Background: an optimization exercise with open tools, aiming at small area and a short achievable clock period. Do not read the settings as production practice.
At most, simulation tests tie the RTL to the original design; equivalence was not proved.
Some runs may be left out. An edit can pass the tests and still lose a function that they never use.
Function not checked in runs 2 to 8: the RTL went through the layout flow alone.

`flow/run.sh`:
```
#!/bin/bash
# synth_recipe.tcl (not shown) runs the flow's synth.tcl, then flattens the netlist and writes it again
# the make line also repeats each setting of config.mk as NAME=value (left out here)
make -C /OpenROAD-flow-scripts/flow DESIGN_CONFIG=/design/flow/config.mk WORK_HOME=/design/flow/orfs CLKGATE_MAP_FILE= SYNTH_SCRIPT=/design/flow/synth_recipe.tcl finish
```
`flow/config.mk`:
```
export PLATFORM = sky130hd
export DESIGN_NAME = CannyEdge
export DESIGN_NICKNAME = CannyEdge
export VERILOG_FILES = /design/flow/design.v
export SDC_FILE = /design/flow/constraint.sdc
export NUM_CORES = 4
export LEC_CHECK = 0
export CAP_MARGIN = 20
export CORE_MARGIN = 2
export CORE_UTILIZATION = 40
export SLEW_MARGIN = 20
```
`flow/constraint.sdc`:
```
create_clock -name core_clock -period 10.0 [get_ports {clk}]
set_input_delay 2.0000 -clock core_clock [delete_from_list [all_inputs] [get_ports {clk}]]
set_output_delay 2.0000 -clock core_clock [all_outputs]
set_load 0.01 [all_outputs]
```
`flow/design.v`:
```
`timescale 1ns/10ps
module CannyEdge(dAddrRegRow, dAddrRegCol, bWE, bCE, InData, OutData,
	OPMode, bOPEnable, dReadReg, dWriteReg,	clk, rst_b);
input 	[2:0]			dAddrRegRow, dAddrRegCol;
input				bWE, bCE;
input 	[8-1:0] 	InData;
output 	[8-1:0] 	OutData;
reg     [8-1:0] 	OutData;
input 	[2:0]			OPMode;
input 				bOPEnable;
input 	[3:0]			dReadReg, dWriteReg;
input				clk, rst_b;
reg [8-1:0] 	regX[0:24];	 
reg [8-1:0]	regY[0:24];	 
reg [8-1:0]	regZ[0:24];	 
function integer gf;
	input integer k;
	case (k)
		0, 4, 20, 24:		gf = 1;
		1, 3, 5, 9, 15, 19, 21, 23:	gf = 3;
		2, 10, 14, 22:		gf = 4;
		6, 8, 16, 18:		gf = 7;
		7, 11, 13, 17:		gf = 10;
		default:		gf = 16;
	endcase
endfunction
function integer Sobeldx;
	input integer k;
	case (k)
		0, 6:	Sobeldx = -1;
		3:	Sobeldx = -2;
		2, 8:	Sobeldx = 1;
		5:	Sobeldx = 2;
		default: Sobeldx = 0;
	endcase
endfunction
function integer Sobeldy;
	input integer k;
	case (k)
		0, 2:	Sobeldy = 1;
		1:	Sobeldy = 2;
		6, 8:	Sobeldy = -1;
		7:	Sobeldy = -2;
		default: Sobeldy = 0;
	endcase
endfunction
function [8-1:0] rdX;
	input integer k;
	rdX = (k >= 0 && k <= 24) ? regX[k] : 0;
endfunction
function [8-1:0] rdZ;
	input integer k;
	rdZ = (k >= 0 && k <= 24) ? regZ[k] : 0;
endfunction
reg signed 	[8-1:0]	Out_gf, Out_gradient, Out_direction, Out_bThres;
parameter 			dThresHigh = 10;
parameter			dThresLow = 3;
reg 	   [31:0]		tpSum;
reg		   [1:0]		IntSignal;
reg signed [31:0] 		Gx, Gy, fGx, fGy;
reg signed [1:0]		dx, dy;
reg [3:0] index1, index2;	 
integer  i, j, addr;
always @(*)
	addr = dAddrRegRow*5+dAddrRegCol;
always @(posedge clk or negedge rst_b)
begin
	if(!rst_b)
        begin
            IntSignal <= 2'b00;
            dx <= 0;
            dy <= 0;
            Out_gf <= 0;
            Out_gradient <= 0;
            Out_direction <= 0;
            Out_bThres <= 0;
            index1 <= 0;
            index2 <= 0;
	end
	else if(bCE==1'b0)
	begin
	end
	else
	begin
	if(bOPEnable==1'b0)
	begin
		if(OPMode == 0)
		begin
			if(IntSignal == 2'b00)
                            IntSignal <= 2'b01;
			else if(IntSignal == 2'b01)
                            Out_gf <= (tpSum >> 7);  
		end
		else if(OPMode == 1)
		begin
                    if(IntSignal == 2'b00)
                        IntSignal <= 2'b01;
                    else if(IntSignal == 2'b01)
                    begin
                        Out_gradient <= (((Gx < 0) ? -Gx : Gx) + ((Gy < 0) ? -Gy : Gy)) >> 3;
                        IntSignal <= 2'b10;
                    end
                    else if(IntSignal == 2'b10)
                        IntSignal <= 2'b11;
                    else if(IntSignal == 2'b11)
                    begin
                        if(fGx >=0)
                        begin
                            if(fGy <= (fGx >> 1))
                                Out_direction <= 0;
                            else if(fGy <= ((5 * fGx) >> 1))
                                Out_direction <= 45;
                            else
                                Out_direction <= 90;
                        end
                        else  
                        begin
                            if(fGy <= ((-fGx) >> 1))
                                Out_direction <= 0;
                            else if(fGy <= ((-5 * fGx) >> 1))
                                Out_direction <= 135;
                            else
                                Out_direction <= 90;
                        end
                    end
		end
		else if(OPMode == 2 || OPMode == 3)
		begin
                    if(IntSignal == 2'b00)
                    begin
                        if(regY[6] == 0)
                        begin
                            index1 <= 5;
                            index2 <= 7;
                        end
                        else if(regY[6] == 45)
                        begin
                            index1 <= 2;
                            index2 <= 10;
                        end
                        else if(regY[6] == 90)
                        begin
                            index1 <= 11;
                            index2 <= 1;
                        end
                        else
                        begin
                            index1 <= 12;
                            index2 <= 0;
                        end
                        if(OPMode == 3)
                        begin
                            dx <= index1;
                            dy <= index2;
                        end
                        IntSignal <= 2'b01;
                    end
                    else if(IntSignal == 2'b01 && OPMode == 3)
                    begin
                            if(regX[6] >= dThresHigh)		 
                                Out_bThres <= 1;
                            else if(regX[6] <= dThresLow)		 
                                Out_bThres <= 0;
                            else					 
                            begin
                                if(rdX(6-5*dy-dx) >= dThresHigh || rdX(6+5*dy+dx) >= dThresHigh)
                                    Out_bThres <= 1;
                                else if(rdZ(6-5*dy-dx) == 1 || rdZ(6+5*dy+dx) == 1)
                                    Out_bThres <= 1;
                                else
                                    Out_bThres <= 0;
                            end
                    end
		end
	end
	else
            IntSignal <= 2'b00;
	end
end
always @(posedge clk)
begin
	if(rst_b)
	begin
	if(bCE==1'b0 && bWE==1'b0)
	begin
		if(addr <= 24)
		begin
		if(dWriteReg == 0)
			regX[addr] <= InData;
		else if(dWriteReg == 1)
			regY[addr] <= InData;
		else
			regZ[addr] <= InData;
		end
	end
	else if(bCE==1'b0 && bWE==1'b1)
	begin
		if(dReadReg == 0)
			OutData <= Out_gf;
		else if(dReadReg == 1)
			OutData <= Out_gradient;
		else if(dReadReg == 2)
			OutData <= Out_direction;
		else if(dReadReg == 3)
			OutData <= rdX(addr);
		else if(dReadReg == 4)
			OutData <= Out_bThres;
	end
	else if(bOPEnable==1'b0)
	begin
		if(OPMode == 0 && IntSignal == 2'b00)
		begin
                    tpSum = 0;
                    for(i = 0; i <= 4; i = i + 1)
                        for(j = 0; j <= 4; j = j + 1)
                            tpSum = tpSum + (regX[i*5+j] * gf(i*5+j));
		end
		else if(OPMode == 1)
		begin
                    if(IntSignal == 2'b00)
                    begin
                        Gx = 0;
                        Gy = 0;
                        for(i = 0; i <= 2; i = i + 1)
                            for(j = 0; j <= 2; j = j + 1)
                            begin
                                Gx = Gx + (regX[i*5+j] * Sobeldx(i*3+j));
                                Gy = Gy + (regX[i*5+j] * Sobeldy(i*3+j));
                            end
                    end
                    else if(IntSignal == 2'b01)
                    begin
                        fGx = (Gx < 0) ? -Gx : Gx;
                        fGy = (Gy < 0) ? -Gy : Gy;
                    end
                    else if(IntSignal == 2'b10)
                    begin
                        if(Gy < 0)
                        begin
                            fGx = -Gx;
                            fGy = -Gy;
                        end
                        else
                        begin
                            fGx = Gx;
                            fGy = Gy;
                        end
                    end
		end
		else if(OPMode == 2 && IntSignal == 2'b01)
		begin
                    if((regX[6] >= regX[index1]) && (regX[6] >= regX[index2]))
                    begin
                        regX[index1] <= 0;
                        regX[index2] <= 0;
                    end
                    else
                        regX[6] <= 0;
		end
	end
	end
end
endmodule
```
==> run_1/port_trees.png <==
The bar under the picture is 100 um long.
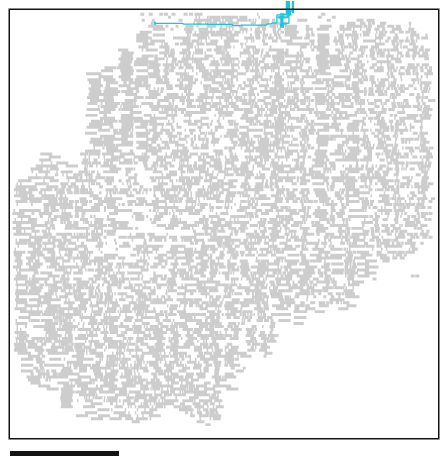
`dWriteReg`: in cyan, bits 4, direction input, end cells 3, buffers 4, wire 221 um.

==> run_1/layers.png <==
The bar under the picture is 100 um long. Two of the layers only.
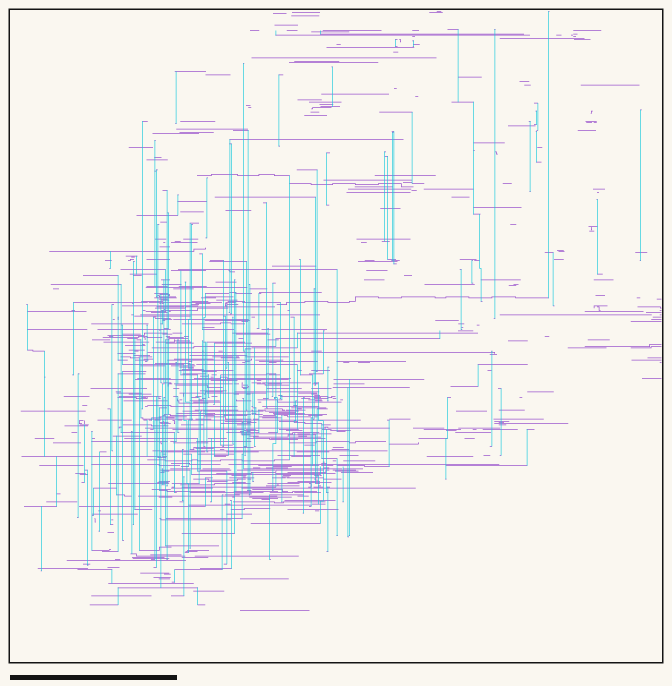
M3: in purple, wire length 12,900 um. M4: in cyan, wire length 10,000 um.

==> run_1/util_map.png <==
The bar under the picture is 100 um long. 39 x 39 tiles, from black (low) to pale yellow (high), 0 to 100% covered.
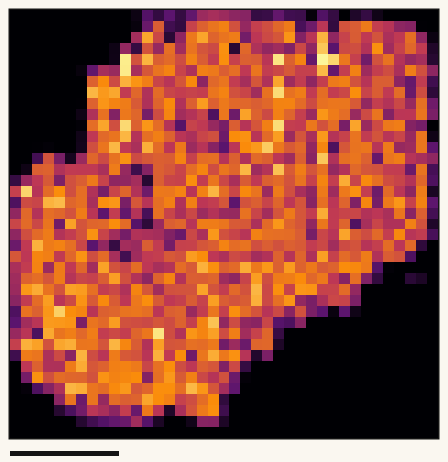
The emptiest ninth of the die: bottom right. 8.6% of the tiles are over 75% full. 25% of the tiles are nearly empty. The mean over all tiles is 41%. The fullest tile reaches 98%.

==> reports/summary.txt, run 1 <==
Outcome -> no timing/DRC/antenna violations
GR met2 Demand/Resource -> 40.0%
Sequential area share after synthesis -> 24.9%
Syn avg cell area -> 10.9 sq um
Reg-to-reg endpoint -> Gy[30]$_DFFE_PP_
Slew @ Worst Pin -> 1.17 ns
TritonCTS Sinks -> 547
Detailed-route vias per instance -> 5.35
Hold WC Path Type -> register to register
Worst-case clock skew -> 0.0889 ns
Synth cell types -> 101
DR top layer -> met5
Tcrit/Tclk final -> 96.3%
Total grt overflow -> 0
Nets -> 7,133
Crit. Startpoint -> regX[10][1]$_SDFFE_PP0P_
Post-synth top flop -> edfxtp_1
RR Startpoint -> regX[10][1]$_SDFFE_PP0P_
Max Fclk -> 104 MHz
Number of DRC markers in iteration 0 -> 3,385
All-Layer GR Usage -> 24.2%
WL/cell -> 23.6 um
Detailed-route DRC error count -> 0
IO Pins -> 38
Fill cells -> 14,000
# rows -> 142
-- run 1: worst max-delay path, delay by kind of cell (launching register included) --
| family | cells | cell delay (ns) |
|---|---|---|
| fa+ha+maj | 10 | 4.40 |
| compound gates | 14 | 3.25 |
| buf+inv | 9 | 0.86 |
| flops | 1 | 0.62 |
| simple gates | 1 | 0.09 |
| xor+xnor | 1 | 0.08 |
-- run 1: placed cells by master, fill, tap and decap left out, drive strengths merged, types with 11 or more instances in the layout --
cell type,synthesis,final
mux2i,143,143
clkinv,1,22
inv,1219,1223
nor2,291,291
o21bai,25,25
o211ai,19,19
dfxtp,128,128
o21a,45,45
nor4,50,50
a31oi,17,17
o21ai,174,174
clkbuf,71,77
a21o,116,116
or2,11,11
fa,762,762
a211oi,26,26
dfrtp,35,35
and3,22,22
nand2b,41,41
ha,646,646
xnor2,204,204
nor3b,17,17
nor2b,38,38
or3,11,11
nand4,47,47
edfxtp,384,384
o31ai,27,27
mux4,145,145
nand3,60,60
clkdlybuf4s50,0,36
conb,1,56
buf,27,109
nor3,71,71
xor2,77,77
nor4b,19,19
a21oi,199,199
nand2,193,193
-- run 1: state kept, by name, summed over array words and instances, names as in the netlist, 2 cells and up --
name and cells:
Gx 32, dy 2, Out_gf 8, IntSignal 2, index1 4, OutData 8, Out_gradient 8, index2 3
tpSum 8, Gy 32, fGx 32, regZ 104, regY 8, fGy 32, Out_direction 6, regX 256
-- run 1: layout make-up --
type	count	share of cell area (%)
tap	2016	3.83
sequential	547	22.7
timing repair buffer	146	1.80
antenna	7	0.0266
clock inverter	39	0.737
multi-input combinational	3719	61.4
inverter	1220	6.95
clock buffer	76	2.49
-- run 1: stage by stage --
step	utilization [%]	setup slack (ns)	hold WS [ns]	instances
floorplan	-	0.404	0.450	5584
global placement	42.6	0.286	0.467	7645
detailed placement	42.6	0.178	0.467	7645
CTS	44.0	0.116	0.481	7760
global route	44.1	-0.000195	0.496	7765
finish	44.1	0.374	0.478	7770
-- run 1: cell usage after synthesis, types with 22 or more instances --
| cell type | n | area [sq um] |
|---|---|---|
| xor2_1 | 76 | 666 |
| o31ai_1 | 26 | 195 |
| inv_1 | 1219 | 4580 |
| ha_1 | 646 | 8080 |
| mux2i_1 | 143 | 1430 |
| nor2b_1 | 38 | 238 |
| a211oi_1 | 25 | 188 |
| and3_1 | 22 | 138 |
| nand3_1 | 60 | 300 |
| a21oi_1 | 199 | 996 |
| edfxtp_1 | 384 | 11500 |
| o21bai_1 | 25 | 188 |
| nor2_1 | 290 | 1090 |
| nand2b_1 | 41 | 257 |
| nor3_1 | 70 | 350 |
| o21ai_0 | 168 | 841 |
| nand4_1 | 46 | 288 |
| dfxtp_1 | 128 | 2560 |
| dfrtp_1 | 35 | 876 |
| clkbuf_1 | 70 | 263 |
| nor4_1 | 49 | 307 |
| xnor2_1 | 204 | 1790 |
| o21a_1 | 45 | 338 |
| mux4_2 | 145 | 3270 |
| fa_1 | 762 | 15300 |
| nand2_1 | 193 | 724 |
| a21o_1 | 116 | 871 |
-- run 1: worst min-delay path by stage --
stage | start | endpoint | slack, ns
final | tpSum[10]$_DFFE_PP_ | Out_gf[3]$_DFFE_PN0P_ | 0.48
after global routing | tpSum[11]$_DFFE_PP_ | Out_gf[4]$_DFFE_PN0P_ | 0.50
after CTS | tpSum[10]$_DFFE_PP_ | Out_gf[3]$_DFFE_PN0P_ | 0.48
after detailed placement | tpSum[10]$_DFFE_PP_ | Out_gf[3]$_DFFE_PN0P_ | 0.47
after global placement | tpSum[10]$_DFFE_PP_ | Out_gf[3]$_DFFE_PN0P_ | 0.47
after floorplan | Out_gradient[0]$_DFFE_PN0P_ | Out_gradient[0]$_DFFE_PN0P_ | 0.45
-- run 1: logic make-up (layout without fill, tap and decap cells) --
| family | count (synthesis) | after routing | synth area share [%] |
|---|---|---|---|
| AOI/OAI and AO/OA | 757 | 757 | 8.20 |
| xor gates and xnor gates | 281 | 281 | 4.11 |
| adders and majority gates | 1408 | 1408 | 38.9 |
| buffers and inverters | 1318 | 1481 | 8.27 |
| DFF | 547 | 547 | 24.9 |
| muxes | 297 | 297 | 7.99 |
| other | 1 | 63 | 0.00624 |
| and+or+nand+nor | 920 | 920 | 7.66 |
==> run_1/top_view.png <==
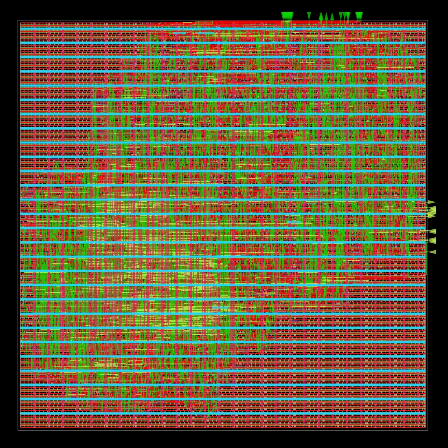

--- run 2 (changed files replaced; the others as in run 1) ---
==> flow/design.v <==
`timescale 1ns/10ps
module CannyEdge(dAddrRegRow, dAddrRegCol, bWE, bCE, InData, OutData,
	OPMode, bOPEnable, dReadReg, dWriteReg,	clk, rst_b);
input 	[2:0]	dAddrRegRow, dAddrRegCol;
input		bWE, bCE;
input 	[7:0] 	InData;
output 	[7:0] 	OutData;
reg     [7:0] 	OutData;
input 	[2:0]	OPMode;
input 		bOPEnable;
input 	[3:0]	dReadReg, dWriteReg;
input		clk, rst_b;
reg [7:0] regX [0:24];
reg [1:0] y6c;			 
reg z2, z6, z10, z18;		 
reg [1:0] st;			 
reg [1:0] pc;			 
reg [1:0] dc;			 
reg [7:0] Out_gf, Out_gradient;
reg [1:0] Out_dir;		 
reg       Out_bThres;
reg [14:0] gs0, gs1, gs2;	 
reg signed [10:0] Gx, Gy;
wire [7:0] rdec = 8'd1 << dAddrRegRow;
wire [7:0] cdec = 8'd1 << dAddrRegCol;
reg  [24:0] hit;
integer hr, hc;
always @(*) begin
	hit = 25'd0;
	for (hr = 0; hr < 8; hr = hr + 1)
		for (hc = 0; hc < 8; hc = hc + 1)
			if (hr*5 + hc <= 24)
				hit[hr*5 + hc] = hit[hr*5 + hc] | (rdec[hr] & cdec[hc]);
end
wire step   = bCE & ~bOPEnable;
wire m_gau  = OPMode == 3'd0;
wire m_sob  = OPMode == 3'd1;
wire m_nms  = OPMode == 3'd2;
wire m_hys  = OPMode == 3'd3;
wire [7:0] x0 = regX[0], x1 = regX[1], x2 = regX[2], x3 = regX[3], x4 = regX[4];
wire [7:0] x5 = regX[5], x6 = regX[6], x7 = regX[7], x8 = regX[8], x9 = regX[9];
wire [7:0] x10 = regX[10], x11 = regX[11], x12 = regX[12], x13 = regX[13], x14 = regX[14];
wire [7:0] x15 = regX[15], x16 = regX[16], x17 = regX[17], x18 = regX[18], x19 = regX[19];
wire [7:0] x20 = regX[20], x21 = regX[21], x22 = regX[22], x23 = regX[23], x24 = regX[24];
wire [14:0] gsum0, gsum1, gsum2;
wire g_1 = x1[0] ^ x3[0] ^ x5[0];
wire g_2 = (x1[0] & x3[0]) | (x1[0] & x5[0]) | (x3[0] & x5[0]);
wire g_3 = x9[0] ^ x15[0] ^ x19[0];
wire g_4 = (x9[0] & x15[0]) | (x9[0] & x19[0]) | (x15[0] & x19[0]);
wire g_5 = x21[0] ^ x23[0] ^ g_1;
wire g_6 = (x21[0] & x23[0]) | (x21[0] & g_1) | (x23[0] & g_1);
wire g_7 = x1[1] ^ x3[1] ^ x5[1];
wire g_8 = (x1[1] & x3[1]) | (x1[1] & x5[1]) | (x3[1] & x5[1]);
wire g_9 = x9[1] ^ x15[1] ^ x19[1];
wire g_10 = (x9[1] & x15[1]) | (x9[1] & x19[1]) | (x15[1] & x19[1]);
wire g_11 = x21[1] ^ x23[1] ^ g_2;
wire g_12 = (x21[1] & x23[1]) | (x21[1] & g_2) | (x23[1] & g_2);
wire g_13 = g_4 ^ g_7 ^ g_9;
wire g_14 = (g_4 & g_7) | (g_4 & g_9) | (g_7 & g_9);
wire g_15 = g_6 ^ g_11;
wire g_16 = g_6 & g_11;
wire g_17 = x1[2] ^ x3[2] ^ x5[2];
wire g_18 = (x1[2] & x3[2]) | (x1[2] & x5[2]) | (x3[2] & x5[2]);
wire g_19 = x9[2] ^ x15[2] ^ x19[2];
wire g_20 = (x9[2] & x15[2]) | (x9[2] & x19[2]) | (x15[2] & x19[2]);
wire g_21 = x21[2] ^ x23[2] ^ g_8;
wire g_22 = (x21[2] & x23[2]) | (x21[2] & g_8) | (x23[2] & g_8);
wire g_23 = g_10 ^ g_17 ^ g_19;
wire g_24 = (g_10 & g_17) | (g_10 & g_19) | (g_17 & g_19);
wire g_25 = g_12 ^ g_14 ^ g_21;
wire g_26 = (g_12 & g_14) | (g_12 & g_21) | (g_14 & g_21);
wire g_27 = g_23 ^ g_16;
wire g_28 = g_23 & g_16;
wire g_29 = x1[3] ^ x3[3] ^ x5[3];
wire g_30 = (x1[3] & x3[3]) | (x1[3] & x5[3]) | (x3[3] & x5[3]);
wire g_31 = x9[3] ^ x15[3] ^ x19[3];
wire g_32 = (x9[3] & x15[3]) | (x9[3] & x19[3]) | (x15[3] & x19[3]);
wire g_33 = x21[3] ^ x23[3] ^ g_18;
wire g_34 = (x21[3] & x23[3]) | (x21[3] & g_18) | (x23[3] & g_18);
wire g_35 = g_20 ^ g_29 ^ g_31;
wire g_36 = (g_20 & g_29) | (g_20 & g_31) | (g_29 & g_31);
wire g_37 = g_22 ^ g_24 ^ g_33;
wire g_38 = (g_22 & g_24) | (g_22 & g_33) | (g_24 & g_33);
wire g_39 = g_35 ^ g_26 ^ g_37;
wire g_40 = (g_35 & g_26) | (g_35 & g_37) | (g_26 & g_37);
wire g_41 = x1[4] ^ x3[4] ^ x5[4];
wire g_42 = (x1[4] & x3[4]) | (x1[4] & x5[4]) | (x3[4] & x5[4]);
wire g_43 = x9[4] ^ x15[4] ^ x19[4];
wire g_44 = (x9[4] & x15[4]) | (x9[4] & x19[4]) | (x15[4] & x19[4]);
wire g_45 = x21[4] ^ x23[4] ^ g_30;
wire g_46 = (x21[4] & x23[4]) | (x21[4] & g_30) | (x23[4] & g_30);
wire g_47 = g_32 ^ g_41 ^ g_43;
wire g_48 = (g_32 & g_41) | (g_32 & g_43) | (g_41 & g_43);
wire g_49 = g_34 ^ g_36 ^ g_45;
wire g_50 = (g_34 & g_36) | (g_34 & g_45) | (g_36 & g_45);
wire g_51 = g_47 ^ g_38 ^ g_49;
wire g_52 = (g_47 & g_38) | (g_47 & g_49) | (g_38 & g_49);
wire g_53 = x1[5] ^ x3[5] ^ x5[5];
wire g_54 = (x1[5] & x3[5]) | (x1[5] & x5[5]) | (x3[5] & x5[5]);
wire g_55 = x9[5] ^ x15[5] ^ x19[5];
wire g_56 = (x9[5] & x15[5]) | (x9[5] & x19[5]) | (x15[5] & x19[5]);
wire g_57 = x21[5] ^ x23[5] ^ g_42;
wire g_58 = (x21[5] & x23[5]) | (x21[5] & g_42) | (x23[5] & g_42);
wire g_59 = g_44 ^ g_53 ^ g_55;
wire g_60 = (g_44 & g_53) | (g_44 & g_55) | (g_53 & g_55);
wire g_61 = g_46 ^ g_48 ^ g_57;
wire g_62 = (g_46 & g_48) | (g_46 & g_57) | (g_48 & g_57);
wire g_63 = g_59 ^ g_50 ^ g_61;
wire g_64 = (g_59 & g_50) | (g_59 & g_61) | (g_50 & g_61);
wire g_65 = x1[6] ^ x3[6] ^ x5[6];
wire g_66 = (x1[6] & x3[6]) | (x1[6] & x5[6]) | (x3[6] & x5[6]);
wire g_67 = x9[6] ^ x15[6] ^ x19[6];
wire g_68 = (x9[6] & x15[6]) | (x9[6] & x19[6]) | (x15[6] & x19[6]);
wire g_69 = x21[6] ^ x23[6] ^ g_54;
wire g_70 = (x21[6] & x23[6]) | (x21[6] & g_54) | (x23[6] & g_54);
wire g_71 = g_56 ^ g_65 ^ g_67;
wire g_72 = (g_56 & g_65) | (g_56 & g_67) | (g_65 & g_67);
wire g_73 = g_58 ^ g_60 ^ g_69;
wire g_74 = (g_58 & g_60) | (g_58 & g_69) | (g_60 & g_69);
wire g_75 = g_71 ^ g_62 ^ g_73;
wire g_76 = (g_71 & g_62) | (g_71 & g_73) | (g_62 & g_73);
wire g_77 = x1[7] ^ x3[7] ^ x5[7];
wire g_78 = (x1[7] & x3[7]) | (x1[7] & x5[7]) | (x3[7] & x5[7]);
wire g_79 = x9[7] ^ x15[7] ^ x19[7];
wire g_80 = (x9[7] & x15[7]) | (x9[7] & x19[7]) | (x15[7] & x19[7]);
wire g_81 = x21[7] ^ x23[7] ^ g_66;
wire g_82 = (x21[7] & x23[7]) | (x21[7] & g_66) | (x23[7] & g_66);
wire g_83 = g_68 ^ g_77 ^ g_79;
wire g_84 = (g_68 & g_77) | (g_68 & g_79) | (g_77 & g_79);
wire g_85 = g_70 ^ g_72 ^ g_81;
wire g_86 = (g_70 & g_72) | (g_70 & g_81) | (g_72 & g_81);
wire g_87 = g_83 ^ g_74 ^ g_85;
wire g_88 = (g_83 & g_74) | (g_83 & g_85) | (g_74 & g_85);
wire g_89 = g_78 ^ g_80 ^ g_82;
wire g_90 = (g_78 & g_80) | (g_78 & g_82) | (g_80 & g_82);
wire g_91 = g_84 ^ g_86 ^ g_89;
wire g_92 = (g_84 & g_86) | (g_84 & g_89) | (g_86 & g_89);
wire g_93 = x6[0] ^ x8[0] ^ x16[0];
wire g_94 = (x6[0] & x8[0]) | (x6[0] & x16[0]) | (x8[0] & x16[0]);
wire g_95 = x6[1] ^ x8[1] ^ x16[1];
wire g_96 = (x6[1] & x8[1]) | (x6[1] & x16[1]) | (x8[1] & x16[1]);
wire g_97 = x18[1] ^ g_94;
wire g_98 = x18[1] & g_94;
wire g_99 = x6[2] ^ x8[2] ^ x16[2];
wire g_100 = (x6[2] & x8[2]) | (x6[2] & x16[2]) | (x8[2] & x16[2]);
wire g_101 = x18[2] ^ g_96 ^ g_99;
wire g_102 = (x18[2] & g_96) | (x18[2] & g_99) | (g_96 & g_99);
wire g_103 = x6[3] ^ x8[3] ^ x16[3];
wire g_104 = (x6[3] & x8[3]) | (x6[3] & x16[3]) | (x8[3] & x16[3]);
wire g_105 = x18[3] ^ g_100 ^ g_103;
wire g_106 = (x18[3] & g_100) | (x18[3] & g_103) | (g_100 & g_103);
wire g_107 = x6[4] ^ x8[4] ^ x16[4];
wire g_108 = (x6[4] & x8[4]) | (x6[4] & x16[4]) | (x8[4] & x16[4]);
wire g_109 = x18[4] ^ g_104 ^ g_107;
wire g_110 = (x18[4] & g_104) | (x18[4] & g_107) | (g_104 & g_107);
wire g_111 = x6[5] ^ x8[5] ^ x16[5];
wire g_112 = (x6[5] & x8[5]) | (x6[5] & x16[5]) | (x8[5] & x16[5]);
wire g_113 = x18[5] ^ g_108 ^ g_111;
wire g_114 = (x18[5] & g_108) | (x18[5] & g_111) | (g_108 & g_111);
wire g_115 = x6[6] ^ x8[6] ^ x16[6];
wire g_116 = (x6[6] & x8[6]) | (x6[6] & x16[6]) | (x8[6] & x16[6]);
wire g_117 = x18[6] ^ g_112 ^ g_115;
wire g_118 = (x18[6] & g_112) | (x18[6] & g_115) | (g_112 & g_115);
wire g_119 = x6[7] ^ x8[7] ^ x16[7];
wire g_120 = (x6[7] & x8[7]) | (x6[7] & x16[7]) | (x8[7] & x16[7]);
wire g_121 = x18[7] ^ g_116 ^ g_119;
wire g_122 = (x18[7] & g_116) | (x18[7] & g_119) | (g_116 & g_119);
wire g_123 = x7[0] ^ x11[0] ^ x13[0];
wire g_124 = (x7[0] & x11[0]) | (x7[0] & x13[0]) | (x11[0] & x13[0]);
wire g_125 = x7[1] ^ x11[1] ^ x13[1];
wire g_126 = (x7[1] & x11[1]) | (x7[1] & x13[1]) | (x11[1] & x13[1]);
wire g_127 = x17[1] ^ g_124;
wire g_128 = x17[1] & g_124;
wire g_129 = x7[2] ^ x11[2] ^ x13[2];
wire g_130 = (x7[2] & x11[2]) | (x7[2] & x13[2]) | (x11[2] & x13[2]);
wire g_131 = x17[2] ^ g_126 ^ g_129;
wire g_132 = (x17[2] & g_126) | (x17[2] & g_129) | (g_126 & g_129);
wire g_133 = x7[3] ^ x11[3] ^ x13[3];
wire g_134 = (x7[3] & x11[3]) | (x7[3] & x13[3]) | (x11[3] & x13[3]);
wire g_135 = x17[3] ^ g_130 ^ g_133;
wire g_136 = (x17[3] & g_130) | (x17[3] & g_133) | (g_130 & g_133);
wire g_137 = x7[4] ^ x11[4] ^ x13[4];
wire g_138 = (x7[4] & x11[4]) | (x7[4] & x13[4]) | (x11[4] & x13[4]);
wire g_139 = x17[4] ^ g_134 ^ g_137;
wire g_140 = (x17[4] & g_134) | (x17[4] & g_137) | (g_134 & g_137);
wire g_141 = x7[5] ^ x11[5] ^ x13[5];
wire g_142 = (x7[5] & x11[5]) | (x7[5] & x13[5]) | (x11[5] & x13[5]);
wire g_143 = x17[5] ^ g_138 ^ g_141;
wire g_144 = (x17[5] & g_138) | (x17[5] & g_141) | (g_138 & g_141);
wire g_145 = x7[6] ^ x11[6] ^ x13[6];
wire g_146 = (x7[6] & x11[6]) | (x7[6] & x13[6]) | (x11[6] & x13[6]);
wire g_147 = x17[6] ^ g_142 ^ g_145;
wire g_148 = (x17[6] & g_142) | (x17[6] & g_145) | (g_142 & g_145);
wire g_149 = x7[7] ^ x11[7] ^ x13[7];
wire g_150 = (x7[7] & x11[7]) | (x7[7] & x13[7]) | (x11[7] & x13[7]);
wire g_151 = x17[7] ^ g_146 ^ g_149;
wire g_152 = (x17[7] & g_146) | (x17[7] & g_149) | (g_146 & g_149);
wire g_153 = x0[0] ^ x4[0] ^ x20[0];
wire g_154 = (x0[0] & x4[0]) | (x0[0] & x20[0]) | (x4[0] & x20[0]);
wire g_155 = x24[0] ^ ~x18[0] ^ g_3;
wire g_156 = (x24[0] & ~x18[0]) | (x24[0] & g_3) | (~x18[0] & g_3);
wire g_157 = ~g_93 ^ g_153;
wire g_158 = ~g_93 & g_153;
wire g_159 = x0[1] ^ x4[1] ^ x20[1];
wire g_160 = (x0[1] & x4[1]) | (x0[1] & x20[1]) | (x4[1] & x20[1]);
wire g_161 = x24[1] ^ x17[0] ^ 1'b1;
wire g_162 = (x24[1] & x17[0]) | (x24[1] & 1'b1) | (x17[0] & 1'b1);
wire g_163 = g_3 ^ ~g_95 ^ g_123;
wire g_164 = (g_3 & ~g_95) | (g_3 & g_123) | (~g_95 & g_123);
wire g_165 = g_154 ^ g_159 ^ g_161;
wire g_166 = (g_154 & g_159) | (g_154 & g_161) | (g_159 & g_161);
wire g_167 = ~g_97 ^ g_158 ^ g_13;
wire g_168 = (~g_97 & g_158) | (~g_97 & g_13) | (g_158 & g_13);
wire g_169 = g_5 ^ g_156 ^ g_163;
wire g_170 = (g_5 & g_156) | (g_5 & g_163) | (g_156 & g_163);
wire g_171 = g_165 ^ g_15;
wire g_172 = g_165 & g_15;
wire g_173 = x0[2] ^ x4[2] ^ x20[2];
wire g_174 = (x0[2] & x4[2]) | (x0[2] & x20[2]) | (x4[2] & x20[2]);
wire g_175 = x24[2] ^ x2[0] ^ x10[0];
wire g_176 = (x24[2] & x2[0]) | (x24[2] & x10[0]) | (x2[0] & x10[0]);
wire g_177 = x14[0] ^ x22[0] ^ g_125;
wire g_178 = (x14[0] & x22[0]) | (x14[0] & g_125) | (x22[0] & g_125);
wire g_179 = g_160 ^ g_162 ^ g_173;
wire g_180 = (g_160 & g_162) | (g_160 & g_173) | (g_162 & g_173);
wire g_181 = g_175 ^ ~g_98 ^ g_127;
wire g_182 = (g_175 & ~g_98) | (g_175 & g_127) | (~g_98 & g_127);
wire g_183 = g_13 ^ ~g_101 ^ g_164;
wire g_184 = (g_13 & ~g_101) | (g_13 & g_164) | (~g_101 & g_164);
wire g_185 = g_166 ^ g_177 ^ g_179;
wire g_186 = (g_166 & g_177) | (g_166 & g_179) | (g_177 & g_179);
wire g_187 = g_15 ^ g_181 ^ g_25;
wire g_188 = (g_15 & g_181) | (g_15 & g_25) | (g_181 & g_25);
wire g_189 = g_168 ^ g_170 ^ g_183;
wire g_190 = (g_168 & g_170) | (g_168 & g_183) | (g_170 & g_183);
wire g_191 = g_185 ^ g_27 ^ g_172;
wire g_192 = (g_185 & g_27) | (g_185 & g_172) | (g_27 & g_172);
wire g_193 = x0[3] ^ x4[3] ^ x20[3];
wire g_194 = (x0[3] & x4[3]) | (x0[3] & x20[3]) | (x4[3] & x20[3]);
wire g_195 = x24[3] ^ x2[1] ^ x10[1];
wire g_196 = (x24[3] & x2[1]) | (x24[3] & x10[1]) | (x2[1] & x10[1]);
wire g_197 = x14[1] ^ x22[1] ^ x18[0];
wire g_198 = (x14[1] & x22[1]) | (x14[1] & x18[0]) | (x22[1] & x18[0]);
wire g_199 = x17[0] ^ g_93 ^ g_123;
wire g_200 = (x17[0] & g_93) | (x17[0] & g_123) | (g_93 & g_123);
wire g_201 = g_174 ^ g_176 ^ g_193;
wire g_202 = (g_174 & g_176) | (g_174 & g_193) | (g_176 & g_193);
wire g_203 = g_195 ^ g_197 ^ g_128;
wire g_204 = (g_195 & g_197) | (g_195 & g_128) | (g_197 & g_128);
wire g_205 = ~g_102 ^ ~g_105 ^ g_131;
wire g_206 = (~g_102 & ~g_105) | (~g_102 & g_131) | (~g_105 & g_131);
wire g_207 = g_178 ^ g_180 ^ g_199;
wire g_208 = (g_178 & g_180) | (g_178 & g_199) | (g_180 & g_199);
wire g_209 = g_201 ^ g_182 ^ g_203;
wire g_210 = (g_201 & g_182) | (g_201 & g_203) | (g_182 & g_203);
wire g_211 = g_25 ^ g_184 ^ g_186;
wire g_212 = (g_25 & g_184) | (g_25 & g_186) | (g_184 & g_186);
wire g_213 = g_205 ^ g_207 ^ g_28;
wire g_214 = (g_205 & g_207) | (g_205 & g_28) | (g_207 & g_28);
wire g_215 = g_27 ^ g_209 ^ g_39;
wire g_216 = (g_27 & g_209) | (g_27 & g_39) | (g_209 & g_39);
wire g_217 = g_188 ^ g_190 ^ g_211;
wire g_218 = (g_188 & g_190) | (g_188 & g_211) | (g_190 & g_211);
wire g_219 = g_192 ^ g_213;
wire g_220 = g_192 & g_213;
wire g_221 = x0[4] ^ x4[4] ^ x20[4];
wire g_222 = (x0[4] & x4[4]) | (x0[4] & x20[4]) | (x4[4] & x20[4]);
wire g_223 = x24[4] ^ x2[2] ^ x10[2];
wire g_224 = (x24[4] & x2[2]) | (x24[4] & x10[2]) | (x2[2] & x10[2]);
wire g_225 = x14[2] ^ x22[2] ^ x12[0];
wire g_226 = (x14[2] & x22[2]) | (x14[2] & x12[0]) | (x22[2] & x12[0]);
wire g_227 = g_95 ^ g_125 ^ g_194;
wire g_228 = (g_95 & g_125) | (g_95 & g_194) | (g_125 & g_194);
wire g_229 = g_196 ^ g_198 ^ g_221;
wire g_230 = (g_196 & g_198) | (g_196 & g_221) | (g_198 & g_221);
wire g_231 = g_223 ^ g_225 ^ g_97;
wire g_232 = (g_223 & g_225) | (g_223 & g_97) | (g_225 & g_97);
wire g_233 = g_127 ^ ~g_106 ^ ~g_109;
wire g_234 = (g_127 & ~g_106) | (g_127 & ~g_109) | (~g_106 & ~g_109);
wire g_235 = g_132 ^ g_135 ^ g_200;
wire g_236 = (g_132 & g_135) | (g_132 & g_200) | (g_135 & g_200);
wire g_237 = g_202 ^ g_227 ^ g_229;
wire g_238 = (g_202 & g_227) | (g_202 & g_229) | (g_227 & g_229);
wire g_239 = g_204 ^ g_231 ^ g_206;
wire g_240 = (g_204 & g_231) | (g_204 & g_206) | (g_231 & g_206);
wire g_241 = g_208 ^ g_233 ^ g_235;
wire g_242 = (g_208 & g_233) | (g_208 & g_235) | (g_233 & g_235);
wire g_243 = g_237 ^ g_28 ^ g_210;
wire g_244 = (g_237 & g_28) | (g_237 & g_210) | (g_28 & g_210);
wire g_245 = g_40 ^ g_51 ^ g_39;
wire g_246 = (g_40 & g_51) | (g_40 & g_39) | (g_51 & g_39);
wire g_247 = g_212 ^ g_239 ^ g_241;
wire g_248 = (g_212 & g_239) | (g_212 & g_241) | (g_239 & g_241);
wire g_249 = g_214 ^ g_243 ^ g_220;
wire g_250 = (g_214 & g_243) | (g_214 & g_220) | (g_243 & g_220);
wire g_251 = g_216 ^ g_218 ^ g_245;
wire g_252 = (g_216 & g_218) | (g_216 & g_245) | (g_218 & g_245);
wire g_253 = x0[5] ^ x4[5] ^ x20[5];
wire g_254 = (x0[5] & x4[5]) | (x0[5] & x20[5]) | (x4[5] & x20[5]);
wire g_255 = x24[5] ^ x2[3] ^ x10[3];
wire g_256 = (x24[5] & x2[3]) | (x24[5] & x10[3]) | (x2[3] & x10[3]);
wire g_257 = x14[3] ^ x22[3] ^ x12[1];
wire g_258 = (x14[3] & x22[3]) | (x14[3] & x12[1]) | (x22[3] & x12[1]);
wire g_259 = g_222 ^ g_224 ^ g_226;
wire g_260 = (g_222 & g_224) | (g_222 & g_226) | (g_224 & g_226);
wire g_261 = g_253 ^ g_255 ^ g_257;
wire g_262 = (g_253 & g_255) | (g_253 & g_257) | (g_255 & g_257);
wire g_263 = g_98 ^ g_128 ^ g_101;
wire g_264 = (g_98 & g_128) | (g_98 & g_101) | (g_128 & g_101);
wire g_265 = ~g_110 ^ ~g_113 ^ g_136;
wire g_266 = (~g_110 & ~g_113) | (~g_110 & g_136) | (~g_113 & g_136);
wire g_267 = g_139 ^ g_131 ^ g_228;
wire g_268 = (g_139 & g_131) | (g_139 & g_228) | (g_131 & g_228);
wire g_269 = g_230 ^ g_259 ^ g_261;
wire g_270 = (g_230 & g_259) | (g_230 & g_261) | (g_259 & g_261);
wire g_271 = g_232 ^ g_234 ^ g_236;
wire g_272 = (g_232 & g_234) | (g_232 & g_236) | (g_234 & g_236);
wire g_273 = g_238 ^ g_263 ^ g_265;
wire g_274 = (g_238 & g_263) | (g_238 & g_265) | (g_263 & g_265);
wire g_275 = g_267 ^ g_269 ^ g_52;
wire g_276 = (g_267 & g_269) | (g_267 & g_52) | (g_269 & g_52);
wire g_277 = g_63 ^ g_40 ^ g_51;
wire g_278 = (g_63 & g_40) | (g_63 & g_51) | (g_40 & g_51);
wire g_279 = g_240 ^ g_242 ^ g_271;
wire g_280 = (g_240 & g_242) | (g_240 & g_271) | (g_242 & g_271);
wire g_281 = g_273 ^ g_244 ^ g_246;
wire g_282 = (g_273 & g_244) | (g_273 & g_246) | (g_244 & g_246);
wire g_283 = g_248 ^ g_275 ^ g_277;
wire g_284 = (g_248 & g_275) | (g_248 & g_277) | (g_275 & g_277);
wire g_285 = g_279 ^ g_250 ^ g_252;
wire g_286 = (g_279 & g_250) | (g_279 & g_252) | (g_250 & g_252);
wire g_287 = x0[6] ^ x4[6] ^ x20[6];
wire g_288 = (x0[6] & x4[6]) | (x0[6] & x20[6]) | (x4[6] & x20[6]);
wire g_289 = x24[6] ^ x2[4] ^ x10[4];
wire g_290 = (x24[6] & x2[4]) | (x24[6] & x10[4]) | (x2[4] & x10[4]);
wire g_291 = x14[4] ^ x22[4] ^ x12[2];
wire g_292 = (x14[4] & x22[4]) | (x14[4] & x12[2]) | (x22[4] & x12[2]);
wire g_293 = g_254 ^ g_256 ^ g_258;
wire g_294 = (g_254 & g_256) | (g_254 & g_258) | (g_256 & g_258);
wire g_295 = g_287 ^ g_289 ^ g_291;
wire g_296 = (g_287 & g_289) | (g_287 & g_291) | (g_289 & g_291);
wire g_297 = g_102 ^ g_105 ^ ~g_114;
wire g_298 = (g_102 & g_105) | (g_102 & ~g_114) | (g_105 & ~g_114);
wire g_299 = ~g_117 ^ g_140 ^ g_143;
wire g_300 = (~g_117 & g_140) | (~g_117 & g_143) | (g_140 & g_143);
wire g_301 = g_132 ^ g_135 ^ g_260;
wire g_302 = (g_132 & g_135) | (g_132 & g_260) | (g_135 & g_260);
wire g_303 = g_262 ^ g_293 ^ g_295;
wire g_304 = (g_262 & g_293) | (g_262 & g_295) | (g_293 & g_295);
wire g_305 = g_264 ^ g_266 ^ g_268;
wire g_306 = (g_264 & g_266) | (g_264 & g_268) | (g_266 & g_268);
wire g_307 = g_270 ^ g_297 ^ g_299;
wire g_308 = (g_270 & g_297) | (g_270 & g_299) | (g_297 & g_299);
wire g_309 = g_301 ^ g_303 ^ g_64;
wire g_310 = (g_301 & g_303) | (g_301 & g_64) | (g_303 & g_64);
wire g_311 = g_75 ^ g_52 ^ g_63;
wire g_312 = (g_75 & g_52) | (g_75 & g_63) | (g_52 & g_63);
wire g_313 = g_272 ^ g_274 ^ g_305;
wire g_314 = (g_272 & g_274) | (g_272 & g_305) | (g_274 & g_305);
wire g_315 = g_307 ^ g_276 ^ g_278;
wire g_316 = (g_307 & g_276) | (g_307 & g_278) | (g_276 & g_278);
wire g_317 = g_280 ^ g_309 ^ g_311;
wire g_318 = (g_280 & g_309) | (g_280 & g_311) | (g_309 & g_311);
wire g_319 = g_313 ^ g_282 ^ g_284;
wire g_320 = (g_313 & g_282) | (g_313 & g_284) | (g_282 & g_284);
wire g_321 = g_315 ^ g_317;
wire g_322 = g_315 & g_317;
wire g_323 = x0[7] ^ x4[7] ^ x20[7];
wire g_324 = (x0[7] & x4[7]) | (x0[7] & x20[7]) | (x4[7] & x20[7]);
wire g_325 = x24[7] ^ x2[5] ^ x10[5];
wire g_326 = (x24[7] & x2[5]) | (x24[7] & x10[5]) | (x2[5] & x10[5]);
wire g_327 = x14[5] ^ x22[5] ^ x12[3];
wire g_328 = (x14[5] & x22[5]) | (x14[5] & x12[3]) | (x22[5] & x12[3]);
wire g_329 = g_288 ^ g_290 ^ g_292;
wire g_330 = (g_288 & g_290) | (g_288 & g_292) | (g_290 & g_292);
wire g_331 = g_323 ^ g_325 ^ g_327;
wire g_332 = (g_323 & g_325) | (g_323 & g_327) | (g_325 & g_327);
wire g_333 = g_106 ^ g_109 ^ ~g_118;
wire g_334 = (g_106 & g_109) | (g_106 & ~g_118) | (g_109 & ~g_118);
wire g_335 = ~g_121 ^ g_144 ^ g_147;
wire g_336 = (~g_121 & g_144) | (~g_121 & g_147) | (g_144 & g_147);
wire g_337 = g_136 ^ g_139 ^ g_294;
wire g_338 = (g_136 & g_139) | (g_136 & g_294) | (g_139 & g_294);
wire g_339 = g_296 ^ g_329 ^ g_331;
wire g_340 = (g_296 & g_329) | (g_296 & g_331) | (g_329 & g_331);
wire g_341 = g_298 ^ g_300 ^ g_302;
wire g_342 = (g_298 & g_300) | (g_298 & g_302) | (g_300 & g_302);
wire g_343 = g_304 ^ g_333 ^ g_335;
wire g_344 = (g_304 & g_333) | (g_304 & g_335) | (g_333 & g_335);
wire g_345 = g_337 ^ g_339 ^ g_76;
wire g_346 = (g_337 & g_339) | (g_337 & g_76) | (g_339 & g_76);
wire g_347 = g_87 ^ g_64 ^ g_75;
wire g_348 = (g_87 & g_64) | (g_87 & g_75) | (g_64 & g_75);
wire g_349 = g_306 ^ g_308 ^ g_341;
wire g_350 = (g_306 & g_308) | (g_306 & g_341) | (g_308 & g_341);
wire g_351 = g_343 ^ g_310 ^ g_312;
wire g_352 = (g_343 & g_310) | (g_343 & g_312) | (g_310 & g_312);
wire g_353 = g_314 ^ g_345 ^ g_347;
wire g_354 = (g_314 & g_345) | (g_314 & g_347) | (g_345 & g_347);
wire g_355 = g_349 ^ g_316 ^ g_318;
wire g_356 = (g_349 & g_316) | (g_349 & g_318) | (g_316 & g_318);
wire g_357 = g_351 ^ g_353 ^ g_322;
wire g_358 = (g_351 & g_353) | (g_351 & g_322) | (g_353 & g_322);
wire g_359 = x2[6] ^ x10[6] ^ x14[6];
wire g_360 = (x2[6] & x10[6]) | (x2[6] & x14[6]) | (x10[6] & x14[6]);
wire g_361 = x22[6] ^ x12[4] ^ ~g_120;
wire g_362 = (x22[6] & x12[4]) | (x22[6] & ~g_120) | (x12[4] & ~g_120);
wire g_363 = g_324 ^ g_326 ^ g_328;
wire g_364 = (g_324 & g_326) | (g_324 & g_328) | (g_326 & g_328);
wire g_365 = g_359 ^ g_110 ^ g_113;
wire g_366 = (g_359 & g_110) | (g_359 & g_113) | (g_110 & g_113);
wire g_367 = ~g_122 ^ g_148 ^ g_151;
wire g_368 = (~g_122 & g_148) | (~g_122 & g_151) | (g_148 & g_151);
wire g_369 = g_140 ^ g_143 ^ g_330;
wire g_370 = (g_140 & g_143) | (g_140 & g_330) | (g_143 & g_330);
wire g_371 = g_332 ^ g_361 ^ g_363;
wire g_372 = (g_332 & g_361) | (g_332 & g_363) | (g_361 & g_363);
wire g_373 = g_334 ^ g_336 ^ g_338;
wire g_374 = (g_334 & g_336) | (g_334 & g_338) | (g_336 & g_338);
wire g_375 = g_340 ^ g_365 ^ g_367;
wire g_376 = (g_340 & g_365) | (g_340 & g_367) | (g_365 & g_367);
wire g_377 = g_369 ^ g_371 ^ g_88;
wire g_378 = (g_369 & g_371) | (g_369 & g_88) | (g_371 & g_88);
wire g_379 = g_91 ^ g_76 ^ g_87;
wire g_380 = (g_91 & g_76) | (g_91 & g_87) | (g_76 & g_87);
wire g_381 = g_342 ^ g_344 ^ g_373;
wire g_382 = (g_342 & g_344) | (g_342 & g_373) | (g_344 & g_373);
wire g_383 = g_375 ^ g_346 ^ g_348;
wire g_384 = (g_375 & g_346) | (g_375 & g_348) | (g_346 & g_348);
wire g_385 = g_350 ^ g_377 ^ g_379;
wire g_386 = (g_350 & g_377) | (g_350 & g_379) | (g_377 & g_379);
wire g_387 = g_381 ^ g_352 ^ g_354;
wire g_388 = (g_381 & g_352) | (g_381 & g_354) | (g_352 & g_354);
wire g_389 = g_383 ^ g_385 ^ g_356;
wire g_390 = (g_383 & g_385) | (g_383 & g_356) | (g_385 & g_356);
wire g_391 = x2[7] ^ x10[7] ^ x14[7];
wire g_392 = (x2[7] & x10[7]) | (x2[7] & x14[7]) | (x10[7] & x14[7]);
wire g_393 = x22[7] ^ ~1'b0 ^ ~1'b0;
wire g_394 = (x22[7] & ~1'b0) | (x22[7] & ~1'b0) | (~1'b0 & ~1'b0);
wire g_395 = x12[5] ^ g_150 ^ g_360;
wire g_396 = (x12[5] & g_150) | (x12[5] & g_360) | (g_150 & g_360);
wire g_397 = g_391 ^ g_393 ^ g_114;
wire g_398 = (g_391 & g_393) | (g_391 & g_114) | (g_393 & g_114);
wire g_399 = g_117 ^ g_152 ^ g_144;
wire g_400 = (g_117 & g_152) | (g_117 & g_144) | (g_152 & g_144);
wire g_401 = g_147 ^ g_362 ^ g_364;
wire g_402 = (g_147 & g_362) | (g_147 & g_364) | (g_362 & g_364);
wire g_403 = g_395 ^ g_90 ^ g_366;
wire g_404 = (g_395 & g_90) | (g_395 & g_366) | (g_90 & g_366);
wire g_405 = g_368 ^ g_370 ^ g_372;
wire g_406 = (g_368 & g_370) | (g_368 & g_372) | (g_370 & g_372);
wire g_407 = g_397 ^ g_399 ^ g_401;
wire g_408 = (g_397 & g_399) | (g_397 & g_401) | (g_399 & g_401);
wire g_409 = g_92 ^ g_88 ^ g_91;
wire g_410 = (g_92 & g_88) | (g_92 & g_91) | (g_88 & g_91);
wire g_411 = g_374 ^ g_376 ^ g_403;
wire g_412 = (g_374 & g_376) | (g_374 & g_403) | (g_376 & g_403);
wire g_413 = g_405 ^ g_407 ^ g_378;
wire g_414 = (g_405 & g_407) | (g_405 & g_378) | (g_407 & g_378);
wire g_415 = g_380 ^ g_382 ^ g_409;
wire g_416 = (g_380 & g_382) | (g_380 & g_409) | (g_382 & g_409);
wire g_417 = g_411 ^ g_384 ^ g_386;
wire g_418 = (g_411 & g_384) | (g_411 & g_386) | (g_384 & g_386);
wire g_419 = g_413 ^ g_415 ^ g_388;
wire g_420 = (g_413 & g_415) | (g_413 & g_388) | (g_415 & g_388);
wire g_421 = ~1'b0 ^ ~1'b0 ^ x12[6];
wire g_422 = (~1'b0 & ~1'b0) | (~1'b0 & x12[6]) | (~1'b0 & x12[6]);
wire g_423 = g_392 ^ g_394 ^ g_421;
wire g_424 = (g_392 & g_394) | (g_392 & g_421) | (g_394 & g_421);
wire g_425 = g_118 ^ g_121 ^ g_148;
wire g_426 = (g_118 & g_121) | (g_118 & g_148) | (g_121 & g_148);
wire g_427 = g_151 ^ g_396 ^ g_423;
wire g_428 = (g_151 & g_396) | (g_151 & g_423) | (g_396 & g_423);
wire g_429 = g_90 ^ g_398 ^ g_400;
wire g_430 = (g_90 & g_398) | (g_90 & g_400) | (g_398 & g_400);
wire g_431 = g_402 ^ g_425 ^ g_427;
wire g_432 = (g_402 & g_425) | (g_402 & g_427) | (g_425 & g_427);
wire g_433 = g_92 ^ g_404 ^ g_406;
wire g_434 = (g_92 & g_404) | (g_92 & g_406) | (g_404 & g_406);
wire g_435 = g_408 ^ g_429 ^ g_431;
wire g_436 = (g_408 & g_429) | (g_408 & g_431) | (g_429 & g_431);
wire g_437 = g_410 ^ g_412 ^ g_433;
wire g_438 = (g_410 & g_412) | (g_410 & g_433) | (g_412 & g_433);
wire g_439 = g_435 ^ g_414 ^ g_416;
wire g_440 = (g_435 & g_414) | (g_435 & g_416) | (g_414 & g_416);
wire g_441 = g_437 ^ g_418;
wire g_442 = g_437 & g_418;
wire g_443 = ~1'b0 ^ ~1'b0 ^ x12[7];
wire g_444 = (~1'b0 & ~1'b0) | (~1'b0 & x12[7]) | (~1'b0 & x12[7]);
wire g_445 = g_120 ^ g_150 ^ g_422;
wire g_446 = (g_120 & g_150) | (g_120 & g_422) | (g_150 & g_422);
wire g_447 = g_443 ^ g_122 ^ g_152;
wire g_448 = (g_443 & g_122) | (g_443 & g_152) | (g_122 & g_152);
wire g_449 = g_424 ^ g_445 ^ g_426;
wire g_450 = (g_424 & g_445) | (g_424 & g_426) | (g_445 & g_426);
wire g_451 = g_428 ^ g_447 ^ g_430;
wire g_452 = (g_428 & g_447) | (g_428 & g_430) | (g_447 & g_430);
wire g_453 = g_432 ^ g_449 ^ g_434;
wire g_454 = (g_432 & g_449) | (g_432 & g_434) | (g_449 & g_434);
wire g_455 = g_436 ^ g_451 ^ g_438;
wire g_456 = (g_436 & g_451) | (g_436 & g_438) | (g_451 & g_438);
wire g_457 = g_453 ^ g_440;
wire g_458 = g_453 & g_440;
wire g_459 = g_444 ^ g_446 ^ g_448;
wire g_460 = (g_444 & g_446) | (g_444 & g_448) | (g_446 & g_448);
wire g_461 = g_450 ^ g_459 ^ g_452;
wire g_462 = (g_450 & g_459) | (g_450 & g_452) | (g_459 & g_452);
wire g_463 = g_454 ^ g_461;
wire g_464 = g_454 & g_461;
wire g_465 = 1'b1 ^ g_460;
wire g_466 = 1'b1 & g_460;
assign gsum0 = {1'b1, g_462, g_456, g_455, g_439, g_417, g_387, g_320, g_286, g_281, g_247, g_215, g_187, g_167, g_5};
assign gsum1 = {g_466, g_464, g_458, g_442, g_420, g_390, g_358, g_355, g_319, g_283, g_249, g_217, g_189, g_169, g_155};
assign gsum2 = {1'b0, g_465, g_463, g_457, g_441, g_419, g_389, g_357, g_321, g_285, g_251, g_219, g_191, g_171, g_157};
wire signed [10:0] gx_n = $signed({3'b0, x2}) + $signed({3'b0, x12}) + $signed({2'b0, x7, 1'b0})
                        - $signed({3'b0, x0}) - $signed({3'b0, x10}) - $signed({2'b0, x5, 1'b0});
wire signed [10:0] gy_n = $signed({3'b0, x0}) + $signed({3'b0, x2}) + $signed({2'b0, x1, 1'b0})
                        - $signed({3'b0, x10}) - $signed({3'b0, x12}) - $signed({2'b0, x11, 1'b0});
wire sx = Gx[10], sy = Gy[10];
wire [10:0] ax = sx ? -Gx : Gx;
wire [10:0] ay = sy ? -Gy : Gy;
wire [11:0] asum = ax + ay;
wire d0  = {ay, 1'b0} <= {1'b0, ax};
wire d45 = {2'b0, ay, 1'b0} <= ({1'b0, ax, 2'b0} + {3'b0, ax});
wire [1:0] dir_n = d0 ? 2'd0 : d45 ? ((sx ^ sy) ? 2'd3 : 2'd1) : 2'd2;
reg [7:0] xa, xb;
always @(*)
	case (pc)
	2'd0: begin xa = x5;  xb = x7;  end
	2'd1: begin xa = x2;  xb = x10; end
	2'd2: begin xa = x11; xb = x1;  end
	default: begin xa = x12; xb = x0; end
	endcase
wire nms_ge = (x6 >= xa) && (x6 >= xb);
wire nms_do = step & m_nms & (st == 2'd1);
wire h6 = x6 >= 8'd10;
wire l6 = x6 <= 8'd3;
reg trace;
always @(*)
	case (dc)
	2'd0, 2'd2: trace = (x10 >= 8'd10) | (x2 >= 8'd10) | z10 | z2;
	2'd1:       trace = (x18 >= 8'd10) | z18;
	default:    trace = z6;
	endcase
wire bthres_n = h6 | (~l6 & trace);
always @(posedge clk or negedge rst_b)
	if (!rst_b) begin
		st <= 2'd0;
		pc <= 2'd3;
		dc <= 2'd3;
		Out_gf <= 8'd0;
		Out_gradient <= 8'd0;
		Out_dir <= 2'd0;
		Out_bThres <= 1'b0;
	end else if (bCE) begin
		if (bOPEnable)
			st <= 2'd0;
		else if (m_gau) begin
			if (st == 2'd0) st <= 2'd1;
			else if (st == 2'd1) Out_gf <= (gs0 + gs1 + gs2) >> 7;
		end else if (m_sob) begin
			st <= (st == 2'd3) ? 2'd3 : st + 2'd1;
			if (st == 2'd1) Out_gradient <= asum[10:3];
			if (st == 2'd3) Out_dir <= dir_n;
		end else if (m_nms | m_hys) begin
			if (st == 2'd0) begin
				pc <= y6c;
				if (m_hys) dc <= pc;
				st <= 2'd1;
			end else if (st == 2'd1 && m_hys)
				Out_bThres <= bthres_n;
		end
	end
wire wr = rst_b & ~bCE & ~bWE;
wire rd = rst_b & ~bCE & bWE;
wire [7:0] wdata = bCE ? 8'd0 : InData;	 
integer k;
reg [7:0] xr;	 
always @(*) begin
	xr = 8'd0;
	for (k = 0; k < 25; k = k + 1)
		xr = xr | ({8{hit[k]}} & regX[k]);
end
always @(posedge clk) begin
	for (k = 0; k < 25; k = k + 1)
		if ((wr && dWriteReg == 4'd0 && hit[k]) ||
		    (rst_b && nms_do && (nms_ge ? (
			(pc == 2'd0 && (k == 5 || k == 7)) ||
			(pc == 2'd1 && (k == 2 || k == 10)) ||
			(pc == 2'd2 && (k == 11 || k == 1)) ||
			(pc == 2'd3 && (k == 12 || k == 0))) : k == 6)))
			regX[k] <= wdata;
	if (wr && dWriteReg == 4'd1 && hit[6])
		y6c <= (InData == 8'd0) ? 2'd0 : (InData == 8'd45) ? 2'd1 : (InData == 8'd90) ? 2'd2 : 2'd3;
	if (wr && dWriteReg[3:1] != 3'd0) begin
		if (hit[2])  z2  <= InData == 8'd1;
		if (hit[6])  z6  <= InData == 8'd1;
		if (hit[10]) z10 <= InData == 8'd1;
		if (hit[18]) z18 <= InData == 8'd1;
	end
	if (rd)
		case (dReadReg)
		4'd0: OutData <= Out_gf;
		4'd1: OutData <= Out_gradient;
		4'd2: case (Out_dir)
		      2'd0: OutData <= 8'd0;
		      2'd1: OutData <= 8'd45;
		      2'd2: OutData <= 8'd90;
		      default: OutData <= 8'h87;
		      endcase
		4'd3: OutData <= xr;
		4'd4: OutData <= {7'd0, Out_bThres};
		default: ;
		endcase
	if (rst_b && step && m_gau && st == 2'd0) begin
		gs0 <= gsum0;
		gs1 <= gsum1;
		gs2 <= gsum2;
	end
	if (rst_b && step && m_sob && st == 2'd0) begin
		Gx <= gx_n;
		Gy <= gy_n;
	end
end
endmodule
==> flow/config.mk <==
export PLATFORM = sky130hd
export DESIGN_NAME = CannyEdge
export DESIGN_NICKNAME = CannyEdge
export VERILOG_FILES = /design/flow/design.v
export SDC_FILE = /design/flow/constraint.sdc
export NUM_CORES = 4
export LEC_CHECK = 0
export CAP_MARGIN = 20
export CORE_MARGIN = 2
export CORE_UTILIZATION = 40
export SETUP_SLACK_MARGIN = 5
export SLEW_MARGIN = 20
==> run_2/top_view.png <==
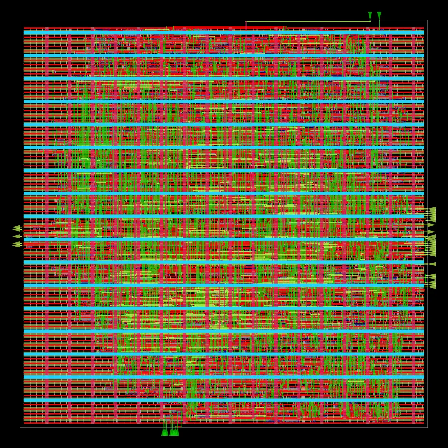
final core occ: 45.5%
Die Ht: 241 um
Post-Layout Cell Count: 2,639
Die ar.: 58,300 sq um
# rows: 86

==> run_2/pinout.png <==
Pins as bars across the die edge, other pins in gray.
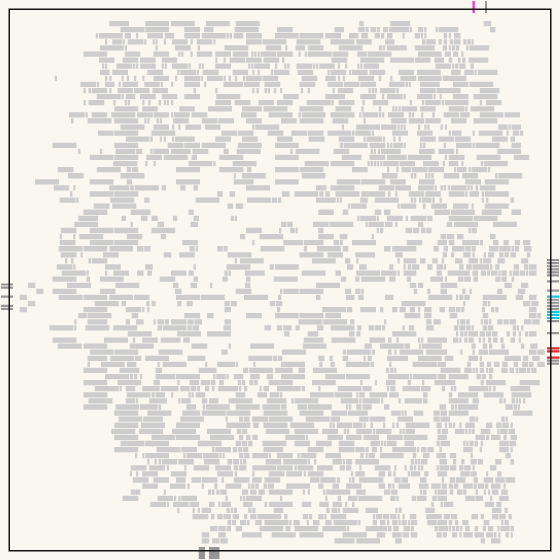
`dWriteReg`: in cyan, pins 4, direction input, edge right. `clk`: in magenta, pins 1, direction input, edge top. `OPMode`: in red, pins 3, direction input, edge right.
All pins by edge: 23 right, 8 bottom, 5 left, 2 top.

==> reports/summary.txt, run 2 <==
Outcome -> no timing/DRC/antenna violations
IO Pins -> 38 (unchanged)
RR Startpoint -> regX[6][3]$_DFFE_PP_
Nets -> 2,297 (-68%)
Most common cell after layout, fill and taps aside -> inv_1
Synth cell types -> 85 (-16%)
Tcrit/Tclk final -> 49.2% (-47 points)
Total grt overflow -> 0 (unchanged)
Detailed-route vias per instance -> 5.58 (+4.3%)
WL/cell -> 29.3 um (+25%)
Post-synth top flop -> edfxtp_1
Most instantiated cells after synthesis -> 379 x inv_1, 290 x fa_1, 279 x edfxtp_1
Sequential area share after synthesis -> 40.0% (+15 points)
Crit. Startpoint -> bCE
Placed insts -> 2,573 (-66%)
Largest Register -> regX
Largest regs -> regX x200, gs1 x15
Top cells by area, synth -> edfxtp_1 37%, fa_1 26%, inv_1 6.3%
Cell with the most instances after synthesis -> inv_1
Diodes inserted -> 0 (-7)
All-Layer GR Usage -> 27.7% (+3.5 points)
Worst-case clock skew -> 0.0303 ns (-0.0587 ns)
Slew @ Worst Pin -> 1.14 ns (-0.0258 ns)
Detailed-route DRC error count -> 0 (unchanged)
Number of DRC markers in iteration 0 -> 1,456 (-57%)
[run 2: layout make-up]
cell class	instances	area [sq um]	share of cell area, %
Multi-Input combinational cell	1076	12100	47.8
Sequential cell	304	9010	35.7
Inverter	379	1420	5.64
Clock buffer	51	1070	4.25
Tap cell	748	936	3.71
Timing Repair Buffer	66	583	2.31
Clock inverter	15	140	0.555
[run 2: how the worst min path moves through the flow]
| stage | slack [ns] | cells past startpoint | to |
|---|---|---|---|
| 2_1_floorplan | 0.44 | 2 | Out_gf[0]$_DFFE_PN0P_ |
| 3_3_place_gp | 0.46 | 1 | pc[1]$_DFFE_PN1P_ |
| 3_5_place_dp | 0.46 | 1 | pc[0]$_DFFE_PN1P_ |
| 4_1_cts | 0.48 | 1 | pc[0]$_DFFE_PN1P_ |
| 5_1_grt | 0.52 | 1 | pc[0]$_DFFE_PN1P_ |
| 6_report | 0.48 | 1 | pc[0]$_DFFE_PN1P_ |
[run 2: logic make-up after synthesis]
| family | after synthesis | share of synthesized area [%] |
|---|---|---|
| flip-flops | 304 | 40.0 |
| XOR/XNOR | 53 | 2.09 |
| buffers and inverters | 415 | 7.04 |
| multiplexers | 22 | 1.89 |
| AND/OR/NAND/NOR | 290 | 7.15 |
| adder cells (fa/ha/maj) | 408 | 32.3 |
| AO/OA/AOI/OAI | 303 | 9.59 |
[run 2: metrics by stage]
| stage | instance area [sq um] | utilization [%] | worst slack [ns] | hold slack [ns] |
|---|---|---|---|---|
| 6_report | 25200 | 45.5 | 5.08 | 0.479 |
| 5_1_grt | 25200 | 45.5 | 4.98 | 0.516 |
| 4_1_cts | 25200 | 45.5 | 5.05 | 0.479 |
| 3_5_place_dp | 24000 | 43.3 | 4.36 | 0.465 |
| 3_3_place_gp | 24000 | 43.2 | 4.44 | 0.462 |
| 2_1_floorplan | 22600 | - | 5.41 | 0.445 |
[run 2: worst max-delay path: stages]
cell and delay (ns):
clkdlybuf4s50_1 0.97, and3_1 0.31, and4b_1 0.37, nand4_1 0.54, o31ai_2 0.88
[run 2: routing by layer]
metal / routed length [um] / vias up / track usage, %
li1: - / 6309 / -
met1: 33600 / 7645 / 39.0
met2: 34300 / 619 / 41.9
met3: 6100 / 144 / 6.05
met4: 3450 / 0 / 10.7
met5: 0 / - / 0
==> run_2/port_trees.png <==
The bar under the picture is 50 um long.
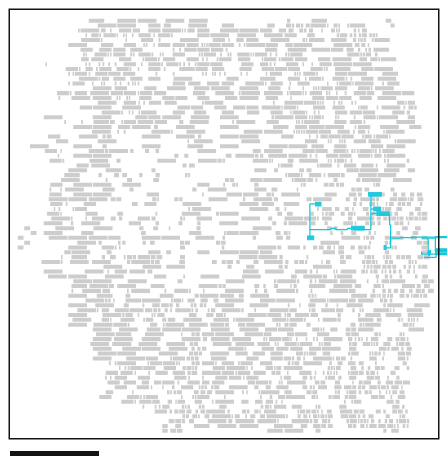

==> run 2 -> run 3 <==
==> flow/flow/run.sh (new file) <==
#!/bin/bash
# The standard layout (standard.sh), with:
#  - port buffers of a plain buffer cell (buf_2) instead of the default pick,
#  - the resizer's setup margin raised so repair_timing keeps shortening
#    the critical paths past the 10 ns constraint.
export BUFFER_PORTS_ARGS="-buffer_cell sky130_fd_sc_hd__buf_2"
export SETUP_SLACK_MARGIN=5.5
bash standard.sh > standard.log 2>&1
==> flow/standard.sh (new file) <==
#!/bin/bash
# synth_recipe.tcl (not shown) runs the flow's synth.tcl, then flattens the netlist and writes it again
# the make line also repeats each setting of config.mk as NAME=value (left out here)
make -C /OpenROAD-flow-scripts/flow DESIGN_CONFIG=/design/flow/config.mk WORK_HOME=/design/flow/orfs CLKGATE_MAP_FILE= SYNTH_SCRIPT=/design/flow/synth_recipe.tcl "${@:-finish}"
--- a/flow/config.mk
+++ b/flow/config.mk
@@ -8,5 +8,4 @@
 export CAP_MARGIN = 20
 export CORE_MARGIN = 2
 export CORE_UTILIZATION = 40
-export SETUP_SLACK_MARGIN = 5
 export SLEW_MARGIN = 20
removed: flow/run.sh
==> run_3/port_trees.png <==
The bar under the picture is 50 um long.
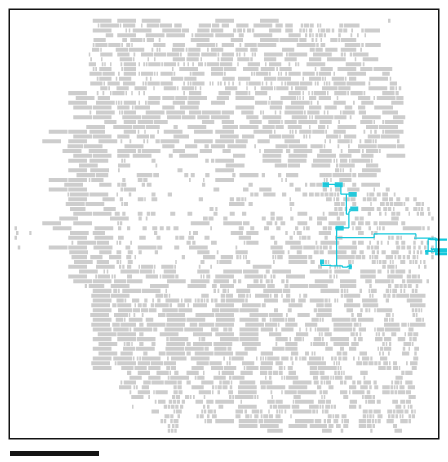
`dWriteReg`: in cyan, bits 4, direction input, end cells 8, buffers 4, wire 197 um.

==> run_3/top_view.png <==
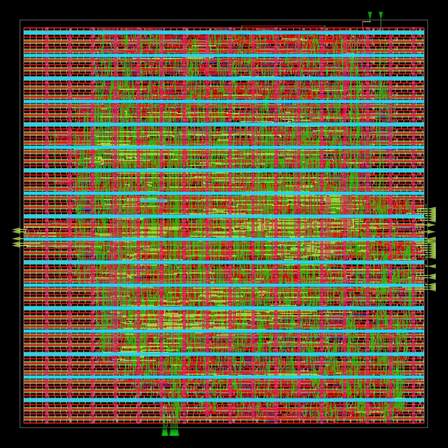
final core occ: 45.5%
IO Pins: 38

==> reports/summary.txt, run 3 <==
Cell with the most instances after synthesis -> inv_1
WL/cell -> 28.1 um (-4.1%)
Synth cell types -> 85 (unchanged)
Post-synth top flop -> edfxtp_1
Post-Layout Cell Count -> 2,666 (+1.0%)
Register area -> 9010 sq um (unchanged)
Asr flop ratio synth -> 8.22%
Most instantiated cells after synthesis -> 379 x inv_1, 290 x fa_1, 279 x edfxtp_1
Top cells by area, synth -> edfxtp_1 37%, fa_1 26%, inv_1 6.3%
Nets -> 2,324 (+1.2%)
Die ar. -> 58,300 sq um (unchanged)
Placed insts -> 2,567 (-0.23%)
Most used cell, CP -> fa_1
Worst hold path endpoint -> pc[0]$_DFFE_PN1P_
Most common cell after layout, fill and taps aside -> inv_1
Detailed-route DRC error count -> 0 (unchanged)
Crit path cell chain -> fa_1 -> fa_1 -> inv_1 -> fa_1 -> fa_1 -> inv_1 -> fa_1 -> fa_1 -> fa_1 -> ha_1
Core box area -> 55,400 sq um
RR Startpoint -> regX[7][4]$_DFFE_PP_
DRT met1 WL -> 31.2 mm (-7.4%)
Total grt overflow -> 0 (unchanged)
Largest Register -> regX
Metal3 WL -> 6.04 mm (-1.1%)
Met2 wire length -> 33.7 mm (-1.6%)
Post-Syn Area -> 22,500 sq um
Critical-path top delay cell -> edfxtp_1
Worst-case clock skew -> 0.0232 ns (-0.00710 ns)
Vias -> 15,000
Fin Hold WS -> 0.480 ns (+0.00130 ns)
Worst path bufs/invs -> 2 (+1)
Multi-input combinational cell area -> 12,100 sq um (+0.16%)
Slew @ Worst Pin -> 0.982 ns (-0.162 ns)
All-Layer GR Usage -> 26.7% (-0.96 points)
Reg-to-reg endpoint -> gs2[11]$_DFFE_PP_
Outcome -> no timing/DRC/antenna violations
DR top layer -> met5
Hpwl dp -> 60.8 mm
Worst-path maximum fanout -> 4
Area share of the largest cell type after synthesis -> 37.2%
CP max stage delay -> 0.61 ns (-0.36 ns)
Die Ht -> 241 um (unchanged)
Crit-path leading delay family -> adder cells
Rel. slew slack -> 34.0%
Fill cells -> 4,988
Root buffer cell -> clkbuf_16
Vias in the first global route -> 15,400
Synth area leader -> edfxtp_1
Tcrit/Tclk final -> 44.4% (-4.8 points)
Largest regs -> regX x200, gs1 x15
Sequential area share after synthesis -> 40.0% (unchanged)
TritonCTS Sinks -> 304
Syn. warnings -> 2
Hold Crit Depth -> 1 (unchanged)
Detailed-route vias per instance -> 5.62 (+0.70%)
EDFF count, synth -> 279
Number of DRC markers in iteration 0 -> 1,507 (+3.5%)
# rows -> 86 (unchanged)
run 3: worst register-to-register path: stages, from the launching register on:
cell	delay [ns]
edfxtp_1	0.61
fa_1	0.59
fa_1	0.49
inv_1	0.09
fa_1	0.41
fa_1	0.50
inv_1	0.05
fa_1	0.38
fa_1	0.42
fa_1	0.38
ha_1	0.27
run 3: how the worst max path moves through the flow:
stage,start,endpoint,cells after the start
after floorplan,bOPEnable,gs0[0]$_DFFE_PP_,3
after global placement,dAddrRegCol[1],regX[18][5]$_DFFE_PP_,6
after detailed placement,rst_b,regX[5][5]$_DFFE_PP_,4
after CTS,regX[5][6]$_DFFE_PP_,gs2[9]$_DFFE_PP_,10
after global routing,pc[0]$_DFFE_PN1P_,regX[5][6]$_DFFE_PP_,9
final,regX[7][4]$_DFFE_PP_,gs2[11]$_DFFE_PP_,10
run 3: layout make-up:
type                       instances  share of cell area [%]
antenna                            1                 0.00993
clock buffer                      43                    3.84
clock inverter                    20                   0.561
inverter                         379                    5.64
multi-input combinational       1076                    47.9
sequential                       304                    35.7
tap                              748                    3.71
timing repair buffer              95                    2.56
run 3: what timing repair did:
item                       in CTS  in global routing
setup endpoints to repair       5                 21
resized for setup               2                 11
buffers inserted               10                 24
pin swaps                       0                 10
run 3: kinds of logic (layout without fill, tap and decap cells):
group           count (synthesis)  count (layout)  share of synthesized area (%)
buf+inv                       415             537                           7.04
fa+ha+maj                     408             408                           32.3
flops                         304             304                           40.0
compound gates                303             303                           9.59
simple gates                  290             290                           7.15
xor+xnor                       53              53                           2.09
mux                            22              22                           1.89
other cells                     0               1                              0
run 3: metal layers:
layer,GRT usage (%),up-vias
met3,5.80,174
met4,12.4,2
met1,36.5,7727
met5,0,-
li1,-,6354
met2,40.9,715
run 3: metrics by stage:
stage | setup slack, ns | utilization, % | cell area [sq um]
finish | 5.56 | 45.5 | 25200
global route | 5.47 | 45.5 | 25200
CTS | 5.50 | 45.0 | 24900
detailed placement | 5.02 | 42.8 | 23700
global placement | 5.19 | 42.8 | 23700
floorplan | 5.62 | - | 22600
==> run_3/pinout.png <==
Pins as bars across the die edge, other pins in gray.
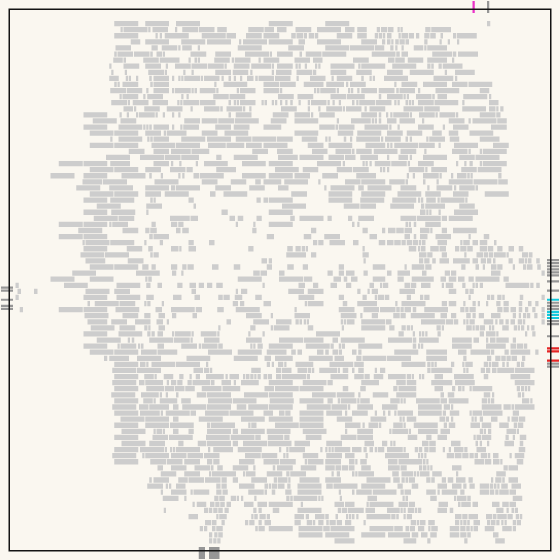

==> run 3 -> run 4 <==
==> flow/flow/run.sh (replaced) <==
#!/bin/bash
# The standard layout (standard.sh), with:
#  - port buffers of a plain buffer cell (buf_2) instead of the default pick,
#  - the resizer's setup margin raised so repair_timing keeps shortening
#    the critical paths past the 10 ns constraint,
#  - a clock tree of smaller buffers and no dummy loads.
export BUFFER_PORTS_ARGS="-buffer_cell sky130_fd_sc_hd__buf_2"
export SETUP_SLACK_MARGIN=6
export CTS_ARGS="-sink_clustering_enable -repair_clock_nets -dont_use_dummy_load -buf_list sky130_fd_sc_hd__clkbuf_8 -sink_clustering_size 16 -sink_clustering_max_diameter 60"
bash standard.sh > standard.log 2>&1
==> run_4/pinout.png <==
Pins as bars across the die edge, other pins in gray.
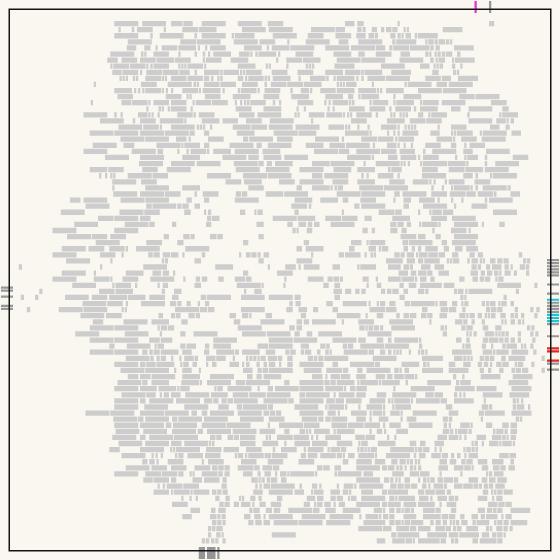
`dWriteReg`: in cyan, pins 4, direction input, edge right. `OPMode`: in red, pins 3, direction input, edge right. `clk`: in magenta, pins 1, direction input, edge top.

==> run_4/port_trees.png <==
The bar under the picture is 50 um long.
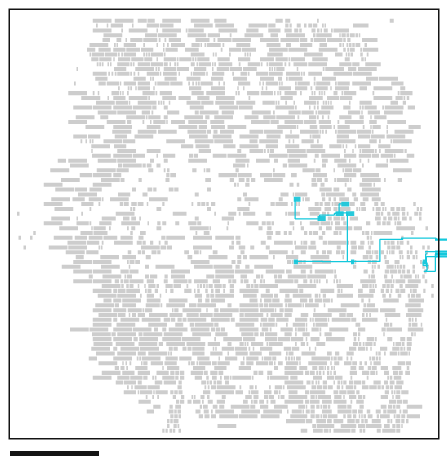
`dWriteReg`: in cyan, bits 4, direction input, end cells 8, buffers 4, wire 224 um.

==> reports/summary.txt, run 4 <==
Largest Register -> regX
Fin Hold WS -> 0.491 ns (+0.0108 ns)
Slew @ Worst Pin -> 0.890 ns (-0.0925 ns)
Synth cell types -> 85 (unchanged)
EDFF count, synth -> 279 (unchanged)
DRT met1 WL -> 31.0 mm (-0.53%)
Final core occ -> 46.6% (+1.1 points)
WL/cell -> 28.2 um (+0.39%)
Worst-path maximum fanout -> 2 (-2)
Nets -> 2,410 (+3.7%)
Multi-input combinational cell area -> 12,700 sq um (+4.7%)
RR Startpoint -> regX[1][6]$_DFFE_PP_
Area share of the largest cell type after synthesis -> 37.2% (unchanged)
Placed Instance Area -> 23,800 sq um (+0.35%)
Total grt overflow -> 0 (unchanged)
Number of DRC markers in iteration 0 -> 1,603 (+6.4%)
Detailed-route DRC error count -> 0 (unchanged)
Most instantiated cells after synthesis -> 379 x inv_1, 290 x fa_1, 279 x edfxtp_1
Worst hold path endpoint -> pc[1]$_DFFE_PN1P_
Register area -> 9020 sq um (about the same)
Syn. warnings -> 2 (unchanged)
Core box area -> 55,400 sq um (unchanged)
Root buffer cell -> clkbuf_8
Tcrit/Tclk final -> 43.8% (-0.61 points)
Metal3 WL -> 6.84 mm (+13%)
Vias in the first global route -> 15,800 (+2.2%)
Hold Crit Depth -> 1 (unchanged)
IO Pins -> 38 (unchanged)
Hpwl dp -> 60.2 mm (-0.96%)
Reg-to-reg endpoint -> gs2[8]$_DFFE_PP_
Outcome -> no timing/DRC/antenna violations
[run 4: cell counts after synthesis]
No cell type changed its count.
[run 4: routing by layer]
metal  vias to the layer above  GRT usage (%)
met2                       822           41.2
met4                         2           14.8
li1                       6495              -
met3                       195           5.73
met1                      7977           36.4
met5                         -              0
[run 4: worst max-delay path by stage]
| stage | start | end | slack, ns | depth (start not counted) |
|---|---|---|---|---|
| floorplan | bOPEnable | gs0[0]$_DFFE_PP_ | 5.69 | 3 |
| global placement | dAddrRegCol[1] | regX[18][4]$_DFFE_PP_ | 5.11 | 6 |
| detailed placement | rst_b | regX[5][1]$_DFFE_PP_ | 5.07 | 4 |
| CTS | regX[1][5]$_DFFE_PP_ | gs2[9]$_DFFE_PP_ | 5.64 | 10 |
| global route | regX[1][6]$_DFFE_PP_ | gs2[9]$_DFFE_PP_ | 5.53 | 12 |
| finish | regX[1][6]$_DFFE_PP_ | gs2[8]$_DFFE_PP_ | 5.62 | 12 |
[run 4: cell type report]
type	count	share of cell area (%)
inverters	379	5.51
multi-input cells	1076	49.0
flip-flops and latches	304	34.9
diodes	1	0.00969
clock buffers	34	1.81
repair buffers	182	5.15
well taps	748	3.62
[run 4: critical path: stages, from the launching register on]
cell      delay [ns]
edfxtp_1        0.54
fa_2            0.41
inv_2           0.06
fa_1            0.42
inv_2           0.07
fa_1            0.43
fa_1            0.49
buf_4           0.16
fa_2            0.52
inv_2           0.04
fa_2            0.52
inv_2           0.04
fa_2            0.40
[run 4: stage by stage]
step	instances	setup slack [ns]
CTS	2676	5.64
global route	2723	5.53
finish	2724	5.62
floorplan	1795	5.69
detailed placement	2567	5.07
global placement	2567	5.11
[run 4: cells by family (layout without fill, tap and decap cells)]
group           Yosys count  in the layout  share of synthesized area, %
compound gates          303            303                          9.59
xor+xnor                 53             53                          2.09
fa+ha+maj               408            408                          32.3
buf+inv                 415            595                          7.04
flops                   304            304                          40.0
mux                      22             22                          1.89
other cells               0              1                             0
simple gates            290            290                          7.15
[run 4: what timing repair did]
item                       4_1_cts  5_1_grt
buffers inserted                75       46
pin swaps                       37       50
hold buffers                     0        0
setup endpoints to repair      145      120
gates resized for setup         79      107
cloned                           0        0
==> run_4/util_map.png <==
The bar under the picture is 50 um long. 24 x 24 tiles, from black (low) to pale yellow (high), 0 to 100% covered.
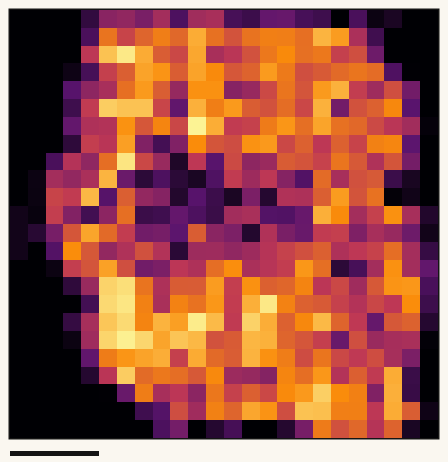

--- run 5: outline of the changes from run 4 ---
flow/design.v: 625 -> 599 lines; modules unchanged: 0
  CannyEdge: edited, 624 -> 598 lines
==> run_5/util_map.png <==
The bar under the picture is 50 um long. 24 x 24 tiles, from black (low) to pale yellow (high), 0 to 100% covered.
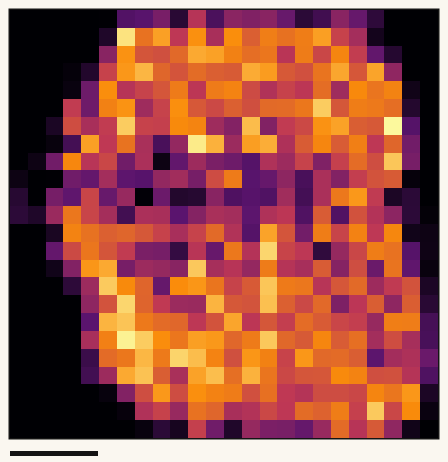
18% of the tiles are nearly empty. The mean over all tiles is 42%. The emptiest ninth of the die: bottom left. 11% of the tiles are over 75% full.

==> run_5/port_trees.png <==
The bar under the picture is 50 um long.
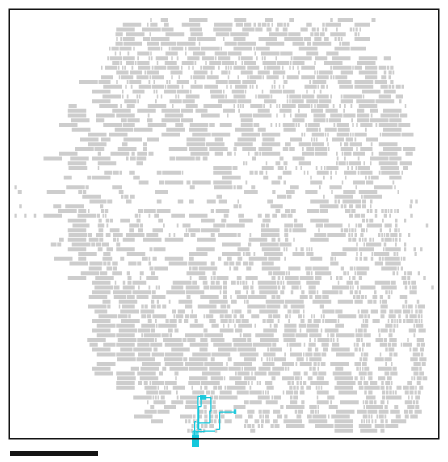
`dWriteReg`: in cyan, bits 4, direction input, end cells 2, buffers 4, wire 122 um.

==> reports/summary.txt, run 5 <==
Outcome -> no timing/DRC/antenna violations
Nets -> 2,379 (-1.3%)
Setup slack after layout -> 5.77 ns (+0.148 ns)
Vias in the first global route -> 15,800 (-0.13%)
Most instantiated cells after synthesis -> 394 x inv_1, 290 x edfxtp_1, 290 x fa_1
Hold Crit Depth -> 2 (+1)
Core box area -> 56,600 sq um (+2.1%)
Syn. warnings -> 2 (unchanged)
Hold-fix buffers at CTS -> 0 (unchanged)
Hpwl dp -> 59.9 mm (-0.56%)
Largest regs -> regX x200, gs1 x14, gs2 x14
Final core occ -> 45.8% (-0.83 points)
Slew @ Worst Pin -> 1.11 ns (+0.222 ns)
EDFF count, synth -> 290 (+3.9%)
Largest Register -> regX
Post-Layout Cell Count -> 2,702 (-0.81%)
IO Pins -> 38 (unchanged)
Tcrit/Tclk final -> 42.3% (-1.5 points)
Total grt overflow -> 0 (unchanged)
Worst hold path endpoint -> Out_gradient[3]$_DFFE_PN0P_
Root buffer cell -> clkbuf_8
Setup WS pre-CTS -> 4.63 ns (-0.446 ns)
Detailed-route DRC error count -> 0 (unchanged)
Synth cell types -> 81 (-4.7%)
RR Startpoint -> regX[1][4]$_DFFE_PP_
Worst-path maximum fanout -> 2 (unchanged)
WL/cell -> 28.2 um (-0.23%)
Placed insts -> 2,588 (+0.82%)
run 5: cell count changes in the layout (fill, tap and decap cells not counted), moves of 9 or more:
cell | previous run | this run
nand2_1 | 73 | 63
a31oi_1 | 5 | 14
fa_1 | 222 | 256
fa_2 | 68 | 34
mux2i_1 | 2 | 18
a22oi_1 | 49 | 25
o21ai_0 | 52 | 61
inv_1 | 344 | 379
edfxtp_1 | 279 | 290
buf_4 | 137 | 82
inv_2 | 35 | 14
run 5: cell type report:
cell class,instances,area (sq um)
multi-input combinational,1070,12600
antenna,2,5.00
fill,5093,30700
clock buffer,35,482
sequential,315,9340
timing repair buffer,129,1000
tap,756,946
inverter,395,1490
run 5: metrics by stage:
step | hold WS, ns | area [sq um]
after floorplan | 0.445 | 23000
after global placement | 0.478 | 24200
after detailed placement | 0.475 | 24200
after CTS | 0.493 | 25300
after global routing | 0.536 | 25900
final | 0.490 | 25900
run 5: worst max-delay path by stage:
| stage | depth (start not counted) | to | from |
|---|---|---|---|
| after floorplan | 4 | gs0[0]$_DFFE_PP_ | bOPEnable |
| after global placement | 5 | regX[16][2]$_DFFE_PP_ | rst_b |
| after detailed placement | 5 | regX[16][0]$_DFFE_PP_ | rst_b |
| after CTS | 11 | gs3[7]$_DFFE_PP_ | regX[1][4]$_DFFE_PP_ |
| after global routing | 11 | gs3[7]$_DFFE_PP_ | regX[1][4]$_DFFE_PP_ |
| final | 11 | gs3[7]$_DFFE_PP_ | regX[1][4]$_DFFE_PP_ |
run 5: cells by family after synthesis:
logic type / synth area share, %
AO/OA/AOI/OAI: 8.78
XOR/XNOR: 2.13
adder cells (fa/ha/maj): 31.6
buffers and inverters: 7.22
flip-flops: 40.6
multiplexers: 2.55
AND/OR/NAND/NOR: 7.12
run 5: routing by layer:
metal  track usage [%]  part of all wire (%)  vias to the layer above
met5                 0                     0                        -
met4              13.7                   6.1                        0
met3              4.33                   7.6                      197
met2              41.1                    46                      722
li1                  -                     -                     6457
met1              34.4                    40                     7800
run 5: critical path, cell delays in order (launching register included):
cell and delay (ns):
edfxtp_1 0.52, fa_2 0.59, inv_2 0.06, fa_2 0.36, fa_1 0.50, inv_1 0.05, fa_1 0.50, inv_2 0.05
fa_1 0.49, inv_1 0.05, fa_2 0.33, fa_1 0.44
run 5: what timing repair did:
action                                  in CTS  in global routing
cloned                                       1                  0
setup buffers                               33                 43
gates resized for setup                     71                 69
pin swaps                                   14                 24
endpoints found under the setup margin     224                 97
==> run_5/pinout.png <==
Pins as bars across the die edge, other pins in gray.
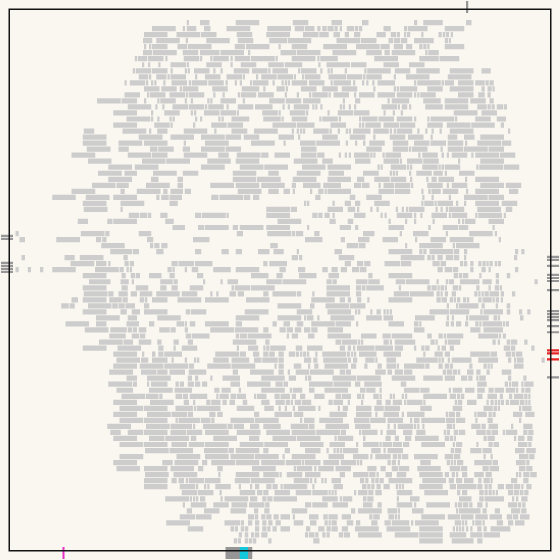

--- run 6: outline of the changes from run 5 ---
flow/design.v: 599 -> 649 lines; modules unchanged: 0
  CannyEdge: edited, 598 -> 648 lines
==> flow/run.sh (new file) <==
#!/bin/bash
# synth_recipe.tcl (not shown) runs the flow's synth.tcl, then flattens the netlist and writes it again
# the make line also repeats each setting of config.mk as NAME=value (left out here)
make -C /OpenROAD-flow-scripts/flow DESIGN_CONFIG=/design/flow/config.mk WORK_HOME=/design/flow/orfs CLKGATE_MAP_FILE= SYNTH_SCRIPT=/design/flow/synth_recipe.tcl finish
removed: flow/flow/run.sh
removed: flow/standard.sh
==> run_6/pinout.png <==
Pins as bars across the die edge, other pins in gray.
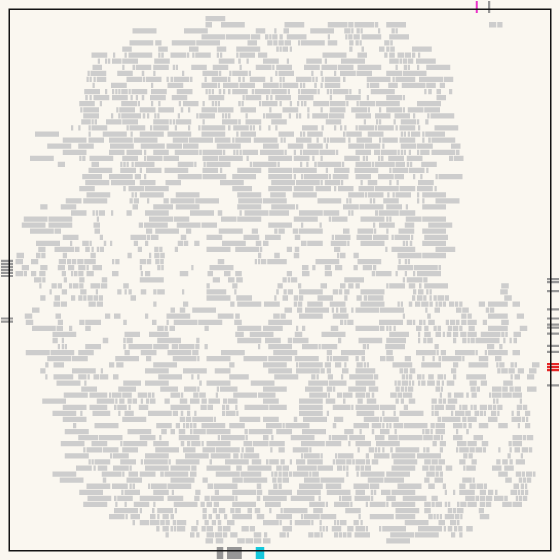
`dWriteReg`: in cyan, pins 4, direction input, edge bottom. `OPMode`: in red, pins 3, direction input, edge right. `clk`: in magenta, pins 1, direction input, edge top.
All pins by edge: 14 bottom, 14 right, 8 left, 2 top.

==> run_6/util_map.png <==
The bar under the picture is 50 um long. 24 x 24 tiles, from black (low) to pale yellow (high), 0 to 100% covered.
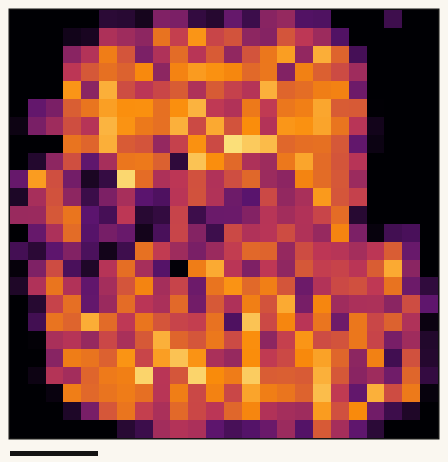
The mean over all tiles is 42%. The fullest tile reaches 93%. 17% of the tiles are nearly empty. 9.7% of the tiles are over 75% full.

==> reports/summary.txt, run 6 <==
Slew @ Worst Pin -> 1.14 ns (+0.0265 ns)
Synth Area in Simple Gates -> 8.22% (+1.1 points)
Detailed-route DRC error count -> 0 (unchanged)
WL/cell -> 27.4 um (-2.6%)
Vias in the first global route -> 16,300 (+3.4%)
Total grt overflow -> 0 (unchanged)
Compound-Gate Fraction of Synth Area -> 9.79% (+1.0 points)
Most frequent cells in the layout -> 439 x inv_1, 289 x fa_1, 266 x edfxtp_1
Largest regs -> regX x200, gc x15, gs x15
DR top layer -> met4
Worst-case clock skew -> 0.0240 ns
Number of DRC markers in iteration 0 -> 1,614
Hold-fix buffers at CTS -> 0 (unchanged)
Largest Register -> regX
Post-cts sizing count -> 0 (-100%)
IO Pins -> 38 (unchanged)
Most instantiated cells after synthesis -> 439 x inv_1, 289 x fa_1, 266 x edfxtp_1
Hold WC Path Type -> register to register
Die Ht -> 242 um
Register area -> 8620 sq um (-7.8%)
Root buffer cell -> clkbuf_16
Postcts setup bufs -> 0 (-100%)
Area share of fa/ha/maj cells after synthesis -> 31.9% (+0.31 points)
EDFF count, synth -> 266 (-8.3%)
Syn. warnings -> 2 (unchanged)
Multi-input combinational cell area -> 12,200 sq um (-3.3%)
Setup slack after layout -> 4.72 ns (-1.05 ns)
Worst-path maximum fanout -> 4 (+2)
Setup WS pre-CTS -> 4.37 ns (-0.260 ns)
Met2 wire length -> 34.1 mm (-2.6%)
Nets -> 2,406 (+1.1%)
Asr flop ratio synth -> 8.59%
Outcome -> no timing/DRC/antenna violations
DRT met1 WL -> 31.0 mm (+1.2%)
Largest family of logic cells by synthesized area -> adder cells
Most common cell after layout, fill and taps aside -> inv_1
Hpwl dp -> 61.1 mm (+2.0%)
Synth cell types -> 79 (-2.5%)
Tcrit/Tclk final -> 52.8% (+11 points)
Post-synthesis xor/xnor area fraction -> 1.74% (-0.39 points)
# setup viols final -> 0
Core box area -> 56,200 sq um (-0.77%)
Multiplexer share of the synthesized area -> 2.06% (-0.49 points)
Metal3 WL -> 5.43 mm (-6.5%)
[run 6: final timing paths]
check | startpoint | end | slack (ns) | depth (start not counted)
worst max-delay path | regX[5][4]$_DFFE_PP_ | gc[7]$_DFFE_PP_ | 4.72 | 13
worst min-delay path | Out_gradient[1]$_DFFE_PN0P_ | Out_gradient[1]$_DFFE_PN0P_ | 0.47 | 2
worst max register to register | regX[5][4]$_DFFE_PP_ | gc[7]$_DFFE_PP_ | 4.72 | 13
worst min register to register | Out_gradient[1]$_DFFE_PN0P_ | Out_gradient[1]$_DFFE_PN0P_ | 0.47 | 2
max in group asynchronous | rst_b | pc[1]$_DFFE_PN1P_ | 7.78 | 2
min in group asynchronous | rst_b | Out_gradient[4]$_DFFE_PN0P_ | 1.86 | 2
[run 6: cells by family after synthesis]
| logic type | Yosys count |
|---|---|
| buf+inv | 489 |
| fa+ha+maj | 403 |
| simple gates | 348 |
| compound gates | 316 |
| flops | 291 |
| xor+xnor | 45 |
| mux | 26 |
[run 6: critical path, stage by stage, from the launching register on]
cell and delay, ns:
edfxtp_1 0.55, fa_1 0.62, inv_1 0.08, fa_1 0.41
fa_1 0.52, inv_1 0.05, fa_1 0.49, fa_1 0.50
inv_1 0.05, fa_1 0.38, fa_1 0.39, fa_1 0.49
inv_1 0.05, fa_1 0.42
[run 6: final cells by class]
cell class                 instances  share of cell area (%)
multi-input combinational       1138                    48.2
sequential                       291                    34.0
tap                              756                    3.73
antenna                            1                 0.00987
clock inverter                    24                    1.46
timing repair buffer              67                    2.33
inverter                         439                    6.50
clock buffer                      41                    3.79
[run 6: metal layers]
metal,GRT usage (%),vias up
met4,15.1,0
met3,4.18,210
li1,-,6622
met1,34.9,7889
met5,0,-
met2,41.1,718
[run 6: stage by stage]
| step | hold slack, ns | util (%) | instance area [sq um] | std cells |
|---|---|---|---|---|
| after detailed placement | 0.462 | 42.7 | 24000 | 2691 |
| after global placement | 0.463 | 42.7 | 24000 | 2690 |
| after CTS | 0.477 | 45.1 | 25300 | 2756 |
| after global routing | 0.506 | 45.1 | 25400 | 2756 |
| final | 0.473 | 45.1 | 25400 | 2757 |
| after floorplan | 0.440 | - | 22600 | 1918 |
==> run_6/layers.png <==
The bar under the picture is 50 um long. Two of the layers only.
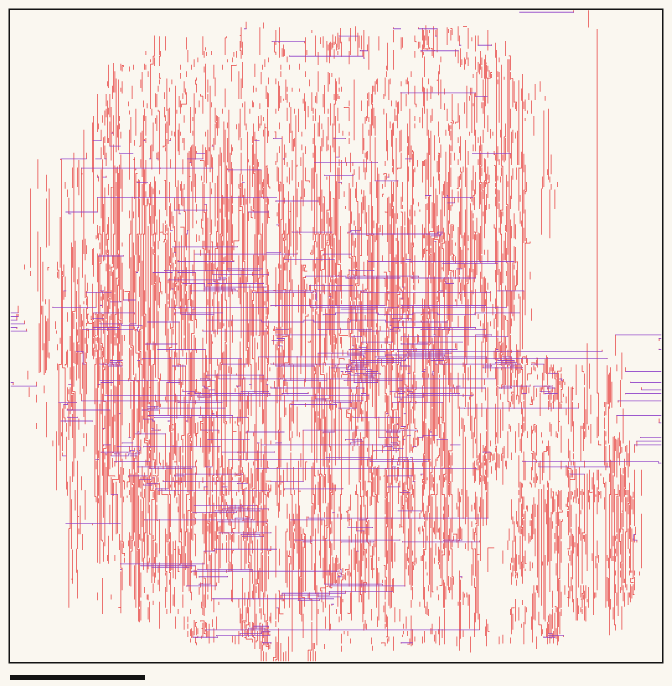

==> run 6 -> run 7 <==
--- a/flow/config.mk
+++ b/flow/config.mk
@@ -8,4 +8,5 @@
 export CAP_MARGIN = 20
 export CORE_MARGIN = 2
 export CORE_UTILIZATION = 40
+export SETUP_SLACK_MARGIN = 5
 export SLEW_MARGIN = 20
==> run_7/layers.png <==
The bar under the picture is 50 um long. Two of the layers only.
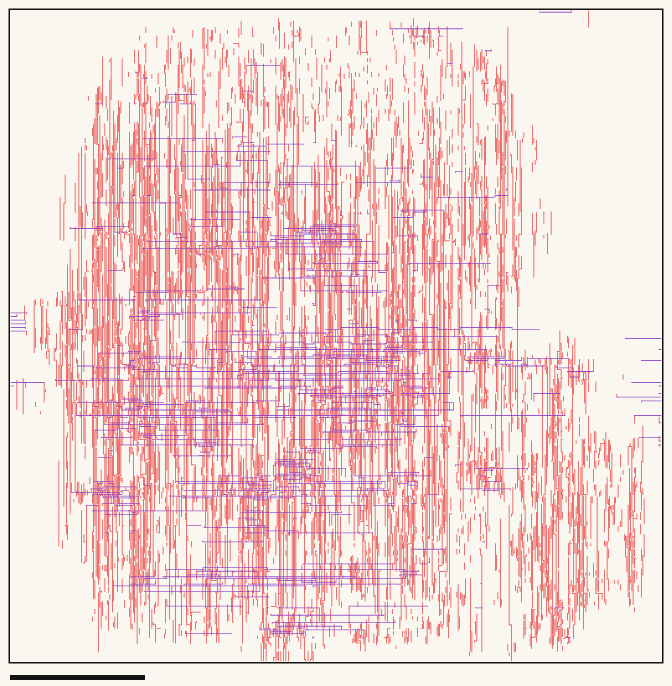
M3: in purple, wire length 5,890 um. M2: in red, wire length 35.4 mm.

==> reports/summary.txt, run 7 <==
Levels on crit path -> 13 (unchanged)
DR top layer -> met4
Detailed-route DRC error count -> 0 (unchanged)
Syn. warnings -> 2 (unchanged)
Outcome -> no timing/DRC/antenna violations
RR Startpoint -> regX[1][4]$_DFFE_PP_
Placed Instance Area -> 23,900 sq um (-0.41%)
IO Pins -> 38 (unchanged)
Number of DRC markers in iteration 0 -> 1,884 (+17%)
Worst-case clock skew -> 0.0503 ns (+0.0263 ns)
Core box area -> 56,200 sq um (unchanged)
Most common cell after layout, fill and taps aside -> inv_1
Multi-input combinational cell area -> 12,400 sq um (+1.5%)
Slew @ Worst Pin -> 1.07 ns (-0.0637 ns)
DRT met1 WL -> 31.0 mm (-0.19%)
Register area -> 8620 sq um (unchanged)
Final Cell Area -> 25,800 sq um (+1.6%)
Largest regs -> regX x200, gc x15, gs x15
Hold WC Path Type -> register to register
Nets -> 2,455 (+2.0%)
Crit. Startpoint -> regX[1][4]$_DFFE_PP_
Asr flop ratio synth -> 8.59% (unchanged)
Diodes inserted -> 0 (-1)
Tcrit/Tclk final -> 50.4% (-2.4 points)
Met2 wire length -> 35.4 mm (+3.9%)
Root buffer cell -> clkbuf_16
Most instantiated cells after synthesis -> 439 x inv_1, 289 x fa_1, 266 x edfxtp_1
Crit path cell chain -> fa_2 -> fa_1 -> inv_2 -> fa_1 -> inv_1 -> fa_1 -> fa_1 -> inv_1 -> fa_2 -> fa_2 -> fa_1 -> inv_1 -> fa_2
Largest Register -> regX
Metal3 WL -> 5.89 mm (+8.5%)
Path depth of the worst reg2reg path -> 13 (unchanged)
Hpwl dp -> 61.3 mm (+0.38%)
Synth cell types -> 79 (unchanged)
==> run_7/pinout.png <==
Pins as bars across the die edge, other pins in gray.
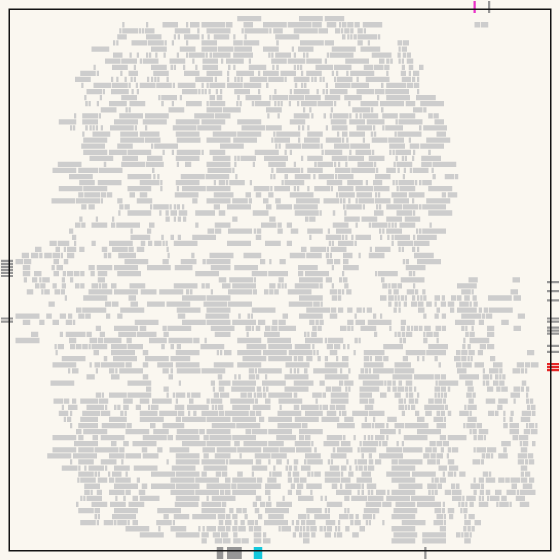
`clk`: in magenta, pins 1, direction input, edge top. `OPMode`: in red, pins 3, direction input, edge right. `dWriteReg`: in cyan, pins 4, direction input, edge bottom.

==> run 7: cell count changes in the layout (fill, tap and decap cells not counted), moves of 3 or more <==
| cell | change |
|---|---|
| inv_2 | +10 |
| clkinvlp_4 | +5 |
| o32ai_4 | +4 |
| clkinv_1 | +5 |
| fa_1 | -44 |
| bufinv_16 | -7 |
| inv_1 | -10 |
| nor2_2 | -4 |
| fa_2 | +44 |
| buf_4 | +47 |
| o32ai_2 | -3 |
| nor2_1 | +4 |
| clkinv_2 | -5 |
==> run 7: per-layer routing <==
metal	GRT usage [%]	vias to the layer above
met2	42.6	845
met1	35.5	7999
met4	17.7	0
met5	0	-
li1	-	6715
met3	3.58	207
==> run 7: cell type report <==
| class | count | area share, % |
|---|---|---|
| clock buffers | 40 | 3.59 |
| multi-input cells | 1138 | 48.1 |
| well taps | 756 | 3.67 |
| repair buffers | 116 | 3.80 |
| inverters | 439 | 6.39 |
| clock inverters | 24 | 0.961 |
| flip-flops and latches | 291 | 33.4 |
==> run 7: cell families after synthesis <==
kind of cell	count (synthesis)	share of synthesized area, %
AOI/OAI and AO/OA	316	9.79
DFF	291	38.1
adders and majority gates	403	31.9
and+or+nand+nor	348	8.22
xor gates and xnor gates	45	1.74
buffers and inverters	489	8.25
muxes	26	2.06
==> run 7: how the worst min path moves through the flow <==
stage | startpoint | endpoint | slack (ns) | cells past startpoint
6_report | Out_gradient[1]$_DFFE_PN0P_ | Out_gradient[1]$_DFFE_PN0P_ | 0.48 | 2
5_1_grt | Out_gradient[1]$_DFFE_PN0P_ | Out_gradient[1]$_DFFE_PN0P_ | 0.50 | 2
4_1_cts | Out_gradient[1]$_DFFE_PN0P_ | Out_gradient[1]$_DFFE_PN0P_ | 0.48 | 2
3_5_place_dp | Out_gradient[1]$_DFFE_PN0P_ | Out_gradient[1]$_DFFE_PN0P_ | 0.47 | 2
3_3_place_gp | Out_gradient[1]$_DFFE_PN0P_ | Out_gradient[1]$_DFFE_PN0P_ | 0.47 | 2
2_1_floorplan | Out_gradient[1]$_DFFE_PN0P_ | Out_gradient[1]$_DFFE_PN0P_ | 0.44 | 2
==> run 7: metrics by stage <==
stage | setup WS [ns] | util, % | hold slack [ns] | std cells
5_1_grt | 4.85 | 45.9 | 0.504 | 2804
4_1_cts | 4.71 | 45.3 | 0.478 | 2785
3_5_place_dp | 4.17 | 42.6 | 0.466 | 2681
3_3_place_gp | 4.14 | 42.5 | 0.471 | 2680
6_report | 4.96 | 45.9 | 0.476 | 2804
2_1_floorplan | 5.02 | - | 0.440 | 1918
==> run 7: worst reg2reg max path, stage by stage, from the launching register on <==
cell      delay (ns)
edfxtp_1        0.53
fa_2            0.42
fa_1            0.51
inv_2           0.05
fa_1            0.53
inv_1           0.06
fa_1            0.49
fa_1            0.50
inv_1           0.05
fa_2            0.33
fa_2            0.34
fa_1            0.43
inv_1           0.08
fa_2            0.42
==> run 7: timing repair <==
action / CTS / global route
setup buffers: 40 / 19
pin swaps: 18 / 25
endpoints found under the setup margin: 61 / 113
resized for setup: 37 / 26
==> run_7/port_trees.png <==
The bar under the picture is 50 um long.
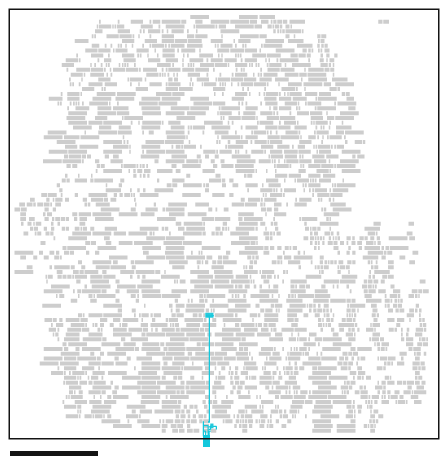

==> run 8: too many edits to list; what changed since run 7 <==
flow/design.v: 649 -> 634 lines; modules unchanged: 0
  CannyEdge: edited, 648 -> 633 lines
==> flow/flow/run.sh (new file) <==
#!/bin/bash
# Layout flow: the standard flow (standard.sh), unchanged synthesis, plus
#  1. fapol.py on the synthesized netlist: full adders are self-dual, so
#     each fa cell may be fed complemented inputs and give complemented
#     outputs; fapol picks the polarities that need the fewest inverters
#     and rewrites the netlist (registers and ports untouched).
#  2. port buffers of a plain buffer cell (buf_2) instead of the default pick,
#  3. the resizer's setup margin raised so repair_timing keeps shortening
#     the critical paths past the 10 ns constraint,
#  4. a clock tree of smaller buffers and no dummy loads.
# Each tool's output goes to a log file in this folder.
set -u
R=orfs/results/${FLOW_PLATFORM:-sky130hd}/CannyEdge/base
export BUFFER_PORTS_ARGS="-buffer_cell sky130_fd_sc_hd__buf_2"
export SETUP_SLACK_MARGIN=${MARGIN:-5.6}
export CTS_ARGS="-sink_clustering_enable -repair_clock_nets -dont_use_dummy_load -buf_list sky130_fd_sc_hd__clkbuf_8 -sink_clustering_size 16 -sink_clustering_max_diameter 60"
bash standard.sh synth > synth.log 2>&1 || exit 1
if python3 flow/fapol.py $R/1_2_yosys.v $R/1_2_yosys_fapol.v > fapol.log 2>&1; then
  cp $R/1_2_yosys.v $R/1_2_yosys_std.v
  cp $R/1_2_yosys_fapol.v $R/1_2_yosys.v
  rm -f $R/1_synth.odb $R/1_synth.sdc
fi
bash standard.sh > standard.log 2>&1
==> flow/flow/fapol.py (new file) <==
#!/usr/bin/env python3
"""Full-adder polarity optimisation on a Yosys gate netlist (sky130hd).

A full adder is self-dual: fa(~a,~b,~c) = (~sum, ~cout).  Yosys's adder
extraction leaves many inverters between full adders; this pass chooses,
for each fa cell, whether to use it "flipped" (fed and producing
complemented signals) so that the number of inverters needed is minimal,
then rewrites the netlist.  The logic function at every register and port
is unchanged; registers are untouched.
usage: fapol.py in.v out.v
"""
import re, sys, random

src = open(sys.argv[1]).read()
INV = 'sky130_fd_sc_hd__inv_1'
FA = re.compile(r'sky130_fd_sc_hd__fa_\d+$')
OUTPINS = {'X', 'Y', 'Q', 'Q_N', 'SUM', 'COUT', 'HI', 'LO'}

# cell instances: type name ( pins );
cell_re = re.compile(r'^(\s*)(sky130_fd_sc_hd__\w+)\s+(\S+)\s*\((.*?)\);\s*$', re.S | re.M)
pin_re = re.compile(r'\.(\w+)\(\s*(.*?)\s*\)(?=\s*,|\s*$)', re.S)

cells = []
for m in cell_re.finditer(src):
    typ, name, body = m.group(2), m.group(3), m.group(4)
    pins = [(p, n.strip()) for p, n in pin_re.findall(body)]
    cells.append({'typ': typ, 'name': name, 'pins': pins, 'span': m.span()})

driver = {}
loads = {}
for i, c in enumerate(cells):
    for p, n in c['pins']:
        if p in OUTPINS:
            driver[n] = (i, p)
        else:
            loads.setdefault(n, []).append((i, p))

def is_inv(i):
    return cells[i]['typ'] == INV

def root(n):
    """follow inverters back: returns (root net, parity)"""
    q = 0
    while n in driver and is_inv(driver[n][0]):
        c = cells[driver[n][0]]
        n = dict(c['pins'])['A']
        q ^= 1
    return n, q

fa_ids = [i for i, c in enumerate(cells) if FA.match(c['typ'])]
fa_set = set(fa_ids)
inv_ids = [i for i, c in enumerate(cells) if c['typ'] == INV]

# demands: for every non-inverter consumer pin, which (root, parity) it needs
# (for fa pins, parity is relative to the fa's flip)
demands = []   # (consumer cell or None, pin, root, q)
nets_out_ports = set()
for i, c in enumerate(cells):
    if c['typ'] == INV:
        continue
    for p, n in c['pins']:
        if p in OUTPINS:
            continue
        if n.startswith("1'") or n == '':
            continue
        r, q = root(n)
        demands.append((i, p, r, q))

# module outputs / assigns that read nets: keep these nets' polarity as-is
assign_re = re.compile(r'^\s*assign\s+(.*?)\s*=\s*(.*?);', re.M)
port_reads = []
for m in assign_re.finditer(src):
    rhs = m.group(2).strip()
    if rhs in driver or rhs in loads:
        r, q = root(rhs)
        port_reads.append((rhs, r, q))

def root_pol(r, flip):
    d = driver.get(r)
    if d and d[0] in fa_set:
        return flip[d[0]]
    return 0

by_root = {}
for i, p, r, q in demands:
    by_root.setdefault(r, []).append((i, q))
for _, r, q in port_reads:
    by_root.setdefault(r, []).append((None, q))
fa_roots = {}
for i in fa_ids:
    rs = set()
    for p, n in cells[i]['pins']:
        if p in OUTPINS:
            rs.add(n)
        elif not (n.startswith("1'") or n == ''):
            rs.add(root(n)[0])
    fa_roots[i] = [r for r in rs if r in by_root]

def root_cost(r, flip):
    rp = root_pol(r, flip)
    wants = set(q ^ (flip[i] if i in fa_set else 0) for i, q in by_root[r])
    return sum(1 for w in wants if w != rp)

def total(flip):
    return sum(root_cost(r, flip) for r in by_root)

def search(flip, seed):
    rnd = random.Random(seed)
    improved = True
    while improved:
        improved = False
        order = fa_ids[:]
        rnd.shuffle(order)
        for i in order:
            before = sum(root_cost(r, flip) for r in fa_roots[i])
            flip[i] ^= 1
            after = sum(root_cost(r, flip) for r in fa_roots[i])
            if after < before or (after == before and rnd.random() < 0.3):
                if after < before:
                    improved = True
            else:
                flip[i] ^= 1
    return total(flip)

start = {i: 0 for i in fa_ids}
print('inverters before', len(inv_ids), 'needed with no flips', total(start), file=sys.stderr)
best, flip = None, None
for seed in range(40):
    f = {i: (random.Random(1000 + seed).random() < 0.5) * 1 if seed else 0 for i in fa_ids}
    c = search(f, seed)
    if best is None or c < best:
        best, flip = c, dict(f)
print('needed after', best, 'flipped', sum(flip.values()), file=sys.stderr)

if len(sys.argv) > 2:
    # rewrite: every (root, polarity) needed gets a net
    newcells = []
    invnet = {}
    cnt = [0]
    def net_for(r, want):
        if want == root_pol(r, flip):
            return r
        if r not in invnet:
            cnt[0] += 1
            nn = f'_fapol_{cnt[0]}_'
            invnet[r] = nn
            ra = r + ' ' if r.startswith('\\') else r
            newcells.append(f'  {INV} fapol_inv_{cnt[0]} (\n    .A({ra}),\n    .Y({nn})\n  );\n')
        return invnet[r]
    out = []
    last = 0
    for i, c in enumerate(cells):
        s, e = c['span']
        out.append(src[last:s])
        last = e
        if c['typ'] == INV:
            continue   # all inverters are re-created as needed
        pins = []
        for p, n in c['pins']:
            if p not in OUTPINS and not (n.startswith("1'") or n == ''):
                r, q = root(n)
                want = q ^ (flip[i] if i in fa_set else 0)
                n = net_for(r, want)
            pins.append(f'    .{p}({n}' + (' )' if n.startswith('\\') else ')'))
        out.append(f"  {c['typ']} {c['name']} (\n" + ',\n'.join(pins) + '\n  );')
    out.append(src[last:])
    text = ''.join(out)
    # port assigns
    def fix_assign(m):
        lhs, rhs = m.group(1), m.group(2).strip()
        if rhs in driver or rhs in loads:
            r, q = root(rhs)
            nn = net_for(r, q)
            return m.group(0).replace(m.group(2), nn + ' ' if nn.startswith('\\') else nn)
        return m.group(0)
    text = assign_re.sub(fix_assign, text)
    wires = ''.join(f'  wire {n};\n' for n in invnet.values())
    text = text.replace('endmodule', wires + ''.join(newcells) + 'endmodule')
    open(sys.argv[2], 'w').write(text)

==> flow/standard.sh (new file) <==
#!/bin/bash
# synth_recipe.tcl (not shown) runs the flow's synth.tcl, then flattens the netlist and writes it again
# the make line also repeats each setting of config.mk as NAME=value (left out here)
make -C /OpenROAD-flow-scripts/flow DESIGN_CONFIG=/design/flow/config.mk WORK_HOME=/design/flow/orfs CLKGATE_MAP_FILE= SYNTH_SCRIPT=/design/flow/synth_recipe.tcl "${@:-finish}"
--- a/flow/config.mk
+++ b/flow/config.mk
@@ -9,4 +9,3 @@
 export CORE_MARGIN = 2
 export CORE_UTILIZATION = 40
-export SETUP_SLACK_MARGIN = 5
 export SLEW_MARGIN = 20
removed: flow/run.sh
==> run_8/port_trees.png <==
The bar under the picture is 50 um long.
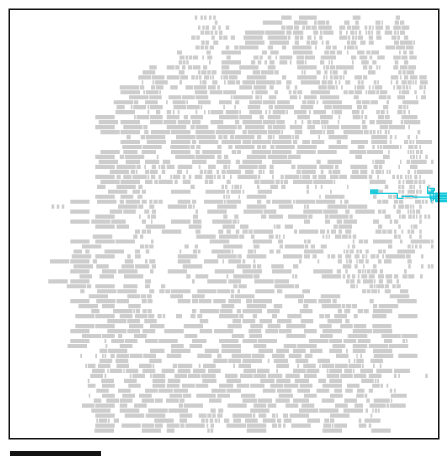
`dWriteReg`: in cyan, bits 4, direction input, end cells 3, buffers 4, wire 78.7 um.

==> run_8/util_map.png <==
The bar under the picture is 50 um long. 23 x 23 tiles, from black (low) to pale yellow (high), 0 to 100% covered.
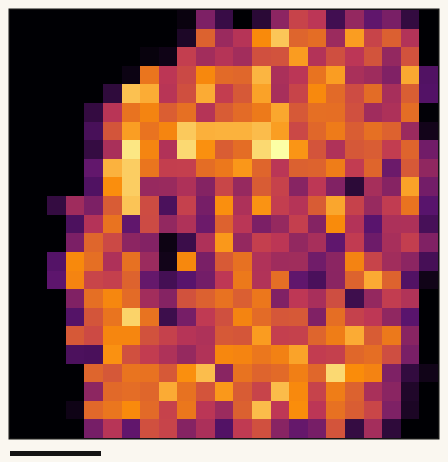
9.5% of the tiles are over 75% full. The fullest tile reaches 100%. 20% of the tiles are nearly empty. The emptiest ninth of the die: top left. The mean over all tiles is 42%.

==> reports/summary.txt, run 8 <==
Outcome -> no timing/DRC/antenna violations
Vias in the first global route -> 14,400
Number of DRC markers in iteration 0 -> 1,728 (-8.3%)
Pre-Repair DR Iteration Count -> 7
Root buffer cell -> clkbuf_8
Final core occ -> 45.1% (-0.80 points)
Detailed-route DRC error count -> 0 (unchanged)
Crit-path leading delay family -> adder cells
Crit path cell chain -> fa_1 -> fa_2 -> inv_2 -> fa_2 -> fa_2 -> fa_2 -> fa_2 -> ha_4 -> fa_1
Total CTS buffers -> 30
Core box area -> 52,400 sq um (-6.6%)
Hold WC Path Type -> register to register
Worst-case clock skew -> 0.0572 ns (+0.00693 ns)
Critical-path top delay cell -> fa_2
Nets -> 2,114 (-14%)
Final slew viol count -> 0
Largest Register -> regX
Most common cell after layout, fill and taps aside -> edfxtp_1
Syn. warnings -> 2 (unchanged)
Largest net degree at the start of global routing -> 32
IO Pins -> 38 (unchanged)
Synthesis-to-layout area growth -> 11.7%
Tcrit/Tclk final -> 44.9% (-5.5 points)
Starting density of the core -> 40.4%
CTS max path bufs -> 3
Crit path time final -> 4.49 ns
# setup viols final -> 0
Slew @ Worst Pin -> 1.17 ns (+0.0957 ns)
Setup slack, reg-to-reg -> 5.51 ns
Placed insts -> 2,264 (-16%)
Syn avg cell area -> 13.7 sq um
Vias -> 13,800
CP Launch Type -> register
GP Congestion -> 0.999
Worst-path maximum fanout -> 2
Die ar. -> 54,800 sq um
Total grt overflow -> 0
WL/cell -> 28.6 um
Layout cells sized above 1 -> 17.8%
Die Ht -> 234 um
CP Capture Type -> register
CTS H-tree depth -> 1
Critical Path RT -> 10.36 ns
TritonCTS Sinks -> 292
Post-Layout Cell Count -> 2,369 (-16%)
Hpwl dp -> 54.1 mm (-12%)
Worst-path clk slew -> 0.11 ns
Hold Vio Cnt, Final -> 0
IO buf count -> 37
Routed WL -> 67.9 mm
==> run 8: metrics by stage <==
stage	area [sq um]	hold WS (ns)	worst slack [ns]
after floorplan	21200	0.445	5.61
after global placement	22300	0.473	4.73
after detailed placement	22400	0.477	5.22
after CTS	23300	0.493	5.51
after global routing	23600	0.502	5.46
final	23600	0.481	5.51
==> run 8: metal layers <==
metal	track usage [%]	up-vias	share of wire (%)
met3	5.12	181	7.5
li1	-	5874	-
met1	33.2	7096	40
met5	0	-	0
met2	40.0	638	46
met4	13.2	0	6.0
==> run 8: final timing paths <==
kind	cells after the start	to	from
worst max-delay path	9	gs2[2]$_DFFE_PP_	regX[6][4]$_DFFE_PP_
worst min-delay path	1	pc[0]$_DFFE_PN1P_	y6c[0]$_SDFFCE_PP0P_
worst max register to register	9	gs2[2]$_DFFE_PP_	regX[6][4]$_DFFE_PP_
worst min register to register	1	pc[0]$_DFFE_PN1P_	y6c[0]$_SDFFCE_PP0P_
max in group asynchronous	1	st[0]$_DFFE_PN0P_	rst_b
min in group asynchronous	1	Out_bThres$_DFFE_PN0P_	rst_b
==> run 8: area by class of cell <==
cell class	instances	area (sq um)
Fill cell	4682	28800
Multi-Input combinational cell	1087	12200
Sequential cell	292	8650
Timing Repair Buffer	147	1010
Tap cell	688	861
Inverter	124	465
Clock buffer	30	413
Antenna cell	1	2.50
==> run 8: repair_timing <==
item	4_1_cts	5_1_grt
endpoints found under the hold margin	0	0
gates resized for setup	45	31
setup buffers	46	27
gates cloned	0	0
pin swaps	21	21
endpoints found under the setup margin	17	17

[static timing again, ports no longer ideal]
The results above use ideal ports. As a check the final layouts listed here were re-extracted and re-timed, cells and wires unchanged.
Step 1, drivers: a clkbuf_16 drives clk and a buf_2 each remaining input, both assumed.
Step 2, shift: input delay + t, output delay - t, t = (earliest + latest rising clock arrival at the registers) / 2. This alone moves slack from input paths to output paths.
Slacks: ideal ports / drivers / drivers and shift; pairs: ideal ports / drivers.
| run | t, ns | setup slack, ns | worst hold slack (ns) | clock arrival spread, ns | cell pins on the clock port's net |
|---|---|---|---|---|---|
| run 1 | 0.777 | 0.374 / 0.374 / 0.374 | 0.478 / 0.478 / 0.478 | 0.090 / 0.090 | 1 |
| run 2 | 0.601 | 5.080 / 5.104 / 4.503 | 0.479 / 0.479 / 0.479 | 0.030 / 0.030 | 1 |
| run 3 | 0.605 | 5.562 / 5.562 / 5.144 | 0.480 / 0.480 / 0.480 | 0.023 / 0.023 | 1 |
| run 4 | 0.651 | 5.623 / 5.623 / 5.438 | 0.491 / 0.491 / 0.491 | 0.063 / 0.063 | 1 |
| run 5 | 0.650 | 5.772 / 5.772 / 5.461 | 0.490 / 0.490 / 0.490 | 0.090 / 0.091 | 1 |
| run 6 | 0.616 | 4.720 / 4.720 / 4.230 | 0.473 / 0.473 / 0.473 | 0.024 / 0.024 | 1 |
| run 7 | 0.626 | 4.956 / 4.956 / 4.558 | 0.476 / 0.476 / 0.476 | 0.053 / 0.052 | 1 |
| run 8 | 0.688 | 5.507 / 5.507 / 5.138 | 0.481 / 0.481 / 0.481 | 0.058 / 0.058 | 1 |
After both steps every run listed still meets setup and hold. The setup slack of run 2, which loses most, moves by +0.024 ns with the drivers and by -0.577 ns with both steps.
